What follows belongs to an exercise in optimizing a design on an open flow for small area; a production flow would make more cautious choices. RTL that was checked went through simulation tests only; none was proved equivalent to the original. Not every run is shown, and edits may drop behaviour that the tests do not exercise. No functional check of the RTL was part of run 2.

--- flow/design.v ---
module ChordMachine2 (
	input         CLOCK_50,
	input         reset,
	input  [3:0]  KEY,
	input  [9:0]  SW,
	input  [17:0] keyBus,
	output [31:0] mix_out,
	output [5:0]  LEDR
);
	localparam integer clock = 50000000;
	localparam [20:0] C3  = clock/131;
	localparam [20:0] Eb3 = clock/156;
	localparam [20:0] F3  = clock/175;
	localparam [20:0] G3  = clock/196;
	localparam [20:0] C5  = clock/523;
	localparam [20:0] Eb5 = clock/622;
	localparam [20:0] F5  = clock/698;
	localparam [20:0] Gb5 = clock/740;
	localparam [20:0] G5  = clock/784;
	localparam [20:0] Bb5 = clock/932;
	localparam [20:0] C6  = clock/1047;
	localparam [20:0] Eb6 = clock/1244;
	localparam [20:0] F6  = clock/1397;
	wire squareEn = SW[9];
	wire triEn    = SW[8];
	wire sawEn    = SW[7];
	wire phaseEn  = SW[6];
	wire loopEn   = SW[5];
	reg sawEn_d, sawPEn_d, triEn_d, triPEn_d;
	always @(posedge CLOCK_50) begin
		if (reset) begin
			sawEn_d <= 1'b0; sawPEn_d <= 1'b0; triEn_d <= 1'b0; triPEn_d <= 1'b0;
		end else begin
			sawEn_d <= sawEn; sawPEn_d <= sawEn & phaseEn;
			triEn_d <= triEn; triPEn_d <= triEn & phaseEn;
		end
	end
	wire sqPEn = squareEn & phaseEn;
	wire [31:0] v0, v1, v2, v3, v0k, v1k, v2k, v3k, v4k, v5k, v6k, v7k, v8k;
	noteVoice #(C3)  n0 (CLOCK_50, reset, squareEn, sqPEn, sawEn_d, sawPEn_d, triEn_d, triPEn_d, v0);
	noteVoice #(Eb3) n1 (CLOCK_50, reset, squareEn, sqPEn, sawEn_d, sawPEn_d, triEn_d, triPEn_d, v1);
	noteVoice #(F3)  n2 (CLOCK_50, reset, squareEn, sqPEn, sawEn_d, sawPEn_d, triEn_d, triPEn_d, v2);
	noteVoice #(G3)  n3 (CLOCK_50, reset, squareEn, sqPEn, sawEn_d, sawPEn_d, triEn_d, triPEn_d, v3);
	noteVoice #(C5)  k0 (CLOCK_50, reset, squareEn, sqPEn, sawEn_d, sawPEn_d, triEn_d, triPEn_d, v0k);
	noteVoice #(Eb5) k1 (CLOCK_50, reset, squareEn, sqPEn, sawEn_d, sawPEn_d, triEn_d, triPEn_d, v1k);
	noteVoice #(F5)  k2 (CLOCK_50, reset, squareEn, sqPEn, sawEn_d, sawPEn_d, triEn_d, triPEn_d, v2k);
	noteVoice #(Gb5) k3 (CLOCK_50, reset, squareEn, sqPEn, sawEn_d, sawPEn_d, triEn_d, triPEn_d, v3k);
	noteVoice #(G5)  k4 (CLOCK_50, reset, squareEn, sqPEn, sawEn_d, sawPEn_d, triEn_d, triPEn_d, v4k);
	noteVoice #(Bb5) k5 (CLOCK_50, reset, squareEn, sqPEn, sawEn_d, sawPEn_d, triEn_d, triPEn_d, v5k);
	noteVoice #(C6)  k6 (CLOCK_50, reset, squareEn, sqPEn, sawEn_d, sawPEn_d, triEn_d, triPEn_d, v6k);
	noteVoice #(Eb6) k7 (CLOCK_50, reset, squareEn, sqPEn, sawEn_d, sawPEn_d, triEn_d, triPEn_d, v7k);
	noteVoice #(F6)  k8 (CLOCK_50, reset, squareEn, sqPEn, sawEn_d, sawPEn_d, triEn_d, triPEn_d, v8k);
	wire [3:0] finalOutBus;
	wire [31:0] o0  = finalOutBus[0] ? v0 : 32'd0;
	wire [31:0] o1  = finalOutBus[1] ? v1 : 32'd0;
	wire [31:0] o2  = finalOutBus[2] ? v2 : 32'd0;
	wire [31:0] o3  = finalOutBus[3] ? v3 : 32'd0;
	wire [31:0] o0k = keyBus[0]  ? v0k : 32'd0;
	wire [31:0] o1k = keyBus[3]  ? v1k : 32'd0;
	wire [31:0] o2k = keyBus[5]  ? v2k : 32'd0;
	wire [31:0] o3k = keyBus[6]  ? v3k : 32'd0;
	wire [31:0] o4k = keyBus[7]  ? v4k : 32'd0;
	wire [31:0] o5k = keyBus[10] ? v5k : 32'd0;
	wire [31:0] o6k = keyBus[12] ? v6k : 32'd0;
	wire [31:0] o7k = keyBus[15] ? v7k : 32'd0;
	wire [31:0] o8k = keyBus[17] ? v8k : 32'd0;
	assign mix_out = o0+o1+o2+o3+o0k+o1k+o2k+o3k+o4k+o5k+o6k+o7k+o8k;
	wire [3:0] noteKeys = SW[3:0];
	wire writeEn = (noteKeys != 0) & !loopEn;
	wire [3:0] nkey = ~KEY;
	reg [3:0] qbus0, qbus1, qbus2, qbus3;        
	reg [3:0] Dstatic0, Dstatic1, Dstatic2, Dstatic3;  
	reg [3:0] loopbus0, loopbus1, loopbus2, loopbus3;  
	reg [3:0] LEDPos;
	reg       DstaticLED;
	reg [15:0] rateOut;
	reg [2:0] startOfBar;
	reg [3:0] ledShiftSel;
	wire start = (startOfBar == 3'd0);
	wire BPMShiftEn = (rateOut == 16'd0);
	always @(posedge CLOCK_50) begin
		if (reset) begin
			qbus0 <= 0; qbus1 <= 0; qbus2 <= 0; qbus3 <= 0;
		end else begin
			if (nkey[0] & writeEn) qbus0 <= noteKeys;
			if (nkey[1] & writeEn) qbus1 <= noteKeys;
			if (nkey[2] & writeEn) qbus2 <= noteKeys;
			if (nkey[3] & writeEn) qbus3 <= noteKeys;
		end
	end
	always @(posedge CLOCK_50) begin
		if (reset) begin
			Dstatic0 <= 0; Dstatic1 <= 0; Dstatic2 <= 0; Dstatic3 <= 0;
			DstaticLED <= 1'b0;
		end else begin
			if (nkey[0] & loopEn) Dstatic0 <= noteKeys;
			if (nkey[1] & loopEn) Dstatic1 <= noteKeys;
			if (nkey[2] & loopEn) Dstatic2 <= noteKeys;
			if (nkey[3] & loopEn) Dstatic3 <= noteKeys;
			if (loopEn) DstaticLED <= 1'b1;
		end
	end
	always @(posedge CLOCK_50) begin
		if (reset | !loopEn) begin
			loopbus0 <= 0; loopbus1 <= 0; loopbus2 <= 0; loopbus3 <= 0; LEDPos <= 0;
		end else begin
			if (nkey[0]) begin if (start) loopbus0 <= Dstatic0; end
			else if (BPMShiftEn) loopbus0 <= {loopbus0[0], loopbus0[3:1]};
			else if (start) loopbus0 <= Dstatic0;
			if (nkey[1]) begin if (start) loopbus1 <= Dstatic1; end
			else if (BPMShiftEn) loopbus1 <= {loopbus1[0], loopbus1[3:1]};
			else if (start) loopbus1 <= Dstatic1;
			if (nkey[2]) begin if (start) loopbus2 <= Dstatic2; end
			else if (BPMShiftEn) loopbus2 <= {loopbus2[0], loopbus2[3:1]};
			else if (start) loopbus2 <= Dstatic2;
			if (nkey[3]) begin if (start) loopbus3 <= Dstatic3; end
			else if (BPMShiftEn) loopbus3 <= {loopbus3[0], loopbus3[3:1]};
			else if (start) loopbus3 <= Dstatic3;
			if (BPMShiftEn) LEDPos <= {LEDPos[0], LEDPos[3:1]};
			else if (start) LEDPos <= {DstaticLED, 3'b000};
		end
	end
	always @(posedge CLOCK_50) begin
		if (reset) begin
			rateOut <= 0;
			startOfBar <= 0;
		end else begin
			if (startOfBar == 3'd4) startOfBar <= 0;
			if (BPMShiftEn) begin
				rateOut <= 16'd49999;
				startOfBar <= startOfBar + 3'd1;
			end else if (loopEn)
				rateOut <= rateOut - 16'd1;
		end
	end
	always @(posedge CLOCK_50) begin
		if (reset) ledShiftSel <= 0;
		else if (loopEn) begin
			if (nkey[3]) ledShiftSel <= 4'b1000;
			else if (nkey[2]) ledShiftSel <= 4'b0100;
			else if (nkey[1]) ledShiftSel <= 4'b0010;
			else if (nkey[0]) ledShiftSel <= 4'b0001;
		end
	end
	wire [3:0] qbus0pt = (nkey[0] | loopbus0[3]) ? qbus0 : 4'd0;
	wire [3:0] qbus1pt = (nkey[1] | loopbus1[3]) ? qbus1 : 4'd0;
	wire [3:0] qbus2pt = (nkey[2] | loopbus2[3]) ? qbus2 : 4'd0;
	wire [3:0] qbus3pt = (nkey[3] | loopbus3[3]) ? qbus3 : 4'd0;
	assign finalOutBus = qbus0pt | qbus1pt | qbus2pt | qbus3pt;
	assign LEDR[5] = loopEn ? start : |keyBus;
	assign LEDR[4] = loopEn & BPMShiftEn;
	assign LEDR[3:0] = loopEn ? (LEDPos | (ledShiftSel[3] ? Dstatic3 : 4'd0) | (ledShiftSel[2] ? Dstatic2 : 4'd0)
	                                    | (ledShiftSel[1] ? Dstatic1 : 4'd0) | (ledShiftSel[0] ? Dstatic0 : 4'd0))
	                          : (writeEn ? noteKeys : finalOutBus);
endmodule
module noteVoice #(parameter [20:0] N = 1) (
	input clk, input rst,
	input sqEn, input sqPEn, input sawEn_d, input sawPEn_d, input triEn_d, input triPEn_d,
	output [31:0] v
);
	localparam [20:0] P = N + N/2;
	localparam [31:0] SQ_HI = 32'd20000000;
	localparam [31:0] SQ_LO = -32'd20000000;
	wire snd, sndP;
	wire [31:0] saw, sawP, triV, triVP;
	sawGen #(N) sa (clk, rst, saw, snd);
	sawGen #(P) sp (clk, rst, sawP, sndP);
	triGen #(N) ta (clk, rst, triV);
	triGen #(P) tp (clk, rst, triVP);
	assign v = (sqEn ? (snd ? SQ_HI : SQ_LO) : 32'd0)
	         | (sqPEn ? (sndP ? SQ_HI : SQ_LO) : 32'd0)
	         | (sawEn_d ? saw : 32'd0) | (sawPEn_d ? sawP : 32'd0)
	         | (triEn_d ? triV : 32'd0) | (triPEn_d ? triVP : 32'd0);
endmodule
module sawGen #(parameter [20:0] N = 1) (input clk, input rst, output [31:0] val, output snd);
	function integer BITS(input integer x);
		integer i;
		begin
			BITS = 1;
			for (i = 1; i < 27; i = i + 1)
				if (x >= (1 << i)) BITS = i + 1;
		end
	endfunction
	localparam integer Q  = 20000000 / N;
	localparam integer TZ = (Q % 2 != 0) ? 0 : (Q % 4 != 0) ? 1 : (Q % 8 != 0) ? 2 : (Q % 16 != 0) ? 3 : 4;
	localparam integer QH = Q >> TZ;
	localparam integer NQH = N * QH;
	localparam integer W  = BITS(NQH);
	reg [W-1:0] R;
	reg sndd;
	wire [W-1:0] nq = NQH;
	wire wrap = &(R | ~nq);  
	always @(posedge clk) begin
		if (rst) begin
			R <= nq;
			sndd <= 1'b1;
		end else begin
			R <= wrap ? {W{1'b0}} : R + QH[W-1:0];
			sndd <= sndd ^ wrap;
		end
	end
	assign snd = sndd ^ wrap;
	assign val = {{(31-W-TZ){1'b0}}, R, {(TZ+1){1'b0}}};
endmodule
module triGen #(parameter [20:0] N = 1) (input clk, input rst, output [31:0] val);
	function integer BITS(input integer x);
		integer i;
		begin
			BITS = 1;
			for (i = 1; i < 27; i = i + 1)
				if (x >= (1 << i)) BITS = i + 1;
		end
	endfunction
	localparam integer Q  = 20000000 / N;
	localparam integer TZ = (Q % 2 != 0) ? 0 : (Q % 4 != 0) ? 1 : (Q % 8 != 0) ? 2 : (Q % 16 != 0) ? 3 : 4;
	localparam integer QH = Q >> TZ;
	localparam integer NQH = N * QH;
	localparam integer W  = BITS((N + 1) * QH);
	localparam [31:0] SPIKE = 32'h1FFFFF * (2 * Q);
	reg [W-1:0] R;
	reg up, spk;
	wire [W-1:0] nq = NQH;
	wire [W-1:0] qh = QH;
	wire isN = &(R | ~nq);                   
	wire [W:0] sum = {1'b0, R} + {1'b0, (up ? qh : -qh)};
	wire zero = ~sum[W];                     
	always @(posedge clk) begin
		if (rst) begin
			R <= {W{1'b0}};
			up <= 1'b1;
			spk <= 1'b1;
		end else begin
			R <= (spk | (~up & zero)) ? {W{1'b0}} : sum[W-1:0];
			up <= up ? ~isN : zero;
			spk <= ~up & zero;
		end
	end
	assign val = {{(31-W-TZ){1'b0}}, R, {(TZ+1){1'b0}}} | (spk ? SPIKE : 32'd0);
endmodule
--- flow/config.mk ---
export PLATFORM = sky130hd
export DESIGN_NAME = ChordMachine2
export DESIGN_NICKNAME = ChordMachine2
export VERILOG_FILES = /design/flow/design.v
export SDC_FILE = /design/flow/constraint.sdc
export NUM_CORES = 4
export LEC_CHECK = 0
export CAP_MARGIN = 20
export CORE_MARGIN = 2
export CORE_UTILIZATION = 40
export SLEW_MARGIN = 20
--- flow/run.sh ---
#!/bin/bash
# synth_recipe.tcl (not shown) runs the flow's synth.tcl, then flattens the netlist and writes it again
# the make line also repeats each setting of config.mk as NAME=value (left out here)
make -C /OpenROAD-flow-scripts/flow DESIGN_CONFIG=/design/flow/config.mk WORK_HOME=/design/flow/orfs CLKGATE_MAP_FILE= SYNTH_SCRIPT=/design/flow/synth_recipe.tcl finish
--- flow/constraint.sdc ---
create_clock -name core_clock -period 20.0 [get_ports {CLOCK_50}]
set_input_delay 4.0000 -clock core_clock [delete_from_list [all_inputs] [get_ports {CLOCK_50}]]
set_output_delay 4.0000 -clock core_clock [all_outputs]
set_load 0.01 [all_outputs]
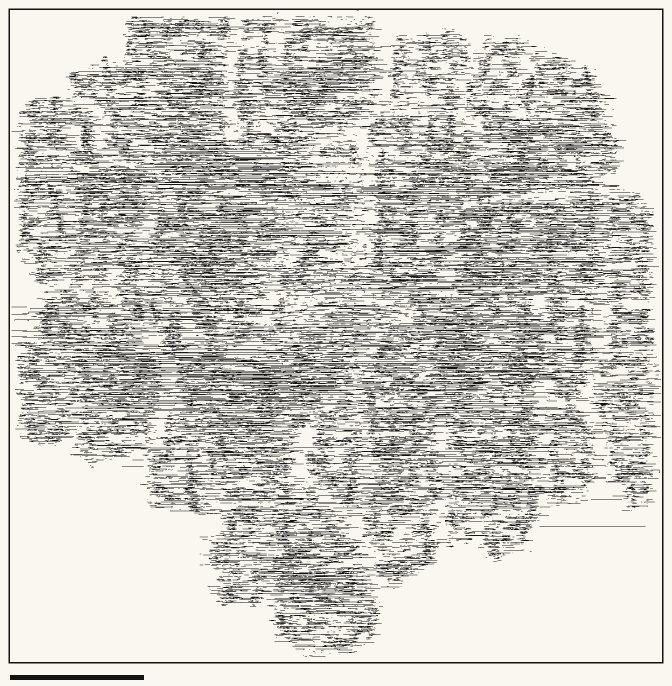
Figure 1: run 1, metal 1.
Bar = 100 um.
share of all routed wire: 44%
main direction: horizontal

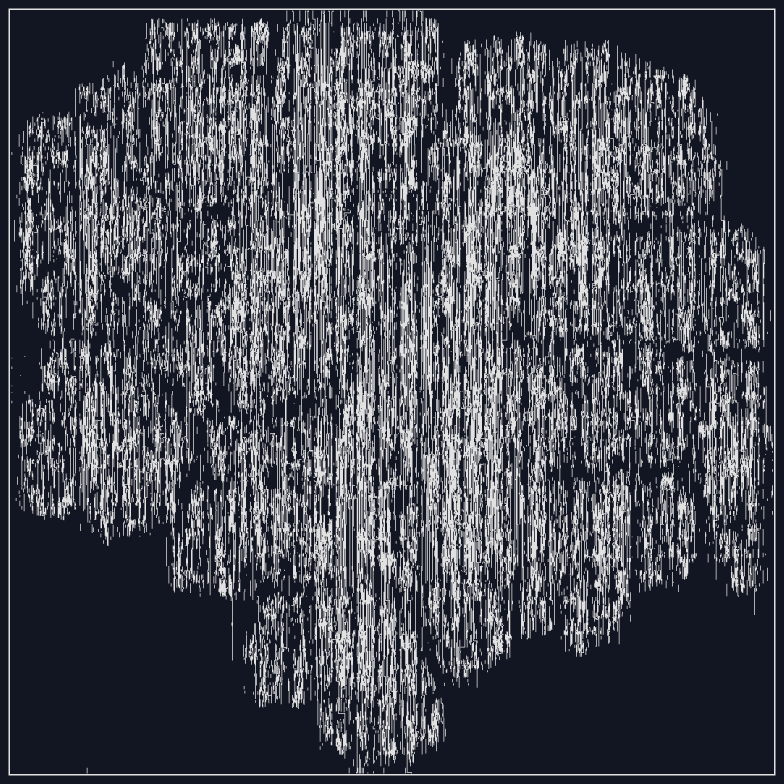
Figure 2: run 1, signal wires on met2.
wire length on this layer: 134 mm
main direction: vertical
share of all routed wire: 45%
nets with wire on the layer: 10143

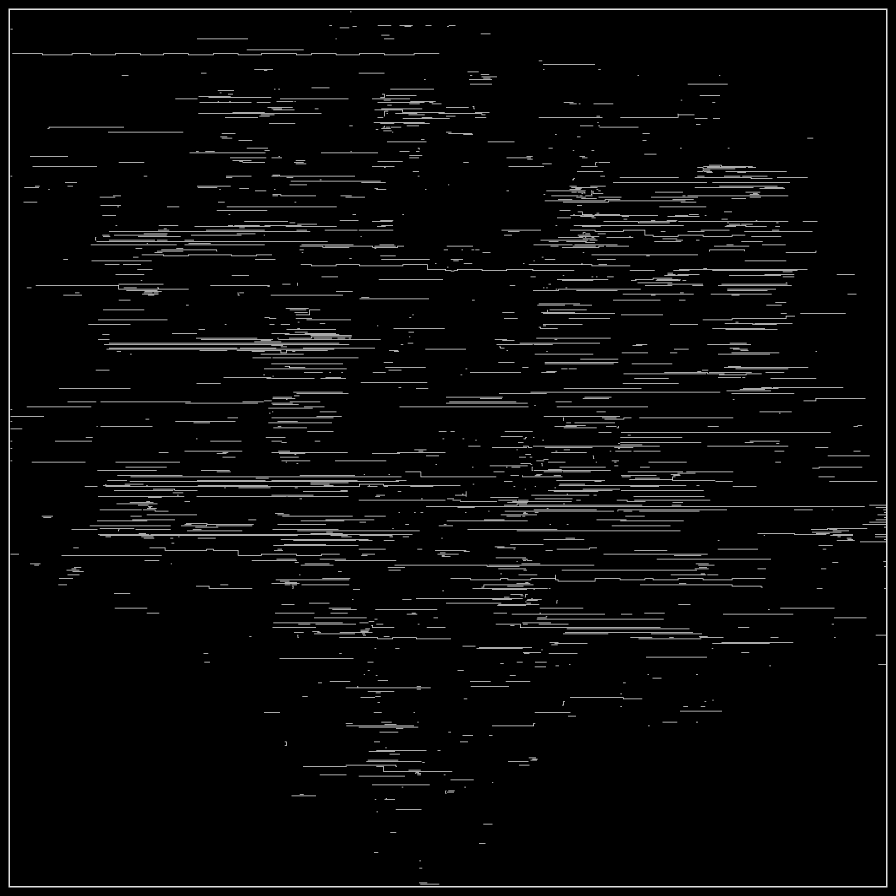
Figure 3: run 1, met3 routing.
share of all routed wire: 6.9%
main direction: horizontal
nets with wire on the layer: 885
longest straight run: 243 um
wire length on this layer: 20.4 mm

run 1: kinds of logic after synthesis:
kind of cell / count (synthesis) / synth area share [%]
AND/OR/NAND/NOR: 3568 / 18.1
AO/OA/AOI/OAI: 3069 / 21.3
flip-flops: 1408 / 30.4
adder cells (fa/ha/maj): 1004 / 16.3
XOR/XNOR: 993 / 9.38
buffers and inverters: 982 / 4.09
multiplexers: 39 / 0.422
other: 1 / 0.00404
run 1: routing by layer:
metal | GRT usage, % | vias up | share of wire, %
met5 | 0 | - | 0
li1 | - | 39235 | -
met2 | 39.2 | 2551 | 45
met1 | 32.8 | 39445 | 44
met4 | 10.1 | 0 | 4.3
met3 | 4.03 | 524 | 6.8
run 1: placed cells by master, fill, tap and decap left out, types with 66 or more instances in the layout:
cell / count
nor2_1: 1254
or3_1: 81
o21a_1: 119
nand2b_1: 147
a211oi_1: 100
a22oi_1: 218
nor2b_1: 137
ha_1: 662
o21ai_0: 1036
nor3_1: 268
and3_1: 115
a222oi_1: 154
o21bai_1: 73
inv_1: 561
dfxtp_1: 1404
a21oi_1: 609
nand2_1: 763
a21o_1: 242
clkbuf_16: 172
nand3_1: 340
or2_2: 72
a31oi_1: 105
clkdlybuf4s50_1: 66
fa_1: 342
nand4_1: 170
xnor2_1: 449
xor2_1: 544
run 1: worst min-delay path by stage:
stage / to / slack, ns / cells after the start
6_report: n3.sp.R[0]$_SDFF_PP1_ / 0.45 / 1
5_1_grt: n3.sa.R[0]$_SDFF_PP0_ / 0.47 / 1
4_1_cts: k2.sp.R[0]$_SDFF_PP1_ / 0.46 / 1
3_5_place_dp: k2.sp.R[0]$_SDFF_PP1_ / 0.44 / 1
3_3_place_gp: k8.ta.R[0]$_SDFF_PP0_ / 0.44 / 1
2_1_floorplan: k0.sp.R[0]$_SDFF_PP1_ / 0.39 / 1
run 1: through the flow:
stage               std cells  utilization (%)
floorplan               11064                -
global placement        13806             41.8
detailed placement      13806             41.8
CTS                     14116             44.3
global route            14123             44.3
finish                  14124             44.3
==> results.json, run 1 <==
{
  "routabilityCongestion": 0.965,
  "dpl.hpwl_um": 228000,
  "cts.clk_slew.worst_paths_ns": 0.06,
  "final_design_area_no_fill_sq_um": 102000,
  "nClkBuffers": 251,
  "first_pass_iters": 11,
  "yosysMostFrequentCell": "dfxtp_1",
  "start_kind": "input pin",
  "seq_share_pct": 27.6,
  "cts_hold_buf": 0,
  "rrSetupSlack_ns": 15.13,
  "drt_iter0_drc": 7421,
  "grt_pass1_wl_um": 458000,
  "crit_family": "adder cells",
  "ys_seq_area_share_pct": 30.4,
  "dieArea_sq_um": 236000,
  "min_path_type": "flop to flop",
  "finClkSkew_ns": 0.0387,
  "synth_edf_count": 0,
  "cts_tree": "done",
  "grt-ovfl-total": 0,
  "cap_violations": 0,
  "vias_per_cell": 5.79,
  "place_ws_ns": 3.27,
  "cp-startpoint": "KEY[1]",
  "syn_area_sq_um": 92700,
  "grt_pass1_vias": 78347,
  "wl_per_cell_um": 21.1,
  "slowest_stage": "nor2_1",
  "critical_path.endpoint_type": "output pin",
  "ctsResizeCount": 0,
  "grt_use_total_pct": 24.5,
  "setup_tns_ns": 0,
  "finalCritPeriodShare_pct": 84.1,
  "synthFlopType": "dfxtp_1",
  "multi_input_area_share_pct": 59.6,
  "cts_setup_buffers": 0,
  "synthTopCellsByCount": "dfxtp_1 (1408), nor2_1 (1254), o21ai_0 (1036)",
  "numCtsBuffers": 170,
  "worst_slack_ns": 3.19,
  "hold_slack_ns": 0.450,
  "cts_buffer_depth": 3,
  "placed_area_sq_um": 96200,
  "final-clk-cell-share_pct": 5.79,
  "cp_common_cell": "fa_1",
  "antenna_found_initial": 8,
  "synthToLayoutAreaGrowth_pct": 10.1,
  "finalMaxSlewViolations": 0,
  "start_util_pct": 40.3,
  "boundaryPins": 72,
  "fp.dieW_um": 486,
  "crit_end": "mix_out[30]",
  "fp.dieH_um": 486,
  "outcome": "finished clean",
  "num_rows": 176,
  "synth_area_leaders": "dfxtp_1 (30%), ha_1 (8.9%), fa_1 (7.4%)",
  "hold_path.startpoint": "n3.sp.R[0]$_SDFF_PP1_",
  "reg2reg_depth": 12,
  "antenna_left": 0,
  "clock_latency_ns": 0.87,
  "grt_max_degree": 147,
  "htree_levels": 4,
  "buffers": 135,
  "yosys_warnings": 53,
  "crit_path_max_fanout": 18,
  "buf_share_pct": 1.20,
  "max_stage_delay_ns": 0.81,
  "rsz0062_at_grt": "false",
  "crit_buf_inv": 6,
  "largest_class": "multi-input gates",
  "relSlewSlack_pct": 22.9,
  "inv_count": 563,
  "fmax_mhz": 59.5,
  "seqCellArea_sq_um": 28200,
  "syn_inst": 11064,
  "fill_cells": 22608,
  "hold_viol": 0,
  "multi_input_gates": 8674,
  "port_buffers": 69,
  "nWellTaps": 3026,
  "critPathKind": "input pin to output pin",
  "drive_gt1_share_pct": 4.57,
  "r2r-start": "k8.ta.up$_SDFF_PP1_",
  "tightestPinTransition_ns": 1.15,
  "synth_top_area_share_pct": 30.4,
  "path_depth": 28,
  "cp_data_required_time_ns": 16.00,
  "synth_top_area_cell": "dfxtp_1",
  "setup_viol": 0,
  "core_area_sq_um": 230000,
  "synth_cell_types": 102,
  "clock-root-buffer": "clkbuf_16",
  "reg2reg_to": "k8.ta.R[4]$_SDFF_PP0_",
  "antenna-diode-count": 8,
  "final_nets": 11990,
  "flops_and_latches": 1408,
  "cts_sinks": 1408,
  "vias": 81755,
  "syn_area_per_cell_sq_um": 8.38,
  "finalCriticalPeriod_ns": 16.81,
  "arrival_ns": 12.81,
  "wl_um": 298000,
  "synth.ff_latch_count": 1408,
  "post-route-drc-count": 0,
  "multi_input_area_sq_um": 60900,
  "postSynth.asyncResetShare_pct": 0
}
==> run 2: changes to the inputs <==
--- a/flow/design.v
+++ b/flow/design.v
@@ -186,18 +186,28 @@
 	localparam integer QH = Q >> TZ;
 	localparam integer NQH = N * QH;
 	localparam integer W  = BITS(NQH);
-	reg [W-1:0] R;
+	wire [W-1:0] pm = QH;
+	wire [W-1:0] nq = NQH;
+	reg [W-1:0] X;
 	reg sndd;
-	wire [W-1:0] nq = NQH;
+	wire [W-1:0] R = X ^ pm;
 	wire wrap = &(R | ~nq);  
+	wire clr = rst | wrap;
+	wire [W:0] co;           
+	wire [W-1:0] ci, s;
+	genvar i;
+	generate for (i = 0; i < W; i = i + 1) begin : add
+		if (i == 0) begin : b0
+			assign ci[i] = pm[0];
+		end else begin : bn
+			assign ci[i] = co[i] ^ (pm[i] ^ pm[i-1]);
+		end
+		assign s[i] = X[i] ^ ci[i];
+		assign co[i+1] = X[i] & ci[i];
+	end endgenerate
 	always @(posedge clk) begin
-		if (rst) begin
-			R <= nq;
-			sndd <= 1'b1;
-		end else begin
-			R <= wrap ? {W{1'b0}} : R + QH[W-1:0];
-			sndd <= sndd ^ wrap;
-		end
+		X <= rst ? (nq ^ pm) : wrap ? pm : s;
+		sndd <= rst | (sndd ^ wrap);
 	end
 	assign snd = sndd ^ wrap;
 	assign val = {{(31-W-TZ){1'b0}}, R, {(TZ+1){1'b0}}};
@@ -218,22 +228,32 @@
 	localparam integer W  = BITS((N + 1) * QH);
 	localparam [31:0] SPIKE = 32'h1FFFFF * (2 * Q);
 	reg [W-1:0] R;
-	reg up, spk;
+	reg up, dn, spk;    
 	wire [W-1:0] nq = NQH;
 	wire [W-1:0] qh = QH;
-	wire isN = &(R | ~nq);                   
-	wire [W:0] sum = {1'b0, R} + {1'b0, (up ? qh : -qh)};
-	wire zero = ~sum[W];                     
+	wire isN = &(R | ~nq);   
+	wire [W:0] c;
+	wire [W-1:0] s;
+	assign c[0] = 1'b0;
+	genvar i;
+	generate for (i = 0; i < W; i = i + 1) begin : add
+		wire b;
+		if (i == 0) begin : b0
+			assign b = 1'b1;
+		end else begin : bn
+			assign b = qh[i] ? up : dn;
+		end
+		assign s[i] = R[i] ^ b ^ c[i];
+		assign c[i+1] = (R[i] & b) | (R[i] & c[i]) | (b & c[i]);
+	end endgenerate
+	wire zero = ~c[W];       
+	wire clr = rst | spk | (dn & zero);
+	wire nup = up ? ~isN : zero;
 	always @(posedge clk) begin
-		if (rst) begin
-			R <= {W{1'b0}};
-			up <= 1'b1;
-			spk <= 1'b1;
-		end else begin
-			R <= (spk | (~up & zero)) ? {W{1'b0}} : sum[W-1:0];
-			up <= up ? ~isN : zero;
-			spk <= ~up & zero;
-		end
+		R <= clr ? {W{1'b0}} : s;
+		up <= rst | nup;
+		dn <= ~rst & ~nup;
+		spk <= rst | (dn & zero);
 	end
 	assign val = {{(31-W-TZ){1'b0}}, R, {(TZ+1){1'b0}}} | (spk ? SPIKE : 32'd0);
 endmodule
--- a/flow/config.mk
+++ b/flow/config.mk
@@ -7,5 +7,6 @@
 export LEC_CHECK = 0
 export CAP_MARGIN = 20
 export CORE_MARGIN = 2
-export CORE_UTILIZATION = 40
+export CORE_UTILIZATION = 70
+export PLACE_DENSITY = 0.78
 export SLEW_MARGIN = 20
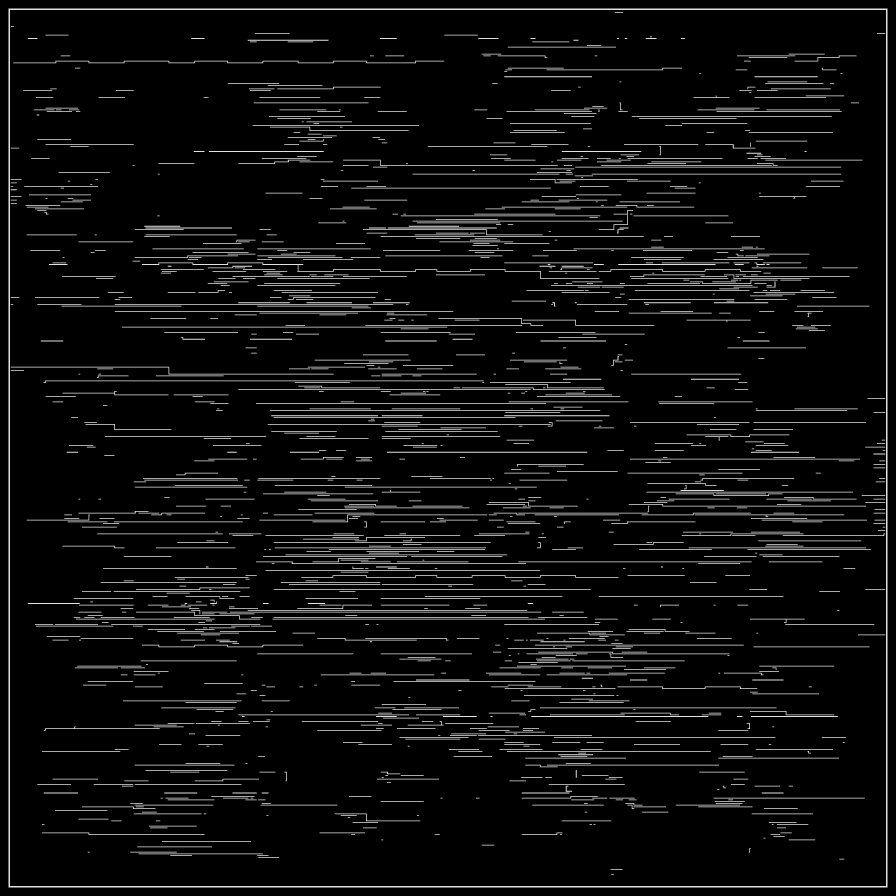
Figure 4: run 2, met3 routing.
main direction: horizontal
share of all routed wire: 10%

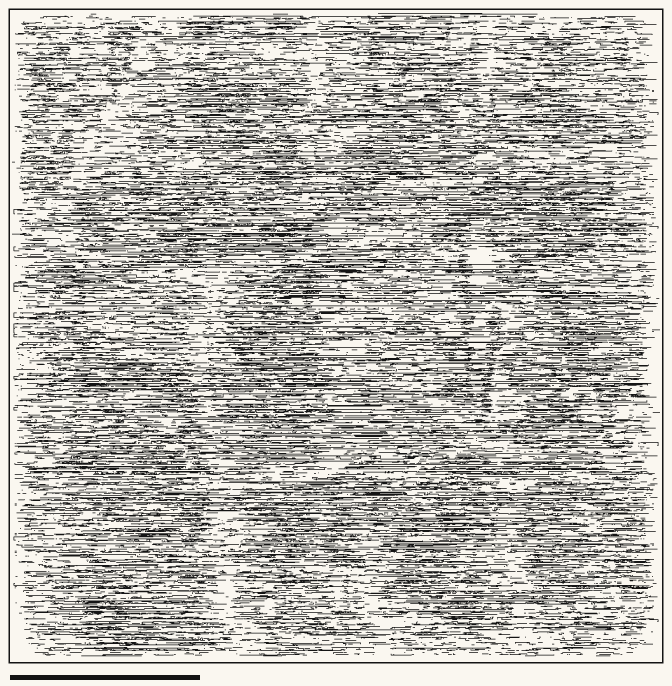
Figure 5: run 2, metal 1.
Bar = 100 um.
wire length on this layer: 90.7 mm
longest straight run: 97.3 um

==> results.json, run 2 <==
{
  "syn_area_sq_um": 80300,
  "routabilityCongestion": 1.03,
  "grt_pass1_wl_um": 341000,
  "cts_buffer_depth": 3,
  "final_design_area_no_fill_sq_um": 87000,
  "setup_viol": 0,
  "grt_max_degree": 157,
  "crit_buf_inv": 3,
  "cts_setup_buffers": 0,
  "tightestPinTransition_ns": 1.12,
  "slowest_stage": "clkdlybuf4s50_1",
  "dieArea_sq_um": 117000,
  "boundaryPins": 72,
  "num_rows": 124,
  "ctsResizeCount": 0,
  "htree_levels": 4,
  "max_stage_delay_ns": 0.72,
  "first_pass_iters": 10,
  "outcome": "finished clean",
  "drt_iter0_drc": 6591,
  "syn_area_per_cell_sq_um": 10.7,
  "r2r-start": "n1.tp.dn$_DFF_P_",
  "cts_tree": "done",
  "placed_area_sq_um": 81900,
  "synth_top_area_cell": "dfxtp_1",
  "critPathKind": "input pin to output pin",
  "layout_commonest_cell": "dfxtp_1",
  "arrival_ns": 12.53,
  "final_cell_mix": "dfxtp_1 (1430), fa_1 (915), and2_1 (869)",
  "vias_per_cell": 6.24,
  "fmax_mhz": 60.5,
  "top_layer_used": "met5",
  "crit_path_max_fanout": 28,
  "synth_cell_types": 80,
  "relSlewSlack_pct": 24.8,
  "drive_gt1_share_pct": 5.05,
  "hold_path.startpoint": "k4.sp.X[0]$_SDFF_PP1_",
  "synthToLayoutAreaGrowth_pct": 8.43,
  "syn_inst": 7530,
  "synth_top_area_share_pct": 35.8,
  "final_nets": 8971,
  "clock-root-buffer": "clkbuf_16",
  "numCtsBuffers": 153,
  "cts_hold_buf": 0,
  "critical_path.endpoint_type": "output pin",
  "cp-startpoint": "KEY[2]",
  "m1WireLength_um": 90700,
  "fp.dieH_um": 343,
  "synth_area_leaders": "dfxtp_1 (36%), fa_1 (23%), ha_1 (9.5%)",
  "grt-ovfl-total": 0,
  "synthFlopType": "dfxtp_1",
  "antenna-diode-count": 0,
  "cts_sinks": 1434,
  "yosysMostFrequentCell": "dfxtp_1",
  "start_util_pct": 70.4,
  "vias": 56430,
  "antenna_left": 0,
  "finalCriticalPeriod_ns": 16.53,
  "ys_seq_area_share_pct": 35.8,
  "finalCritPeriodShare_pct": 82.6,
  "antenna_found_initial": 4,
  "wl_per_cell_um": 24.5,
  "start_kind": "input pin",
  "min_path_type": "flop to flop",
  "finClkSkew_ns": 0.0353,
  "finalMaxSlewViolations": 0,
  "cap_violations": 0,
  "synth_edf_count": 0,
  "wl_met3_um": 22100,
  "post-route-drc-count": 0,
  "postSynth.asyncResetShare_pct": 0,
  "yosys_warnings": 53,
  "port_buffers": 69,
  "cp_data_required_time_ns": 16.00,
  "rsz0062_at_grt": "false",
  "fp.dieW_um": 343,
  "synthTopCellsByCount": "dfxtp_1 (1434), fa_1 (915), and2_1 (869)",
  "core_area_sq_um": 114000,
  "path_cells": "clkdlybuf4s50_1 -> nand2b_1 -> a22o_1 -> a221oi_4 -> buf_4 -> or3_1 -> o21ai_0 -> fa_1 -> fa_1 -> fa_1 -> fa_1 -> fa_1 -> ha_1 -> o21ai_0 -> nor2_1 -> a311oi_2 -> nor3_1 -> a311o_1 -> a31oi_1 -> o21ai_0 -> xnor3_1 -> clkdlybuf4s50_1",
  "setup_tns_ns": 0,
  "clock_latency_ns": 0.76,
  "cp_common_cell": "fa_1",
  "synth.ff_latch_count": 1434,
  "hold_viol": 0,
  "grt_pass1_vias": 56819,
  "wl_met2_um": 98600,
  "wl_um": 222000,
  "crit_family": "adder cells",
  "dpl.hpwl_um": 168000,
  "cts.clk_slew.worst_paths_ns": 0.06,
  "grt_use_total_pct": 38.5
}
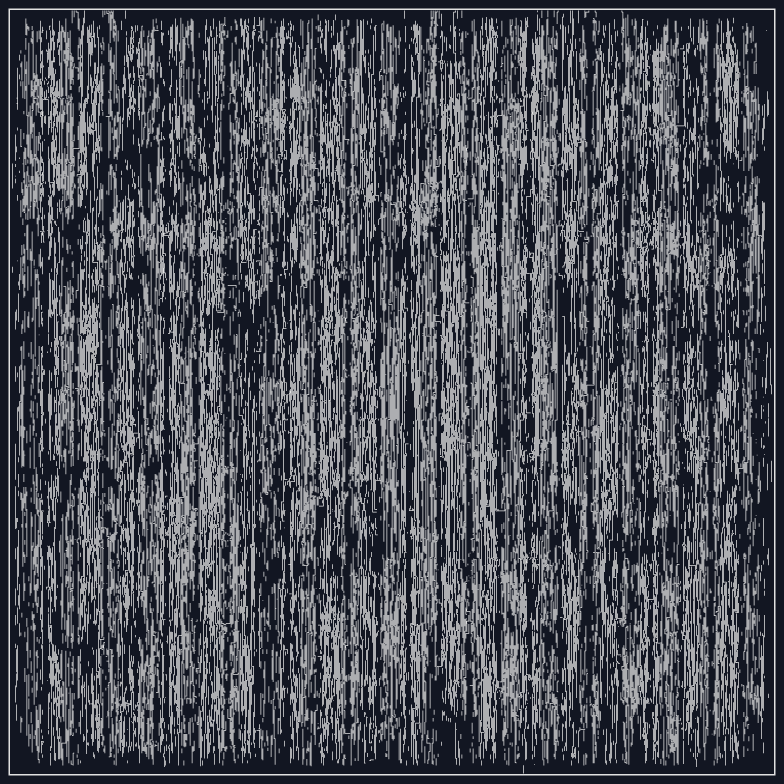
Figure 6: run 2, signal wires on met2.
longest straight run: 104 um
share of all routed wire: 44%
main direction: vertical

==> run 2: cell type report <==
class / instances / area, sq um
clock inverters: 36 / 422
flip-flops and latches: 1434 / 28700
well taps: 1512 / 1890
fillers: 7696 / 27000
inverters: 557 / 2090
multi-input cells: 5131 / 48000
clock buffers: 234 / 4670
repair buffers: 136 / 1240
==> run 2: final timing paths <==
kind | slack (ns) | endpoint | cells past startpoint
max reg2reg | 7.42 | n1.tp.R[16]$_SDFF_PP0_ | 30
min | 0.38 | k4.sp.X[0]$_SDFF_PP1_ | 1
min reg2reg | 0.38 | k4.sp.X[0]$_SDFF_PP1_ | 1
max | 3.47 | mix_out[31] | 22
==> run 2: per-stage QoR <==
step                hold slack (ns)  worst slack (ns)  utilization [%]  instances
floorplan                     0.358              5.70                -       7530
global placement              0.366              3.55             71.8       8767
CTS                           0.382              3.49             76.3       9037
global route                  0.410              3.02             76.3       9040
finish                        0.385              3.47             76.3       9040
detailed placement            0.369              3.50             71.8       8767
==> run 2: cells by family (layout without fill, tap and decap cells) <==
logic type	after synthesis	in the layout	synth area share [%]
and+or+nand+nor	1911	1911	13.2
AOI/OAI and AO/OA	1562	1562	12.6
adders and majority gates	1524	1524	32.3
DFF	1434	1434	35.8
buffers and inverters	965	963	4.53
xor gates and xnor gates	100	100	1.17
muxes	33	33	0.411
other	1	1	0.00467
==> run 2: layer usage <==
layer	track usage, %	vias to the layer above
met5	0	-
met4	16.1	6
met3	8.62	483
met2	57.8	2596
met1	54.2	28117
li1	-	25228
==> run 2: worst reg2reg max path, delay by kind of cell (launching register included) <==
kind | cells | cell delay, ns
simple gates | 2 | 0.50
fa+ha+maj | 24 | 10.88
buf+inv | 3 | 0.45
flops | 1 | 0.30
compound gates | 1 | 0.33
--- run 3 (changed files replaced; the others as in run 2) ---
==> flow/design.v <==
module ChordMachine2 (
	input         CLOCK_50,
	input         reset,
	input  [3:0]  KEY,
	input  [9:0]  SW,
	input  [17:0] keyBus,
	output [31:0] mix_out,
	output [5:0]  LEDR
);
	localparam integer clock = 50000000;
	localparam [20:0] C3  = clock/131;
	localparam [20:0] Eb3 = clock/156;
	localparam [20:0] F3  = clock/175;
	localparam [20:0] G3  = clock/196;
	localparam [20:0] C5  = clock/523;
	localparam [20:0] Eb5 = clock/622;
	localparam [20:0] F5  = clock/698;
	localparam [20:0] Gb5 = clock/740;
	localparam [20:0] G5  = clock/784;
	localparam [20:0] Bb5 = clock/932;
	localparam [20:0] C6  = clock/1047;
	localparam [20:0] Eb6 = clock/1244;
	localparam [20:0] F6  = clock/1397;
	wire squareEn = SW[9];
	wire triEn    = SW[8];
	wire sawEn    = SW[7];
	wire phaseEn  = SW[6];
	wire loopEn   = SW[5];
	reg sawEn_d, sawPEn_d, triEn_d, triPEn_d;
	always @(posedge CLOCK_50) begin
		if (reset) begin
			sawEn_d <= 1'b0; sawPEn_d <= 1'b0; triEn_d <= 1'b0; triPEn_d <= 1'b0;
		end else begin
			sawEn_d <= sawEn; sawPEn_d <= sawEn & phaseEn;
			triEn_d <= triEn; triPEn_d <= triEn & phaseEn;
		end
	end
	wire sqPEn = squareEn & phaseEn;
	reg rst_d;
	always @(posedge CLOCK_50) rst_d <= reset;
	wire rstSaw = reset | rst_d;
	wire [3:0] finalOutBus;
	wire [31:0] v0, v1, v2, v3, v0k, v1k, v2k, v3k, v4k, v5k, v6k, v7k, v8k;
	noteVoice #(C3)  n0 (CLOCK_50, rstSaw, reset, finalOutBus[0], squareEn, sqPEn, sawEn_d, sawPEn_d, triEn_d, triPEn_d, v0);
	noteVoice #(Eb3) n1 (CLOCK_50, rstSaw, reset, finalOutBus[1], squareEn, sqPEn, sawEn_d, sawPEn_d, triEn_d, triPEn_d, v1);
	noteVoice #(F3)  n2 (CLOCK_50, rstSaw, reset, finalOutBus[2], squareEn, sqPEn, sawEn_d, sawPEn_d, triEn_d, triPEn_d, v2);
	noteVoice #(G3)  n3 (CLOCK_50, rstSaw, reset, finalOutBus[3], squareEn, sqPEn, sawEn_d, sawPEn_d, triEn_d, triPEn_d, v3);
	noteVoice #(C5)  k0 (CLOCK_50, rstSaw, reset, keyBus[0], squareEn, sqPEn, sawEn_d, sawPEn_d, triEn_d, triPEn_d, v0k);
	noteVoice #(Eb5) k1 (CLOCK_50, rstSaw, reset, keyBus[3], squareEn, sqPEn, sawEn_d, sawPEn_d, triEn_d, triPEn_d, v1k);
	noteVoice #(F5)  k2 (CLOCK_50, rstSaw, reset, keyBus[5], squareEn, sqPEn, sawEn_d, sawPEn_d, triEn_d, triPEn_d, v2k);
	noteVoice #(Gb5) k3 (CLOCK_50, rstSaw, reset, keyBus[6], squareEn, sqPEn, sawEn_d, sawPEn_d, triEn_d, triPEn_d, v3k);
	noteVoice #(G5)  k4 (CLOCK_50, rstSaw, reset, keyBus[7], squareEn, sqPEn, sawEn_d, sawPEn_d, triEn_d, triPEn_d, v4k);
	noteVoice #(Bb5) k5 (CLOCK_50, rstSaw, reset, keyBus[10], squareEn, sqPEn, sawEn_d, sawPEn_d, triEn_d, triPEn_d, v5k);
	noteVoice #(C6)  k6 (CLOCK_50, rstSaw, reset, keyBus[12], squareEn, sqPEn, sawEn_d, sawPEn_d, triEn_d, triPEn_d, v6k);
	noteVoice #(Eb6) k7 (CLOCK_50, rstSaw, reset, keyBus[15], squareEn, sqPEn, sawEn_d, sawPEn_d, triEn_d, triPEn_d, v7k);
	noteVoice #(F6)  k8 (CLOCK_50, rstSaw, reset, keyBus[17], squareEn, sqPEn, sawEn_d, sawPEn_d, triEn_d, triPEn_d, v8k);
	assign mix_out = v0+v1+v2+v3+v0k+v1k+v2k+v3k+v4k+v5k+v6k+v7k+v8k;
	wire [3:0] noteKeys = SW[3:0];
	wire writeEn = (noteKeys != 0) & !loopEn;
	wire [3:0] nkey = ~KEY;
	reg [3:0] qbus0, qbus1, qbus2, qbus3;        
	reg [3:0] Dstatic0, Dstatic1, Dstatic2, Dstatic3;  
	reg [3:0] loopbus0, loopbus1, loopbus2, loopbus3;  
	reg [3:0] LEDPos;
	reg       DstaticLED;
	reg [15:0] rateOut;
	reg [2:0] startOfBar;
	reg [3:0] ledShiftSel;
	wire start = (startOfBar == 3'd0);
	wire BPMShiftEn = (rateOut == 16'h0001);
	always @(posedge CLOCK_50) begin
		if (reset) begin
			qbus0 <= 0; qbus1 <= 0; qbus2 <= 0; qbus3 <= 0;
		end else begin
			if (nkey[0] & writeEn) qbus0 <= noteKeys;
			if (nkey[1] & writeEn) qbus1 <= noteKeys;
			if (nkey[2] & writeEn) qbus2 <= noteKeys;
			if (nkey[3] & writeEn) qbus3 <= noteKeys;
		end
	end
	always @(posedge CLOCK_50) begin
		if (reset) begin
			Dstatic0 <= 0; Dstatic1 <= 0; Dstatic2 <= 0; Dstatic3 <= 0;
			DstaticLED <= 1'b0;
		end else begin
			if (nkey[0] & loopEn) Dstatic0 <= noteKeys;
			if (nkey[1] & loopEn) Dstatic1 <= noteKeys;
			if (nkey[2] & loopEn) Dstatic2 <= noteKeys;
			if (nkey[3] & loopEn) Dstatic3 <= noteKeys;
			if (loopEn) DstaticLED <= 1'b1;
		end
	end
	always @(posedge CLOCK_50) begin
		if (reset | !loopEn) begin
			loopbus0 <= 0; loopbus1 <= 0; loopbus2 <= 0; loopbus3 <= 0; LEDPos <= 0;
		end else begin
			if (nkey[0]) begin if (start) loopbus0 <= Dstatic0; end
			else if (BPMShiftEn) loopbus0 <= {loopbus0[0], loopbus0[3:1]};
			else if (start) loopbus0 <= Dstatic0;
			if (nkey[1]) begin if (start) loopbus1 <= Dstatic1; end
			else if (BPMShiftEn) loopbus1 <= {loopbus1[0], loopbus1[3:1]};
			else if (start) loopbus1 <= Dstatic1;
			if (nkey[2]) begin if (start) loopbus2 <= Dstatic2; end
			else if (BPMShiftEn) loopbus2 <= {loopbus2[0], loopbus2[3:1]};
			else if (start) loopbus2 <= Dstatic2;
			if (nkey[3]) begin if (start) loopbus3 <= Dstatic3; end
			else if (BPMShiftEn) loopbus3 <= {loopbus3[0], loopbus3[3:1]};
			else if (start) loopbus3 <= Dstatic3;
			if (BPMShiftEn) LEDPos <= {LEDPos[0], LEDPos[3:1]};
			else if (start) LEDPos <= {DstaticLED, 3'b000};
		end
	end
	always @(posedge CLOCK_50) begin
		if (reset) begin
			rateOut <= 16'h0001;
			startOfBar <= 0;
		end else begin
			if (startOfBar == 3'd4) startOfBar <= 0;
			if (BPMShiftEn) begin
				rateOut <= 16'he856;
				startOfBar <= startOfBar + 3'd1;
			end else if (loopEn)
				rateOut <= {1'b0, rateOut[15:1]} ^ (rateOut[0] ? 16'hb400 : 16'h0000);
		end
	end
	always @(posedge CLOCK_50) begin
		if (reset) ledShiftSel <= 0;
		else if (loopEn) begin
			if (nkey[3]) ledShiftSel <= 4'b1000;
			else if (nkey[2]) ledShiftSel <= 4'b0100;
			else if (nkey[1]) ledShiftSel <= 4'b0010;
			else if (nkey[0]) ledShiftSel <= 4'b0001;
		end
	end
	wire [3:0] qbus0pt = (nkey[0] | loopbus0[3]) ? qbus0 : 4'd0;
	wire [3:0] qbus1pt = (nkey[1] | loopbus1[3]) ? qbus1 : 4'd0;
	wire [3:0] qbus2pt = (nkey[2] | loopbus2[3]) ? qbus2 : 4'd0;
	wire [3:0] qbus3pt = (nkey[3] | loopbus3[3]) ? qbus3 : 4'd0;
	assign finalOutBus = qbus0pt | qbus1pt | qbus2pt | qbus3pt;
	assign LEDR[5] = loopEn ? start : |keyBus;
	assign LEDR[4] = loopEn & BPMShiftEn;
	assign LEDR[3:0] = loopEn ? (LEDPos | (ledShiftSel[3] ? Dstatic3 : 4'd0) | (ledShiftSel[2] ? Dstatic2 : 4'd0)
	                                    | (ledShiftSel[1] ? Dstatic1 : 4'd0) | (ledShiftSel[0] ? Dstatic0 : 4'd0))
	                          : (writeEn ? noteKeys : finalOutBus);
endmodule
module noteVoice #(parameter [20:0] N = 1) (
	input clk, input rstSaw, input rstTri, input g,
	input sqEn, input sqPEn, input sawEn_d, input sawPEn_d, input triEn_d, input triPEn_d,
	output [31:0] v
);
	localparam [20:0] P = N + N/2;
	localparam [31:0] SQ_HI = 32'd20000000;
	localparam [31:0] SQ_LO = -32'd20000000;
	wire snd, sndP;
	wire [31:0] saw, sawP, triV, triVP;
	sawGen #(N) sa (clk, rstSaw, saw, snd);
	sawGen #(P) sp (clk, rstSaw, sawP, sndP);
	triGen #(N) ta (clk, rstTri, triV);
	triGen #(P) tp (clk, rstTri, triVP);
	wire sqHi = g & ((sqEn & snd) | (sqPEn & sndP));
	wire sqLo = g & ((sqEn & ~snd) | (sqPEn & ~sndP));
	wire eSaw = g & sawEn_d, eSawP = g & sawPEn_d, eTri = g & triEn_d, eTriP = g & triPEn_d;
	assign v = (sqHi ? SQ_HI : 32'd0) | (sqLo ? SQ_LO : 32'd0)
	         | (eSaw ? saw : 32'd0) | (eSawP ? sawP : 32'd0)
	         | (eTri ? triV : 32'd0) | (eTriP ? triVP : 32'd0);
endmodule
module sawGen #(parameter [20:0] N = 1) (input clk, input rst, output [31:0] val, output snd);
	function integer BITS(input integer x);
		integer i;
		begin
			BITS = 1;
			for (i = 1; i < 27; i = i + 1)
				if (x >= (1 << i)) BITS = i + 1;
		end
	endfunction
	localparam integer Q  = 20000000 / N;
	localparam integer TZ = (Q % 2 != 0) ? 0 : (Q % 4 != 0) ? 1 : (Q % 8 != 0) ? 2 : (Q % 16 != 0) ? 3 : 4;
	localparam integer QH = Q >> TZ;
	localparam integer NQH = N * QH;
	localparam integer W  = BITS(NQH);
	reg [W-1:0] R;
	reg sndd;
	wire [W-1:0] nq = NQH;
	wire [W-1:0] qh = QH;
	wire wrap = &(R | ~nq);  
	wire clr = rst | wrap;
	wire [W:0] c;
	wire [W-1:0] s;
	assign c[0] = 1'b0;
	genvar i;
	generate for (i = 0; i < W; i = i + 1) begin : add
		assign s[i] = R[i] ^ qh[i] ^ c[i];
		assign c[i+1] = qh[i] ? (R[i] | c[i]) : (R[i] & c[i]);
	end endgenerate
	always @(posedge clk) begin
		R <= clr ? {W{1'b0}} : s;
		sndd <= ~rst & (sndd ^ wrap);
	end
	assign snd = sndd ^ wrap;
	assign val = {{(31-W-TZ){1'b0}}, R, {(TZ+1){1'b0}}};
endmodule
module triGen #(parameter [20:0] N = 1) (input clk, input rst, output [31:0] val);
	function integer BITS(input integer x);
		integer i;
		begin
			BITS = 1;
			for (i = 1; i < 27; i = i + 1)
				if (x >= (1 << i)) BITS = i + 1;
		end
	endfunction
	localparam integer Q  = 20000000 / N;
	localparam integer TZ = (Q % 2 != 0) ? 0 : (Q % 4 != 0) ? 1 : (Q % 8 != 0) ? 2 : (Q % 16 != 0) ? 3 : 4;
	localparam integer QH = Q >> TZ;
	localparam integer NQH = N * QH;
	localparam integer W  = BITS((N + 1) * QH);
	localparam [31:0] SPIKE = 32'h1FFFFF * (2 * Q);
	reg [W-1:0] R;
	reg up, dn, spk;    
	wire [W-1:0] nq = NQH;
	wire [W-1:0] qh = QH;
	wire isN = &(R | ~nq);   
	wire [W:0] c;
	wire [W-1:0] s;
	assign c[0] = 1'b0;
	genvar i;
	generate for (i = 0; i < W; i = i + 1) begin : add
		wire b;
		if (i == 0) begin : b0
			assign b = 1'b1;
		end else begin : bn
			assign b = qh[i] ? up : dn;
		end
		assign s[i] = R[i] ^ b ^ c[i];
		assign c[i+1] = (R[i] & b) | (R[i] & c[i]) | (b & c[i]);
	end endgenerate
	wire zero = ~c[W];       
	wire clr = rst | spk | (dn & zero);
	wire nup = up ? ~isN : zero;
	always @(posedge clk) begin
		R <= clr ? {W{1'b0}} : s;
		up <= rst | nup;
		dn <= ~rst & ~nup;
		spk <= rst | (dn & zero);
	end
	assign val = {{(31-W-TZ){1'b0}}, R, {(TZ+1){1'b0}}} | (spk ? SPIKE : 32'd0);
endmodule
==> flow/config.mk <==
export PLATFORM = sky130hd
export DESIGN_NAME = ChordMachine2
export DESIGN_NICKNAME = ChordMachine2
export VERILOG_FILES = /design/flow/design.v
export SDC_FILE = /design/flow/constraint.sdc
export NUM_CORES = 4
export LEC_CHECK = 0
export CAP_MARGIN = 20
export CORE_MARGIN = 2
export CORE_UTILIZATION = 70
export CTS_BUF_LIST = sky130_fd_sc_hd__clkbuf_16 sky130_fd_sc_hd__clkbuf_8
export CTS_CLUSTER_DIAMETER = 100
export CTS_CLUSTER_SIZE = 20
export PLACE_DENSITY = 0.78
export SLEW_MARGIN = 20
==> results.json, run 3 <==
{
  "tightestPinTransition_ns": 1.13,
  "synth_top_area_cell": "dfxtp_1",
  "grt_pass1_wl_um": 326000,
  "drt_iter0_drc": 5012,
  "boundaryPins": 72,
  "slowest_stage": "xnor2_1",
  "finalCritPeriodShare_pct": 86.6,
  "synth_edf_count": 0,
  "start_util_pct": 70.3,
  "reg2reg_depth": 30,
  "synth_top_area_share_pct": 36.5,
  "start_kind": "input pin",
  "drive_gt1_share_pct": 3.35,
  "fp.dieH_um": 339,
  "min_path_type": "flop to flop",
  "max_stage_delay_ns": 0.71,
  "fmax_mhz": 57.7,
  "cp_data_required_time_ns": 16.00,
  "dpl.hpwl_um": 164000,
  "synthTopCellsByCount": "dfxtp_1 (1435), and2_1 (1111), fa_1 (915)",
  "antenna_left": 0,
  "antenna-diode-count": 0,
  "final_cell_mix": "dfxtp_1 (1433), and2_1 (1112), fa_1 (915)",
  "relSlewSlack_pct": 24.5,
  "reg2reg_to": "k3.tp.R[12]$_SDFF_PP0_",
  "grt_use_total_pct": 37.3,
  "ctsResizeCount": 0,
  "post-route-drc-count": 0,
  "routabilityCongestion": 1.01,
  "busiest_layer": "met2",
  "use_met3_pct": 8.71,
  "hold_viol": 0,
  "wl_per_cell_um": 24.0,
  "postSynth.asyncResetShare_pct": 0,
  "grt_pass1_vias": 54584,
  "cap_violations": 0,
  "outcome": "finished clean",
  "syn_inst": 7379,
  "cts_sinks": 1435,
  "yosys_warnings": 53,
  "rrSetupSlack_ns": 7.35,
  "cts_buffer_depth": 3,
  "fp.dieW_um": 339,
  "numCtsBuffers": 82,
  "synthToLayoutAreaGrowth_pct": 5.12,
  "met1_usage_pct": 51.7,
  "cts_setup_buffers": 0,
  "vias_per_cell": 6.12,
  "holdPathStages": 1,
  "num_rows": 123,
  "synthFlopType": "dfxtp_1",
  "syn_area_sq_um": 78800,
  "grt_max_degree": 60,
  "final_nets": 8812,
  "finalCriticalPeriod_ns": 17.32,
  "setup_viol": 0,
  "cts_hold_buf": 0
}
[run 3: cell type report]
cell class                 count  area, sq um  area share (%)
tap                         1500         1880            2.27
timing repair buffer         136         1180            1.42
inverter                     540         2030            2.45
clock inverter                 8         95.1           0.115
multi-input combinational   5059        46800            56.5
clock buffer                  85         2120            2.56
sequential                  1435        28700            34.7
[run 3: cell families after synthesis]
group                    Yosys count  synth area share, %
AO/OA/AOI/OAI                    964                 7.85
XOR/XNOR                          95                 1.06
adder cells (fa/ha/maj)         1524                 32.9
buffers and inverters            885                 4.23
flip-flops                      1435                 36.5
multiplexers                      49                0.623
other                              1              0.00476
AND/OR/NAND/NOR                 2426                 16.8
[run 3: stage by stage]
step	hold WS, ns	instances	setup WS, ns	cell area (sq um)
after floorplan	0.413	7379	5.68	78800
after global placement	0.422	8666	2.86	80500
after detailed placement	0.432	8666	2.82	80500
after CTS	0.445	8759	2.77	82700
after global routing	0.470	8763	2.30	82800
final	0.444	8763	2.68	82800
[run 3: worst max-delay path: cells and delay by family]
| family | cells | cell delay [ns] |
|---|---|---|
| adder cells (fa/ha/maj) | 7 | 3.37 |
| AO/OA/AOI/OAI | 9 | 2.32 |
| AND/OR/NAND/NOR | 6 | 1.38 |
| buffers and inverters | 4 | 1.51 |
| XOR/XNOR | 1 | 0.71 |
[run 3: worst max path at each step]
stage,to,cells after the start
after floorplan,mix_out[31],24
after global placement,mix_out[31],23
after detailed placement,mix_out[31],23
after CTS,mix_out[31],23
after global routing,mix_out[30],24
final,mix_out[30],27
[run 3: layer usage]
metal | vias to the layer above | wire length (um)
li1 | 24188 | -
met1 | 26819 | 86100
met2 | 2151 | 93500
met3 | 454 | 20000
met4 | 6 | 10700
met5 | - | 31
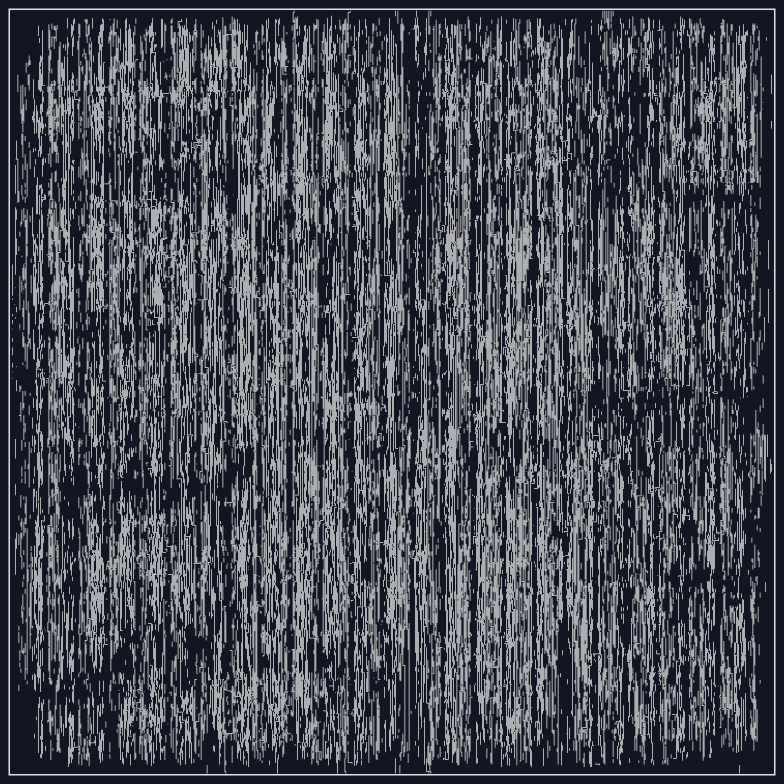
Figure 7: run 3, signal wires on met2.
Total Routed Length: 210000 um
met2 Use GR: 56.7%
total number of vias: 53618

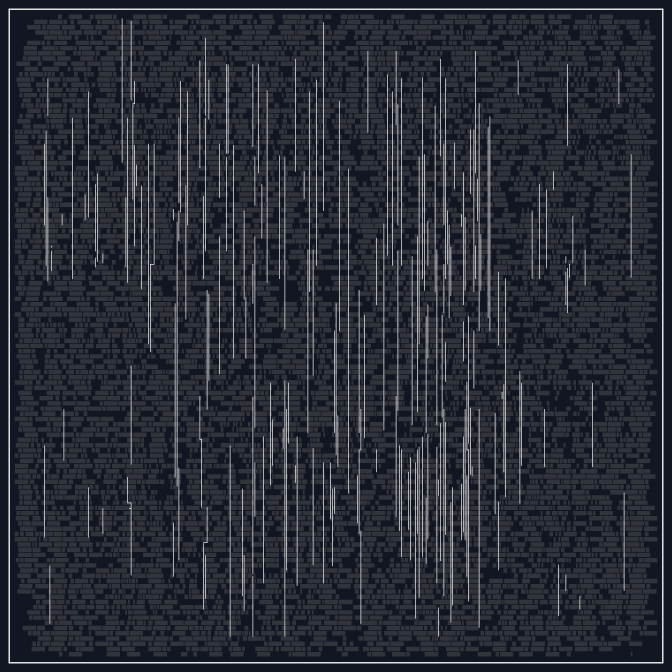
Figure 8: run 3, met4 routing.
Cells faint in the background.
share of all routed wire: 5.1%
longest straight run: 169 um
nets with wire on the layer: 163

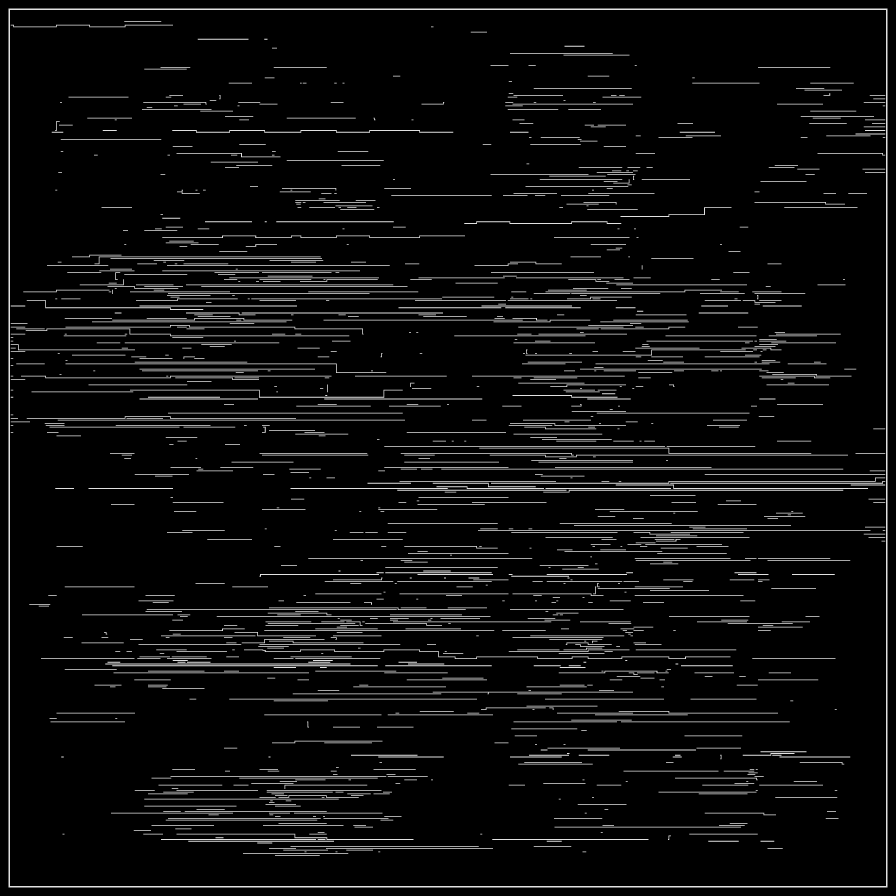
Figure 9: run 3, met3 routing.
share of all routed wire: 9.5%
nets with wire on the layer: 809
longest straight run: 156 um
wire length on this layer: 20000 um
main direction: horizontal

==> run 4: changes to the inputs <==
--- a/flow/config.mk
+++ b/flow/config.mk
@@ -7,9 +7,9 @@
 export LEC_CHECK = 0
 export CAP_MARGIN = 20
 export CORE_MARGIN = 2
-export CORE_UTILIZATION = 70
+export CORE_UTILIZATION = 80
 export CTS_BUF_LIST = sky130_fd_sc_hd__clkbuf_16 sky130_fd_sc_hd__clkbuf_8
 export CTS_CLUSTER_DIAMETER = 100
 export CTS_CLUSTER_SIZE = 20
-export PLACE_DENSITY = 0.78
+export PLACE_DENSITY = 0.86
 export SLEW_MARGIN = 20
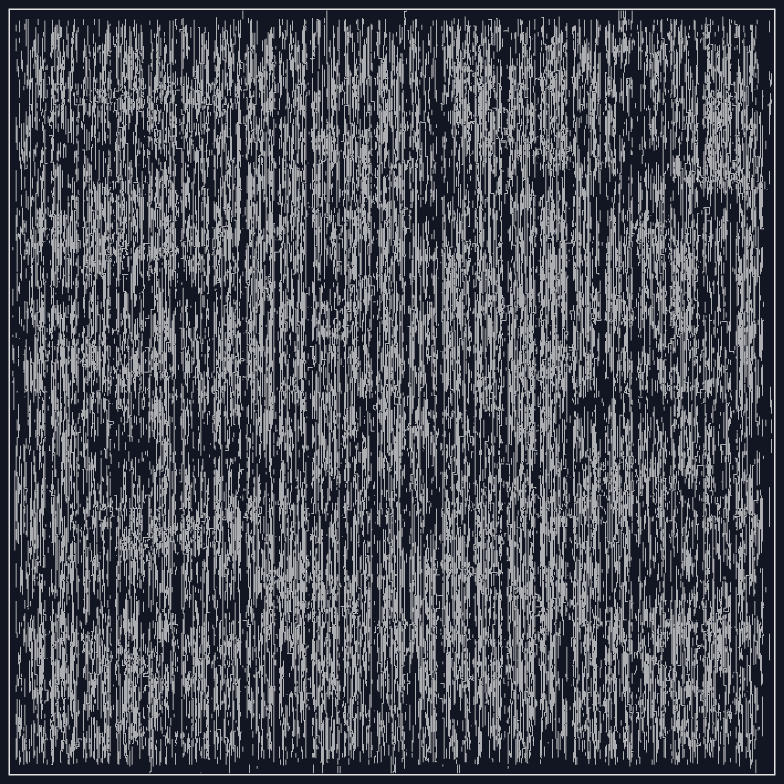
Figure 10: run 4, signal wires on met2.
main direction: vertical
wire length on this layer: 95.7 mm
longest straight run: 125 um
share of all routed wire: 45%
nets with wire on the layer: 7782

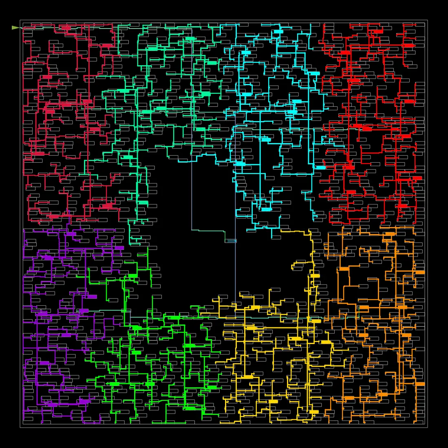
Figure 11: run 4, clock tree branches.
FFs & Latches: 1435
CTS Buf Count: 81

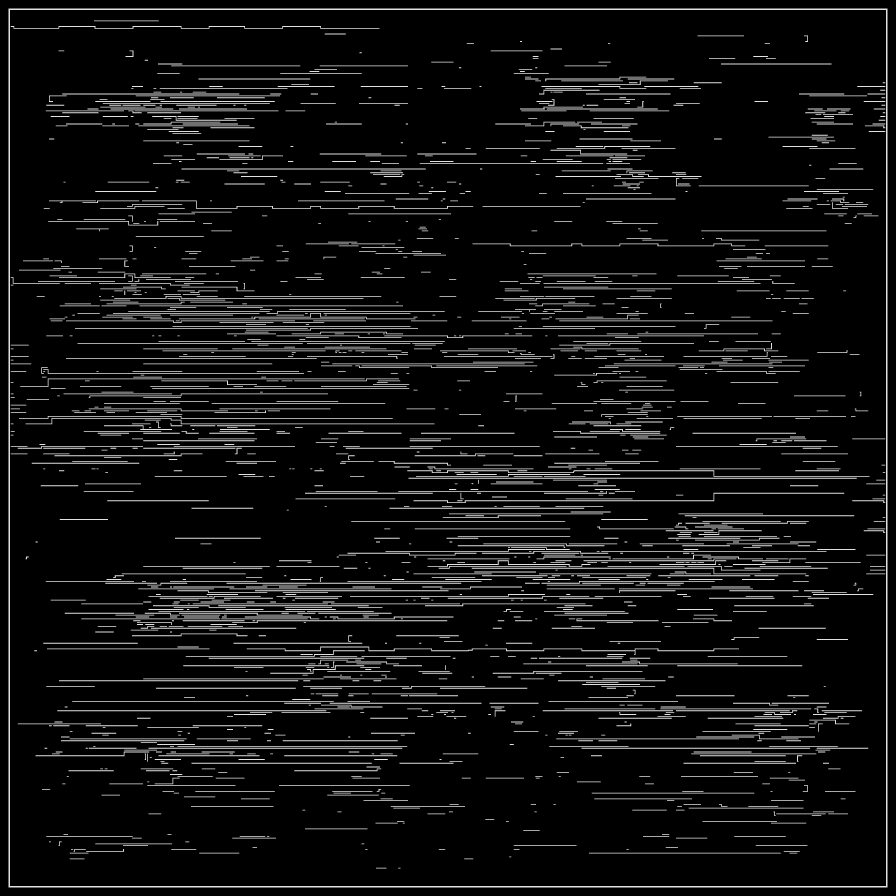
Figure 12: run 4, met3 routing.
total number of vias: 55239
Total Routed Length: 214000 um
routing usage on met3: 10.7%

==> results.json, run 4 <==
{
  "cts_buffer_depth": 3,
  "final_design_area_no_fill_sq_um": 82300,
  "crit_family": "adder cells",
  "setup_viol": 0,
  "cp-startpoint": "KEY[2]",
  "antenna_left": 0,
  "ys_seq_area_share_pct": 36.5,
  "htree_levels": 3,
  "finalMaxSlewViolations": 0,
  "synthTopCellsByCount": "dfxtp_1 (1435), and2_1 (1111), fa_1 (915)",
  "cp_common_cell": "fa_1",
  "setup_tns_ns": 0,
  "syn_area_per_cell_sq_um": 10.7,
  "crit_buf_inv": 2,
  "drt_iter0_drc": 7219,
  "wl_per_cell_um": 25.1,
  "min_path_type": "flop to flop",
  "reg2reg_to": "k3.tp.R[16]$_SDFF_PP0_",
  "slowest_stage": "a21boi_0",
  "synth.ff_latch_count": 1435,
  "final_cell_mix": "dfxtp_1 (1435), and2_1 (1111), fa_1 (915)",
  "cap_violations": 0,
  "critical_path.endpoint_type": "output pin",
  "rsz0062_at_grt": "false",
  "antenna_found_initial": 3,
  "grt_pass1_vias": 57202,
  "clock_latency_ns": 0.72,
  "placed_area_sq_um": 80100,
  "boundaryPins": 72,
  "finalCriticalPeriod_ns": 17.14,
  "cts_setup_buffers": 0,
  "reg2reg_depth": 30,
  "synth_edf_count": 0,
  "fp.dieW_um": 318,
  "cts_tree": "done",
  "num_rows": 115,
  "max_stage_delay_ns": 0.75,
  "syn_inst": 7379,
  "fmax_mhz": 58.3,
  "outcome": "finished clean",
  "utilization_pct": 84.0,
  "vias_per_cell": 6.47,
  "routabilityCongestion": 1.09,
  "grt_pass1_wl_um": 333000,
  "grt_max_degree": 60,
  "post-route-drc-count": 0,
  "hold_viol": 0,
  "dieArea_sq_um": 101000,
  "holdPathStages": 1,
  "synth_top_area_share_pct": 36.5,
  "critPathKind": "input pin to output pin",
  "synth_area_leaders": "dfxtp_1 (36%), fa_1 (23%), ha_1 (9.7%)",
  "synthFlopType": "dfxtp_1",
  "r2r-start": "k3.tp.dn$_DFF_P_",
  "dpl.hpwl_um": 165000,
  "cts_sinks": 1435,
  "hold_slack_ns": 0.444,
  "synthToLayoutAreaGrowth_pct": 4.55,
  "synth_top_area_cell": "dfxtp_1",
  "start_kind": "input pin",
  "rrSetupSlack_ns": 7.34,
  "cp_data_required_time_ns": 16.00,
  "cts_hold_buf": 0,
  "hold_end": "k0.ta.R[0]$_SDFF_PP0_",
  "layout_commonest_cell": "dfxtp_1",
  "tightestPinTransition_ns": 1.15,
  "syn_area_sq_um": 78800,
  "yosysMostFrequentCell": "dfxtp_1",
  "final_nets": 8799,
  "path_cells": "clkdlybuf4s50_1 -> nand2b_1 -> a22oi_1 -> nand2_1 -> and2_1 -> a21boi_0 -> nand4_1 -> fa_1 -> fa_1 -> fa_1 -> fa_1 -> fa_1 -> ha_1 -> a21o_1 -> or3_1 -> o221ai_2 -> o21ai_1 -> a2111oi_2 -> o21ai_1 -> a211o_1 -> a21oi_1 -> xnor2_1 -> clkdlybuf4s50_1",
  "core_area_sq_um": 98000,
  "crit_path_max_fanout": 24,
  "yosys_warnings": 53,
  "relSlewSlack_pct": 22.7,
  "grt_use_total_pct": 43.3,
  "start_util_pct": 80.4,
  "cts.clk_slew.worst_paths_ns": 0.08,
  "postSynth.asyncResetShare_pct": 0,
  "finClkSkew_ns": 0.0209,
  "first_pass_iters": 7,
  "drive_gt1_share_pct": 3.12,
  "arrival_ns": 13.14,
  "finalCritPeriodShare_pct": 85.7,
  "grt-ovfl-total": 0,
  "port_buffers": 69,
  "synth_cell_types": 60,
  "hold_path.startpoint": "k0.ta.R[0]$_SDFF_PP0_",
  "clock-root-buffer": "clkbuf_16",
  "ctsResizeCount": 0,
  "fp.dieH_um": 318
}
run 4: cell counts after synthesis:
Identical to the previous run, type by type.
run 4: logic make-up after synthesis:
| family | count (synthesis) | share of synthesized area, % |
|---|---|---|
| muxes | 49 | 0.623 |
| AOI/OAI and AO/OA | 964 | 7.85 |
| and+or+nand+nor | 2426 | 16.8 |
| xor gates and xnor gates | 95 | 1.06 |
| other | 1 | 0.00476 |
| DFF | 1435 | 36.5 |
| adders and majority gates | 1524 | 32.9 |
| buffers and inverters | 885 | 4.23 |
run 4: worst max path at each step:
stage | end | slack [ns] | depth (start not counted)
global placement | mix_out[31] | 3.17 | 22
finish | mix_out[30] | 2.86 | 23
global route | mix_out[28] | 2.48 | 27
CTS | mix_out[30] | 3.00 | 23
floorplan | mix_out[31] | 5.68 | 24
detailed placement | mix_out[30] | 3.03 | 23
run 4: per-layer routing:
| metal | wire [um] | vias up | GRT usage [%] |
|---|---|---|---|
| met5 | 0 | - | 0 |
| met4 | 14500 | 0 | 23.5 |
| met3 | 23600 | 743 | 10.7 |
| met2 | 95700 | 3057 | 66.2 |
| met1 | 80300 | 27292 | 57.6 |
| li1 | - | 24147 | - |
run 4: final cells by class:
| cell class | count | area, sq um |
|---|---|---|
| timing repair buffer | 124 | 1090 |
| fill | 5421 | 15600 |
| tap | 1287 | 1610 |
| clock inverter | 8 | 83.8 |
| clock buffer | 81 | 2030 |
| inverter | 540 | 2030 |
| multi-input combinational | 5059 | 46800 |
| sequential | 1435 | 28700 |
| antenna | 1 | 2.50 |
run 4: per-stage QoR:
stage | cells | worst slack [ns]
after global placement | 8441 | 3.17
after CTS | 8530 | 3.00
after detailed placement | 8441 | 3.03
after floorplan | 7379 | 5.68
final | 8535 | 2.86
after global routing | 8534 | 2.48
==> run 5: changes to the inputs <==
--- a/flow/design.v
+++ b/flow/design.v
@@ -188,12 +188,14 @@
 	wire [W-1:0] s;
 	assign c[0] = 1'b0;
 	genvar i;
+	wire [W-1:0] Rk = R & {W{~clr}};
+	wire [W:0] ck = c & {(W+1){~clr}};
 	generate for (i = 0; i < W; i = i + 1) begin : add
-		assign s[i] = R[i] ^ qh[i] ^ c[i];
+		assign s[i] = Rk[i] ^ (qh[i] & ~clr) ^ ck[i];
 		assign c[i+1] = qh[i] ? (R[i] | c[i]) : (R[i] & c[i]);
 	end endgenerate
 	always @(posedge clk) begin
-		R <= clr ? {W{1'b0}} : s;
+		R <= s;
 		sndd <= ~rst & (sndd ^ wrap);
 	end
 	assign snd = sndd ^ wrap;
==> results.json, run 5 <==
{
  "outcome": "finished clean",
  "cap_violations": 0,
  "synthTopCellsByCount": "dfxtp_1 (1435), fa_1 (915), nor2_1 (766)",
  "wl_per_cell_um": 24.7,
  "synthFlopType": "dfxtp_1",
  "finalMaxSlewViolations": 0,
  "setup_viol": 0,
  "placed_area_sq_um": 79500,
  "relSlewSlack_pct": 21.2,
  "dieArea_sq_um": 100000,
  "ctsResizeCount": 0,
  "utilization_pct": 84.4,
  "yosysMostFrequentCell": "dfxtp_1",
  "hold_viol": 0,
  "final_design_area_no_fill_sq_um": 81700,
  "vias": 59767,
  "port_buffers": 69,
  "post-route-drc-count": 0,
  "reg2reg_depth": 29,
  "finalCritPeriodShare_pct": 86.9,
  "fill_cells": 5539,
  "cts.clk_slew.worst_paths_ns": 0.08,
  "tightestPinTransition_ns": 1.17,
  "cts_buffer_depth": 3,
  "grt_pass1_wl_um": 341000,
  "num_rows": 114,
  "boundaryPins": 72,
  "place_ws_ns": 3.17,
  "numCtsBuffers": 81,
  "grt_max_degree": 43,
  "min_path_type": "flop to flop",
  "critical_path.endpoint_type": "output pin",
  "start_kind": "input pin",
  "cts_sinks": 1435,
  "postSynth.asyncResetShare_pct": 0,
  "fp.dieH_um": 317,
  "grt-ovfl-total": 0,
  "final_cell_mix": "dfxtp_1 (1431), fa_1 (915), nor2_1 (745)",
  "start_util_pct": 80.8,
  "vias_per_cell": 6.64,
  "rsz0062_at_grt": "false",
  "first_pass_iters": 8,
  "synth_cell_types": 90,
  "crit_path_max_fanout": 24,
  "cp_data_required_time_ns": 16.00,
  "cts_tree": "done",
  "routabilityCongestion": 1.12,
  "synth_area_leaders": "dfxtp_1 (37%), fa_1 (23%), and2_1 (5.4%)",
  "synth.ff_latch_count": 1435,
  "finClkSkew_ns": 0.0236,
  "grt_pass1_vias": 59240,
  "dpl.hpwl_um": 168000,
  "setup_tns_ns": 0,
  "synth_top_area_share_pct": 36.7,
  "stdcell_count": 9004,
  "arrival_ns": 13.39,
  "core_area_sq_um": 96900,
  "clock_latency_ns": 0.73,
  "final_nets": 8698,
  "ys_seq_area_share_pct": 36.7,
  "cts_hold_buf": 0,
  "antenna_left": 0,
  "drive_gt1_share_pct": 3.10,
  "layout_commonest_cell": "dfxtp_1",
  "synthToLayoutAreaGrowth_pct": 4.34,
  "worst_slack_ns": 2.61,
  "finalCriticalPeriod_ns": 17.39,
  "syn_area_sq_um": 78300,
  "synth_top_area_cell": "dfxtp_1",
  "grt_use_total_pct": 44.9,
  "yosys_warnings": 53,
  "holdPathStages": 1,
  "drt_iter0_drc": 7946,
  "syn_inst": 7900,
  "syn_area_per_cell_sq_um": 9.91,
  "antenna_found_initial": 2,
  "fmax_mhz": 57.5,
  "wl_um": 223000,
  "synth_edf_count": 0,
  "critPathKind": "input pin to output pin",
  "fp.dieW_um": 317,
  "cts_setup_buffers": 0,
  "hold_slack_ns": 0.451,
  "dp.cells": 8905
}
==> run 5: logic make-up (layout without fill, tap and decap cells) <==
kind of cell / after synthesis / in the layout / share of synthesized area (%)
other: 1 / 7 / 0.00479
muxes: 47 / 47 / 0.601
buffers and inverters: 787 / 609 / 3.81
and+or+nand+nor: 2983 / 2983 / 19.3
xor gates and xnor gates: 548 / 548 / 6.16
AOI/OAI and AO/OA: 1150 / 1150 / 9.46
DFF: 1435 / 1435 / 36.7
adders and majority gates: 949 / 949 / 23.9
==> run 5: worst paths after layout <==
path                                            start                     end  slack [ns]
worst min register to register  k5.tp.R[0]$_SDFF_PP0_   k5.tp.R[0]$_SDFF_PP0_        0.45
worst max-delay path                           KEY[1]             mix_out[28]        2.61
worst min-delay path            k5.tp.R[0]$_SDFF_PP0_   k5.tp.R[0]$_SDFF_PP0_        0.45
worst max register to register       k7.ta.dn$_DFF_P_  k7.ta.R[17]$_SDFF_PP0_        7.13
==> run 5: layout make-up <==
type	count	area (sq um)	share of cell area [%]
Antenna cell	6	15.0	0.0184
Multi-Input combinational cell	5678	46600	57.1
Inverter	399	1500	1.84
Tap cell	1276	1600	1.95
Sequential cell	1435	28700	35.2
Timing Repair Buffer	120	1060	1.29
Clock buffer	82	2050	2.51
Clock inverter	8	105	0.129
==> run 5: per-layer routing <==
metal / GRT usage (%) / routed length [um]
met4: 24.9 / 14900
met3: 14.6 / 28000
met5: 0.947 / 135
met2: 67.5 / 98800
met1: 58.0 / 80800
==> run 5: critical path, stage by stage <==
cell	delay [ns]
clkdlybuf4s50_1	0.70
nand2b_1	0.17
a22oi_1	0.24
nand2_1	0.27
and2_0	0.64
o21ai_0	0.28
nand2_1	0.07
a221oi_1	0.73
fa_1	0.62
fa_1	0.59
fa_1	0.54
fa_1	0.55
inv_1	0.06
fa_1	0.54
ha_1	0.22
inv_1	0.07
fa_1	0.42
nor2b_1	0.16
o21a_1	0.15
o21ai_0	0.23
a21oi_1	0.30
o211ai_1	0.20
a21oi_1	0.20
o21ai_0	0.12
a211oi_1	0.59
clkdlybuf4s50_1	0.72
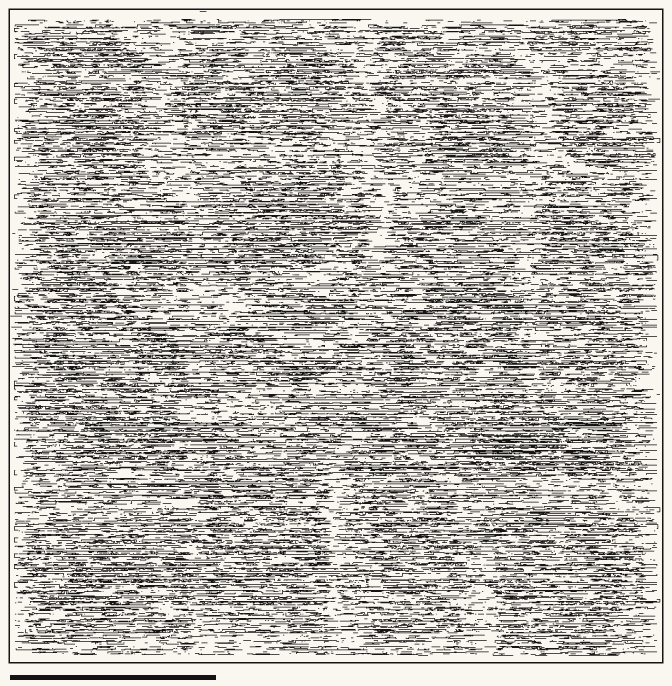
Figure 13: run 5, metal 1.
Bar = 100 um.
longest straight run: 71.8 um
wire length on this layer: 80.8 mm
share of all routed wire: 36%
main direction: horizontal

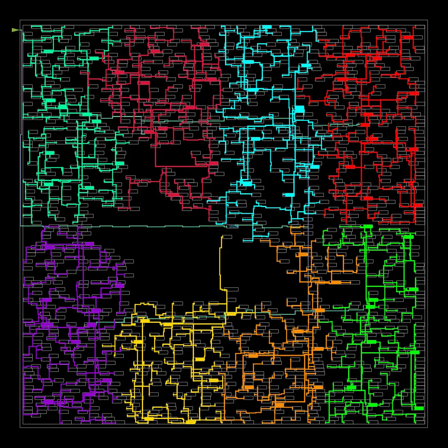
Figure 14: run 5, clock tree branches.
H-tree depth: 3
root buf cell: clkbuf_16

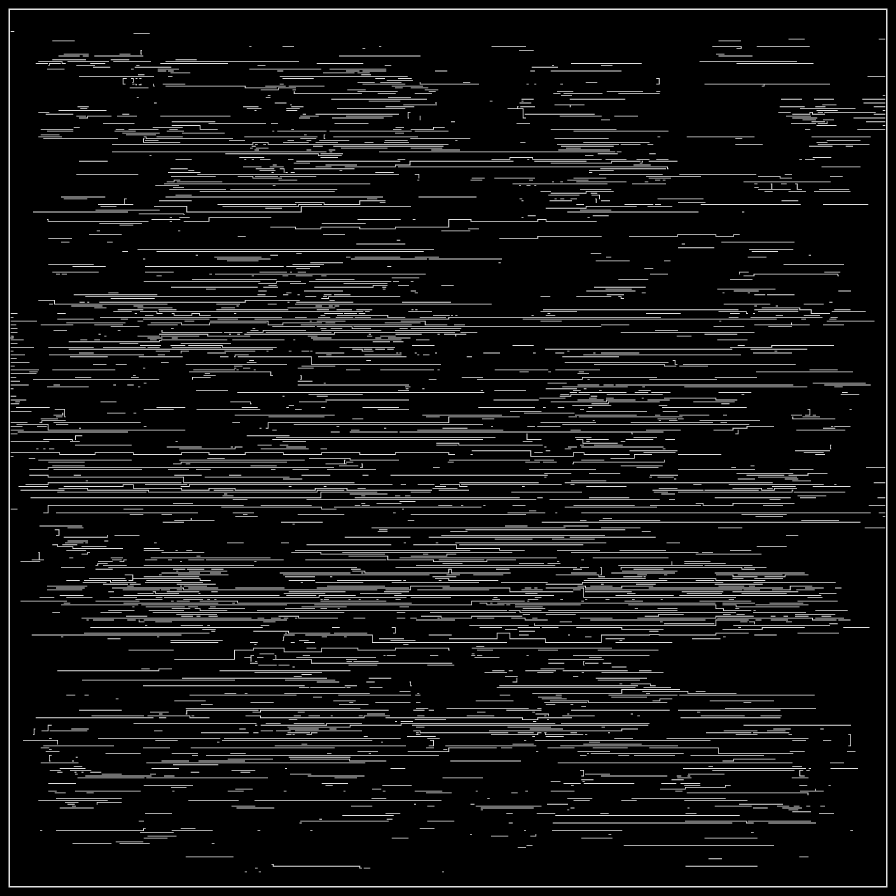
Figure 15: run 5, met3 routing.
wire length on this layer: 28.0 mm
main direction: horizontal
longest straight run: 115 um
nets with wire on the layer: 1308

==> run 6: changes to the inputs <==
==> flow/flow/run.sh (new file) <==
#!/bin/bash
# Layout: the standard ORFS flow (standard.sh) with two changes:
#  - the ports are buffered with sky130_fd_sc_hd__buf_1 cells (repair_design
#    resizes them where needed) instead of the default port buffer;
#  - clock tree synthesis inserts no dummy loads.
# The full make output goes to standard.log; ORFS keeps each step's log
# under orfs/logs/.
set -euo pipefail
bash standard.sh \
  "BUFFER_PORTS_ARGS=-buffer_cell sky130_fd_sc_hd__buf_1" \
  "CTS_ARGS=-sink_clustering_enable -repair_clock_nets -sink_clustering_size 20 -sink_clustering_max_diameter 100 -buf_list {sky130_fd_sc_hd__clkbuf_16 sky130_fd_sc_hd__clkbuf_8} -dont_use_dummy_load" \
  finish > standard.log 2>&1
==> flow/standard.sh (new file) <==
#!/bin/bash
# synth_recipe.tcl (not shown) runs the flow's synth.tcl, then flattens the netlist and writes it again
# the make line also repeats each setting of config.mk as NAME=value (left out here)
make -C /OpenROAD-flow-scripts/flow DESIGN_CONFIG=/design/flow/config.mk WORK_HOME=/design/flow/orfs CLKGATE_MAP_FILE= SYNTH_SCRIPT=/design/flow/synth_recipe.tcl "${@:-finish}"
removed: flow/run.sh
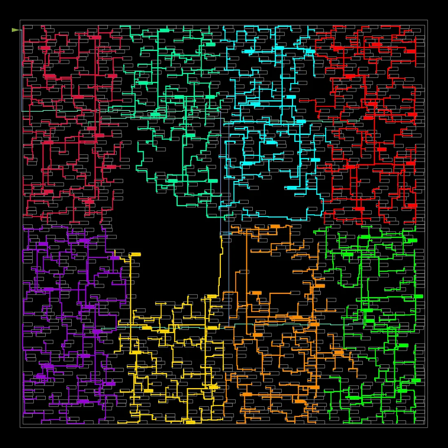
Figure 16: run 6, clock tree branches.
CTS Buf Count: 83
CTS Sinks: 1435

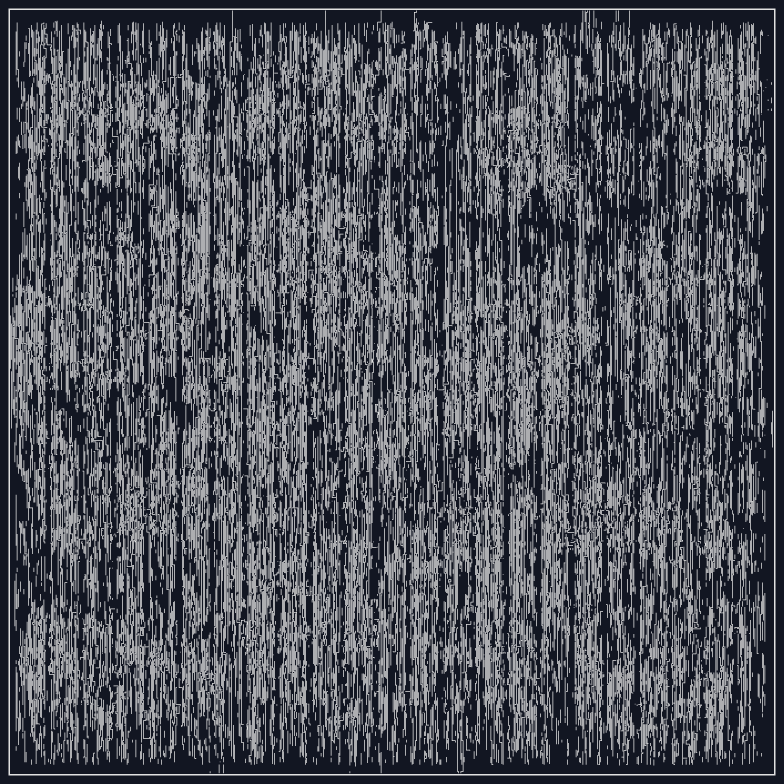
Figure 17: run 6, signal wires on met2.
share of all routed wire: 44%
wire length on this layer: 97.1 mm
main direction: vertical
longest straight run: 83.3 um

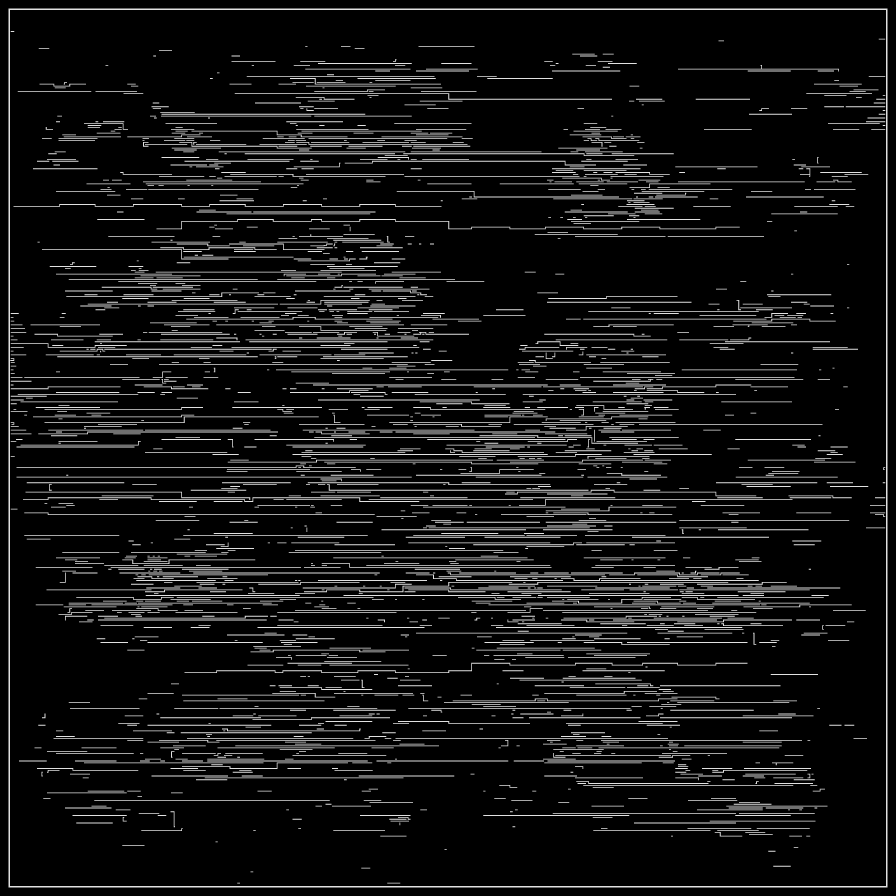
Figure 18: run 6, met3 routing.
wire length on this layer: 27.9 mm
longest straight run: 143 um
nets with wire on the layer: 1345
share of all routed wire: 13%
main direction: horizontal

==> results.json, run 6 <==
{
  "outcome": "finished clean",
  "synth_cell_types": 90,
  "synthXorXnorAreaFrac_pct": 6.16,
  "cts_hold_buf": 0,
  "setup_viol": 0,
  "postSynth.asyncResetShare_pct": 0,
  "start_kind": "input pin",
  "routabilityCongestion": 1.05,
  "drive_gt1_share_pct": 3.03,
  "r2r-start": "k7.ta.dn$_DFF_P_",
  "synth.ff_latch_count": 1435,
  "synth_top_area_share_pct": 36.7,
  "syn_inst": 7900,
  "rsz0062_at_grt": "false",
  "rrSetupSlack_ns": 7.06,
  "wl_um": 222000,
  "htree_levels": 3,
  "fill_cells": 5776,
  "layout_commonest_cell": "dfxtp_1",
  "hold_viol": 0,
  "antenna_left": 0,
  "vias_per_cell": 6.64,
  "crit_buf_inv": 4,
  "syn_area_per_cell_sq_um": 9.91,
  "finalCritPeriodShare_pct": 82.5,
  "fmax_mhz": 60.6,
  "antenna_found_initial": 10,
  "reg2reg_to": "k7.ta.R[7]$_SDFF_PP0_",
  "vias": 59738,
  "cp_data_required_time_ns": 16.00,
  "synth_top_area_cell": "dfxtp_1",
  "synth_compound_area_share_pct": 9.46,
  "dieArea_sq_um": 100000,
  "grt_max_degree": 54,
  "grt-ovfl-total": 0,
  "synth_edf_count": 0,
  "grt_pass1_vias": 59227,
  "cts_tree": "done",
  "arrival_ns": 12.50,
  "slowest_stage": "a221oi_1",
  "crit_path_max_fanout": 24,
  "cts.clk_slew.worst_paths_ns": 0.08,
  "num_rows": 114,
  "cp_common_cell": "fa_1",
  "hold_slack_ns": 0.447,
  "critPathKind": "input pin to output pin",
  "cap_violations": 0,
  "dpl.hpwl_um": 168000,
  "relSlewSlack_pct": 21.2,
  "hold_path.startpoint": "k6.tp.R[0]$_SDFF_PP0_",
  "wl_per_cell_um": 24.6,
  "final_cell_mix": "dfxtp_1 (1431), fa_1 (915), nor2_1 (745)",
  "yosys.area_share.adder_pct": 23.9,
  "drt_iter0_drc": 8037,
  "start_util_pct": 80.8,
  "synthTopCellsByCount": "dfxtp_1 (1435), fa_1 (915), nor2_1 (766)",
  "clock-root-buffer": "clkbuf_16",
  "post-route-drc-count": 0,
  "fp.dieH_um": 317,
  "ctsResizeCount": 0,
  "reg2reg_depth": 29,
  "grt_pass1_wl_um": 340000,
  "holdPathStages": 1,
  "yosys.area_share.simple_pct": 19.3,
  "yosysMostFrequentCell": "dfxtp_1",
  "setup_tns_ns": 0,
  "tightestPinTransition_ns": 1.18,
  "cts_buffer_depth": 3,
  "crit_family": "adder cells",
  "min_path_type": "flop to flop",
  "synth_top_family_by_area": "adder cells",
  "core_area_sq_um": 96900,
  "synthFlopType": "dfxtp_1",
  "cts_setup_buffers": 0,
  "final_nets": 8701,
  "ys_seq_area_share_pct": 36.7,
  "max_stage_delay_ns": 0.78,
  "first_pass_iters": 7,
  "port_buffers": 69,
  "fp.dieW_um": 317,
  "synthMuxAreaShare_pct": 0.601,
  "grt_use_total_pct": 44.8,
  "syn_area_sq_um": 78300,
  "finClkSkew_ns": 0.0701,
  "finalCriticalPeriod_ns": 16.50,
  "finalMaxSlewViolations": 0,
  "clock_latency_ns": 0.70,
  "synth_area_leaders": "dfxtp_1 (37%), fa_1 (23%), and2_1 (5.4%)",
  "hold_end": "k6.tp.R[0]$_SDFF_PP0_",
  "critical_path.endpoint_type": "output pin",
  "boundaryPins": 72,
  "synthToLayoutAreaGrowth_pct": 3.73,
  "yosys_warnings": 53
}
==> run 6: cell counts after synthesis <==
Identical to the previous run, type by type.
==> run 6: worst max path at each step <==
stage | from | depth (start not counted) | slack [ns] | end
2_1_floorplan | KEY[1] | 21 | 5.89 | mix_out[31]
3_3_place_gp | KEY[3] | 23 | 4.12 | mix_out[31]
3_5_place_dp | KEY[3] | 26 | 3.98 | mix_out[28]
4_1_cts | KEY[3] | 26 | 3.93 | mix_out[28]
5_1_grt | KEY[1] | 26 | 3.21 | mix_out[24]
6_report | KEY[3] | 26 | 3.50 | mix_out[28]
==> run 6: routing by layer <==
metal  track usage (%)  part of all wire (%)  vias up
met5                 0                 0.016        -
met4              25.2                   7.1        6
met3              13.3                    13      862
met2              66.9                    44     3740
met1              58.9                    36    29287
li1                  -                     -    25843
==> run 6: logic make-up (layout without fill, tap and decap cells) <==
| logic type | after synthesis | after routing |
|---|---|---|
| AO/OA/AOI/OAI | 1150 | 1150 |
| XOR/XNOR | 548 | 548 |
| multiplexers | 47 | 47 |
| adder cells (fa/ha/maj) | 949 | 949 |
| flip-flops | 1435 | 1435 |
| other | 1 | 6 |
| AND/OR/NAND/NOR | 2983 | 2983 |
| buffers and inverters | 787 | 603 |
==> run 6: layout make-up <==
cell class,instances,area [sq um],share of cell area [%]
Clock buffer,83,2080,2.56
Multi-Input combinational cell,5678,46600,57.4
Inverter,399,1500,1.85
Tap cell,1276,1600,1.97
Antenna cell,5,12.5,0.0154
Sequential cell,1435,28700,35.4
Timing Repair Buffer,121,661,0.813
==> run 6: metrics by stage <==
step | instances | setup WS (ns) | utilization, % | cell area [sq um]
floorplan | 7900 | 5.89 | - | 78300
global placement | 8906 | 4.12 | 81.6 | 79100
detailed placement | 8906 | 3.98 | 81.6 | 79100
CTS | 8989 | 3.93 | 83.8 | 81100
global route | 8992 | 3.21 | 83.9 | 81200
finish | 8997 | 3.50 | 83.9 | 81200
==> run 7: changes to the inputs <==
==> flow/flow/run.sh (replaced) <==
#!/bin/bash
# Layout: the standard ORFS flow (standard.sh) with these changes:
#  - the ports are buffered with sky130_fd_sc_hd__buf_1 cells (repair_design
#    resizes them where needed) instead of the default port buffer;
#  - clock tree synthesis inserts no dummy loads.
# The full make output goes to standard.log; ORFS keeps each step's log
# under orfs/logs/.
set -euo pipefail
bash standard.sh \
  REMOVE_ABC_BUFFERS=1 \
  "BUFFER_PORTS_ARGS=-buffer_cell sky130_fd_sc_hd__buf_1" \
  "CTS_ARGS=-sink_clustering_enable -repair_clock_nets -sink_clustering_size 24 -sink_clustering_max_diameter 100 -buf_list {sky130_fd_sc_hd__clkbuf_16 sky130_fd_sc_hd__clkbuf_8} -dont_use_dummy_load" \
  finish > standard.log 2>&1
--- a/flow/config.mk
+++ b/flow/config.mk
@@ -10,6 +10,7 @@
 export CORE_UTILIZATION = 80
 export CTS_BUF_LIST = sky130_fd_sc_hd__clkbuf_16 sky130_fd_sc_hd__clkbuf_8
 export CTS_CLUSTER_DIAMETER = 100
-export CTS_CLUSTER_SIZE = 20
+export CTS_CLUSTER_SIZE = 24
+export GPL_TIMING_DRIVEN = 0
 export PLACE_DENSITY = 0.86
 export SLEW_MARGIN = 20
==> results.json, run 7 <==
{
  "outcome": "finished clean",
  "cts.clk_slew.worst_paths_ns": 0.09,
  "ctsResizeCount": 0,
  "cts_setup_buffers": 0,
  "synth_edf_count": 0,
  "start_util_pct": 80.8,
  "synthFlopType": "dfxtp_1",
  "finalMaxSlewViolations": 0,
  "yosys_warnings": 53,
  "clock_latency_ns": 0.71,
  "yosysMostFrequentCell": "dfxtp_1",
  "min_path_type": "flop to flop",
  "grt_pass1_vias": 58282,
  "critical_path.endpoint_type": "output pin",
  "dpl.hpwl_um": 169000,
  "grt_use_total_pct": 44.6,
  "hold_slack_ns": 0.452,
  "rrSetupSlack_ns": 7.11,
  "crit_end": "mix_out[31]",
  "port_buffers": 69,
  "setup_tns_ns": 0,
  "dieArea_sq_um": 100000,
  "slowest_stage": "a21oi_1",
  "fp.dieH_um": 317,
  "boundaryPins": 72,
  "syn_area_sq_um": 78300,
  "synth.ff_latch_count": 1435,
  "finalCriticalPeriod_ns": 16.52,
  "antenna_found_initial": 9,
  "antenna_left": 0,
  "path_depth": 21,
  "num_rows": 114,
  "reg2reg_to": "k4.tp.R[2]$_SDFF_PP0_",
  "final_nets": 8653,
  "tightestPinTransition_ns": 1.17,
  "layout_commonest_cell": "dfxtp_1",
  "start_kind": "input pin",
  "ys_seq_area_share_pct": 36.7,
  "syn_inst": 7900,
  "finalCritPeriodShare_pct": 82.6,
  "synth_top_area_cell": "dfxtp_1",
  "crit_family": "adder cells",
  "cap_violations": 0,
  "synth_cell_types": 90,
  "cp_common_cell": "fa_1",
  "finClkSkew_ns": 0.0518,
  "post-route-drc-count": 0,
  "r2r-start": "k4.tp.dn$_DFF_P_",
  "syn_area_per_cell_sq_um": 9.91,
  "cts_hold_buf": 0,
  "synthTopCellsByCount": "dfxtp_1 (1435), fa_1 (915), nor2_1 (766)",
  "postSynth.asyncResetShare_pct": 0,
  "relSlewSlack_pct": 21.7,
  "drive_gt1_share_pct": 2.62,
  "clock-root-buffer": "clkbuf_16",
  "cp-startpoint": "KEY[3]",
  "hold_viol": 0,
  "max_stage_delay_ns": 0.90,
  "routabilityCongestion": 1.06,
  "synthToLayoutAreaGrowth_pct": 3.29,
  "cts_buffer_depth": 3,
  "crit_buf_inv": 2,
  "grt_max_degree": 39,
  "vias_per_cell": 6.64,
  "reg2reg_depth": 29,
  "setup_viol": 0,
  "synth_top_area_share_pct": 36.7,
  "first_pass_iters": 7,
  "cts_tree": "done",
  "path_cells": "buf_1 -> nand2b_1 -> a22oi_1 -> nand2_1 -> and2_1 -> a21oi_1 -> nand4_1 -> fa_1 -> fa_1 -> fa_1 -> fa_1 -> fa_1 -> ha_1 -> a21oi_1 -> o21ai_0 -> a211oi_1 -> a211oi_1 -> or4_1 -> a41oi_1 -> xnor2_1 -> buf_1",
  "htree_levels": 3,
  "crit_path_max_fanout": 25,
  "grt-ovfl-total": 0,
  "grt_pass1_wl_um": 338000,
  "arrival_ns": 12.52,
  "drt_iter0_drc": 8007,
  "final_cell_mix": "dfxtp_1 (1421), fa_1 (915), nor2_1 (746)",
  "cts_sinks": 1435,
  "critPathKind": "input pin to output pin",
  "core_area_sq_um": 96900,
  "fp.dieW_um": 317,
  "synth_area_leaders": "dfxtp_1 (37%), fa_1 (23%), and2_1 (5.4%)",
  "fmax_mhz": 60.5,
  "rsz0062_at_grt": "false",
  "wl_per_cell_um": 24.7,
  "cp_data_required_time_ns": 16.00
}
==> run 7: logic make-up after synthesis <==
kind of cell / count (synthesis) / share of synthesized area (%)
simple gates: 2983 / 19.3
flops: 1435 / 36.7
compound gates: 1150 / 9.46
fa+ha+maj: 949 / 23.9
buf+inv: 787 / 3.81
xor+xnor: 548 / 6.16
mux: 47 / 0.601
other cells: 1 / 0.00479
==> run 7: stage by stage <==
| step | cells | instance area [sq um] | setup WS (ns) | utilization, % |
|---|---|---|---|---|
| after global placement | 8857 | 78700 | 2.10 | 81.2 |
| after global routing | 8947 | 80900 | 3.26 | 83.5 |
| final | 8950 | 80900 | 3.48 | 83.5 |
| after floorplan | 7512 | 76800 | 6.05 | - |
| after CTS | 8942 | 80800 | 3.75 | 83.4 |
| after detailed placement | 8873 | 79100 | 3.84 | 81.6 |
==> run 7: how the worst min path moves through the flow <==
stage                                      from  cells past startpoint  slack, ns                     to
after detailed placement  k5.tp.R[0]$_SDFF_PP0_                      1       0.44  k5.tp.R[0]$_SDFF_PP0_
final                     k5.tp.R[0]$_SDFF_PP0_                      1       0.45  k5.tp.R[0]$_SDFF_PP0_
after global placement    n2.ta.R[0]$_SDFF_PP0_                      1       0.43  n2.ta.R[0]$_SDFF_PP0_
after CTS                 k5.tp.R[0]$_SDFF_PP0_                      1       0.45  k5.tp.R[0]$_SDFF_PP0_
after floorplan           k4.tp.R[0]$_SDFF_PP0_                      1       0.41  k4.tp.R[0]$_SDFF_PP0_
after global routing      k6.tp.R[0]$_SDFF_PP0_                      1       0.47  k6.tp.R[0]$_SDFF_PP0_
==> run 7: final cells by class <==
type,count,area [sq um]
Sequential cell,1435,28700
Antenna cell,6,15.0
Timing Repair Buffer,87,622
Clock buffer,69,1730
Fill cell,5767,16000
Multi-Input combinational cell,5678,46700
Inverter,399,1500
Tap cell,1276,1600
==> run 7: layer usage <==
metal / vias up / wire (um) / global-route usage [%]
met4: 10 / 14800 / 24.0
met3: 793 / 26900 / 12.0
li1: 25763 / - / -
met5: - / 63 / 0
met1: 29285 / 80500 / 59.1
met2: 3586 / 99100 / 67.5
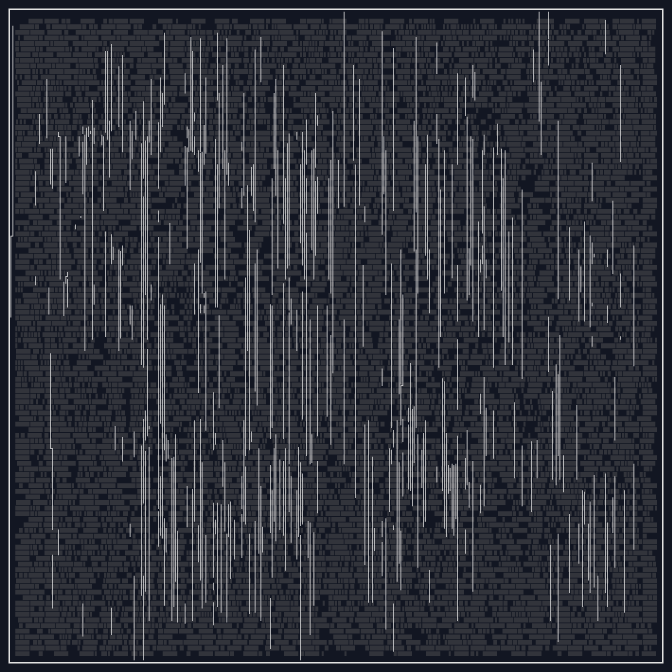
Figure 19: run 7, met4 routing.
Cells faint in the background.
Total Routed Length: 221000 um
total number of vias: 59437

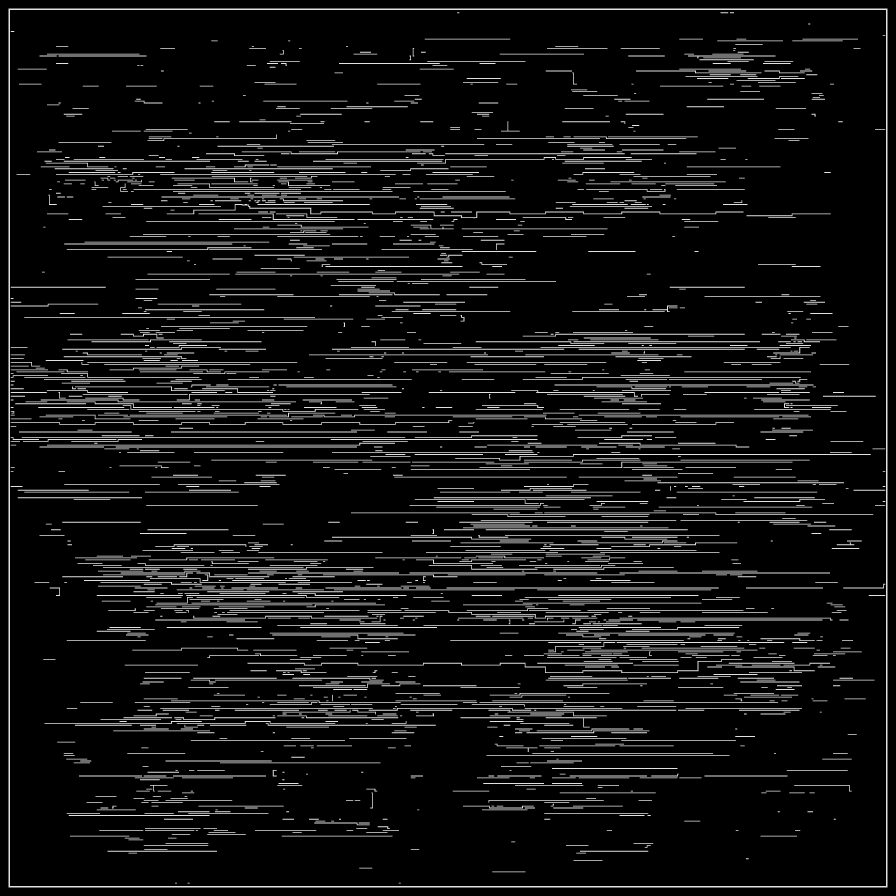
Figure 20: run 7, met3 routing.
routing usage on met3: 12.0%

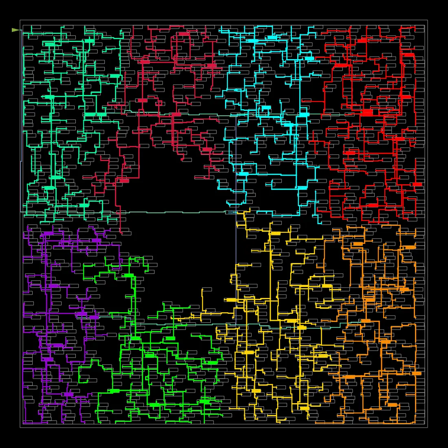
Figure 21: run 7, clock tree branches.
CTS Buf Count: 69

==> run 8: changes to the inputs <==
--- a/flow/config.mk
+++ b/flow/config.mk
@@ -7,10 +7,10 @@
 export LEC_CHECK = 0
 export CAP_MARGIN = 20
 export CORE_MARGIN = 2
-export CORE_UTILIZATION = 80
+export CORE_UTILIZATION = 84
 export CTS_BUF_LIST = sky130_fd_sc_hd__clkbuf_16 sky130_fd_sc_hd__clkbuf_8
 export CTS_CLUSTER_DIAMETER = 100
 export CTS_CLUSTER_SIZE = 24
 export GPL_TIMING_DRIVEN = 0
-export PLACE_DENSITY = 0.86
+export PLACE_DENSITY = 0.9
 export SLEW_MARGIN = 20
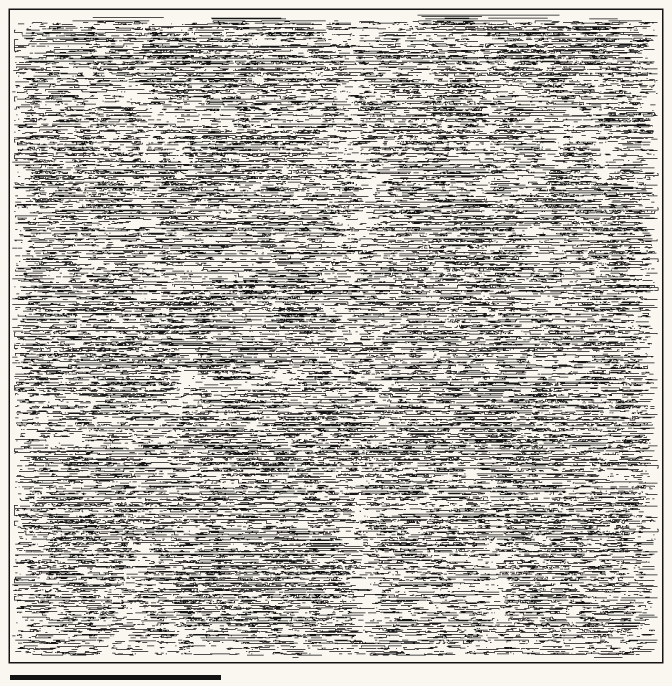
Figure 22: run 8, metal 1.
Bar = 100 um.
longest straight run: 104 um
share of all routed wire: 35%

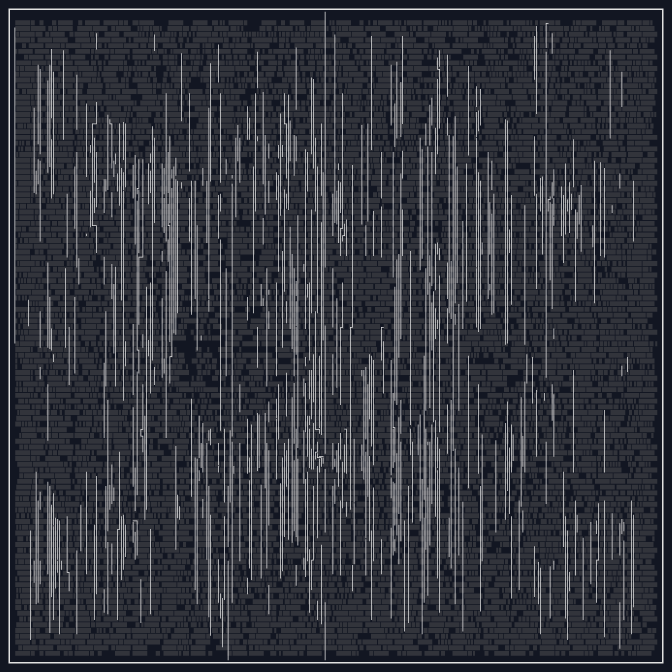
Figure 23: run 8, met4 routing.
Cells faint in the background.
nets with wire on the layer: 440
longest straight run: 154 um
main direction: vertical
wire length on this layer: 18200 um

==> results.json, run 8 <==
{
  "wl_um": 229000,
  "wl_met3_um": 31700,
  "critical_path.endpoint_type": "output pin",
  "start_util_pct": 85.0,
  "antenna_left": 0,
  "hold_slack_ns": 0.445,
  "grt_max_degree": 39,
  "slowest_stage": "a21oi_1",
  "cts_buffer_depth": 3,
  "min_path_type": "flop to flop",
  "clock-root-buffer": "clkbuf_16",
  "synth_cell_types": 90,
  "cts_setup_buffers": 0,
  "ctsResizeCount": 0,
  "antenna_found_initial": 9,
  "fill_cells": 4571,
  "grt_use_total_pct": 48.5,
  "drive_gt1_share_pct": 2.70,
  "critPathKind": "input pin to output pin",
  "finalMaxSlewViolations": 0,
  "path_cells": "buf_1 -> nand2b_1 -> a22oi_1 -> nand2_1 -> and2_1 -> a21oi_1 -> nand4_1 -> fa_1 -> fa_1 -> fa_1 -> fa_1 -> fa_1 -> ha_1 -> a21oi_1 -> o21ai_0 -> a211oi_1 -> a211oi_1 -> or4_1 -> a41oi_1 -> xnor2_1 -> buf_1",
  "synth_top_area_cell": "dfxtp_1",
  "reg2reg_to": "k7.ta.R[8]$_SDFF_PP0_",
  "fp.dieH_um": 309,
  "routabilityCongestion": 1.06,
  "yosys.area_share.adder_pct": 23.9,
  "grt_pass1_wl_um": 350000,
  "seqCellArea_sq_um": 28700,
  "finalCriticalPeriod_ns": 16.67,
  "m1WireLength_um": 79700,
  "cap_violations": 0,
  "hold_viol": 0,
  "dpl.hpwl_um": 171000,
  "core_area_sq_um": 92100,
  "crit_path_max_fanout": 25,
  "rrSetupSlack_ns": 7.01,
  "relSlewSlack_pct": 16.9,
  "synthXorXnorAreaFrac_pct": 6.16,
  "fmax_mhz": 60.0,
  "yosysMostFrequentCell": "dfxtp_1",
  "hold_path.startpoint": "k6.tp.R[0]$_SDFF_PP0_",
  "cts_tree": "done",
  "setup_viol": 0,
  "wl_met2_um": 99500,
  "final_nets": 8656,
  "cts_sinks": 1435,
  "cts.clk_slew.worst_paths_ns": 0.09,
  "yosys.area_share.simple_pct": 19.3,
  "vias": 61028,
  "cts_hold_buf": 0,
  "ys_seq_area_share_pct": 36.7,
  "final_cell_mix": "dfxtp_1 (1419), fa_1 (915), nor2_1 (746)",
  "outcome": "finished clean",
  "htree_levels": 3,
  "multi_input_area_sq_um": 46700,
  "port_buffers": 69,
  "synth_area_leaders": "dfxtp_1 (37%), fa_1 (23%), and2_1 (5.4%)",
  "setup_tns_ns": 0,
  "rsz0062_at_grt": "false",
  "post-route-drc-count": 0,
  "layout_commonest_cell": "dfxtp_1",
  "synthToLayoutAreaGrowth_pct": 3.30,
  "finClkSkew_ns": 0.0507,
  "drt_iter0_drc": 9620,
  "arrival_ns": 12.67,
  "hold_end": "k6.tp.R[0]$_SDFF_PP0_",
  "fp.dieW_um": 309,
  "reg2reg_depth": 30,
  "yosys_warnings": 53,
  "num_rows": 111
}
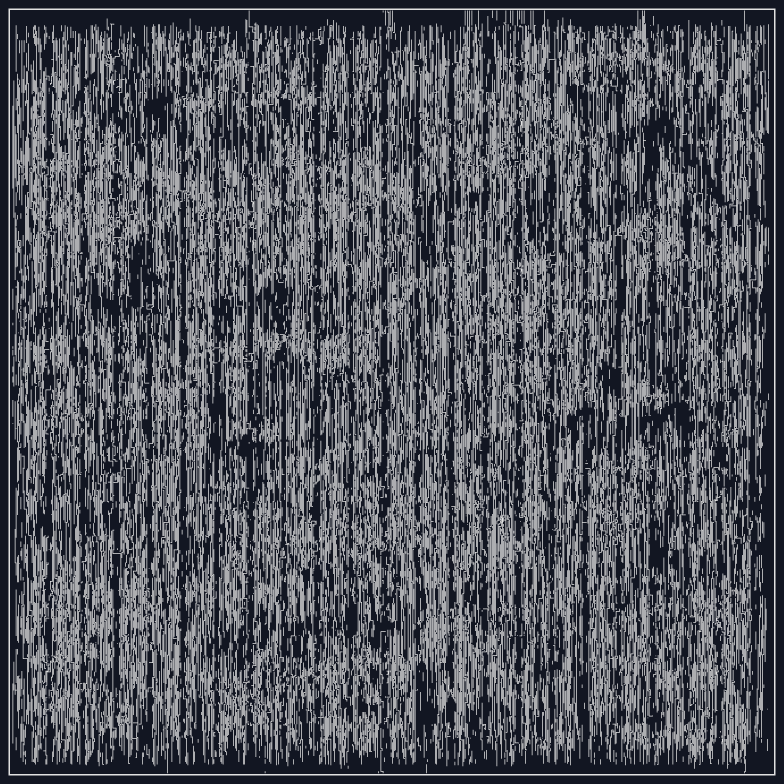
Figure 24: run 8, signal wires on met2.
longest straight run: 76.5 um
nets with wire on the layer: 7803
main direction: vertical

[run 8: cell counts after synthesis]
Identical to the previous run, type by type.
[run 8: worst max-delay path by stage]
stage                     startpoint          end  slack (ns)  cells past startpoint
after floorplan               KEY[1]  mix_out[31]        6.05                     19
after detailed placement      KEY[3]  mix_out[31]        3.76                     21
after global routing          KEY[3]  mix_out[31]        3.14                     21
final                         KEY[0]  mix_out[31]        3.33                     21
after global placement         SW[6]  mix_out[28]        2.18                     18
after CTS                     KEY[0]  mix_out[31]        3.69                     21
[run 8: stage by stage]
step / setup slack [ns] / instance area (sq um) / cells
4_1_cts: 3.69 / 80800 / 8911
5_1_grt: 3.14 / 80900 / 8915
3_5_place_dp: 3.76 / 79000 / 8841
2_1_floorplan: 6.05 / 76800 / 7512
6_report: 3.33 / 80900 / 8923
3_3_place_gp: 2.18 / 78600 / 8824
[run 8: layout make-up]
cell class | instances | area share [%]
flip-flops and latches | 1435 | 35.5
diodes | 9 | 0.0278
inverters | 399 | 1.85
well taps | 1243 | 1.92
multi-input cells | 5678 | 57.7
clock buffers | 70 | 2.17
repair buffers | 89 | 0.783
[run 8: kinds of logic after synthesis]
logic type / Yosys count
xor+xnor: 548
compound gates: 1150
mux: 47
flops: 1435
buf+inv: 787
fa+ha+maj: 949
other cells: 1
simple gates: 2983
[run 8: per-layer routing]
metal	global-route usage (%)	up-vias
met3	16.7	1163
met2	71.6	4453
met1	62.2	29626
met4	29.8	6
li1	-	25780
met5	0	-

==> screenshots <==
Clock tree branches.
(a)
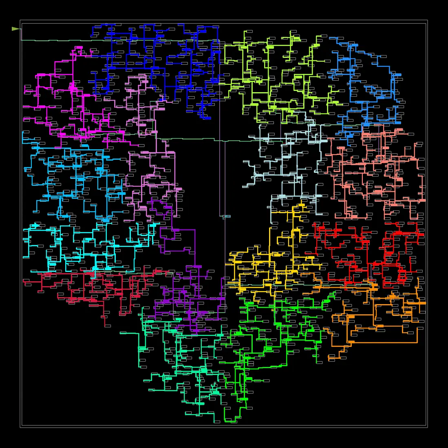
(b)
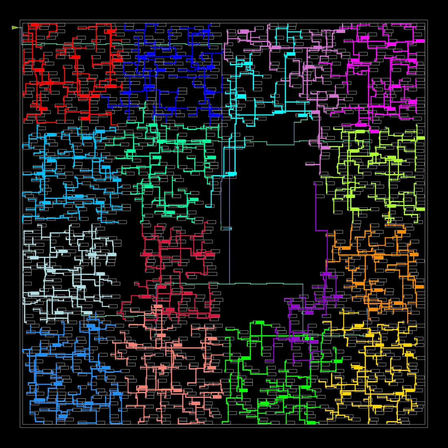
(c)
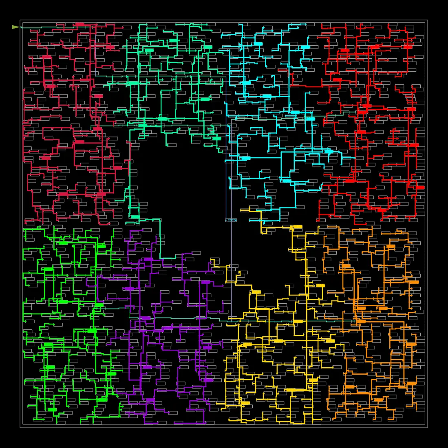
(d)
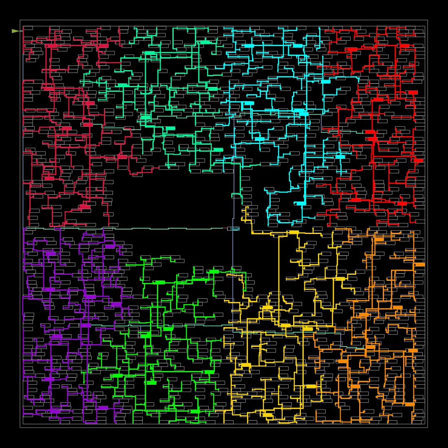
- run 2 = (b)
- run 1 = (a)
- run 3 = (c)
- run 8 = (d)

-- separate check: timing with driven ports --
In the flow no input, the clock included, has a driving cell. The finished layouts below were timed again as built, in two steps.
Step 1, drivers: a clkbuf_16 drives CLOCK_50 and a buf_2 each remaining input, both assumed.
Step 2, shift: input delay + t, output delay - t, t = (earliest + latest rising clock arrival at the registers) / 2. This alone moves slack from input paths to output paths.
Three values: ideal, step 1, step 2; two values: the first two.
| run | shift t [ns] | setup WS [ns] | worst setup path at the end |
|---|---|---|---|
| run 1 | 0.938 | 3.189 / 3.163 / 3.163 | input to output |
| run 2 | 0.826 | 3.472 / 3.435 / 3.435 | input to output |
| run 3 | 0.776 | 2.678 / 2.651 / 2.651 | input to output |
| run 4 | 0.782 | 2.859 / 2.829 / 2.829 | input to output |
| run 5 | 0.790 | 2.615 / 2.588 / 2.588 | input to output |
| run 6 | 0.745 | 3.502 / 3.478 / 3.478 | input to output |
| run 7 | 0.759 | 3.484 / 3.438 / 3.438 | input to output |
| run 8 | 0.764 | 3.327 / 3.267 / 3.267 | input to output |
After both steps every run listed still meets setup and hold. The setup slack of run 8, which loses most, moves by -0.060 ns with the drivers and by -0.060 ns with both steps.
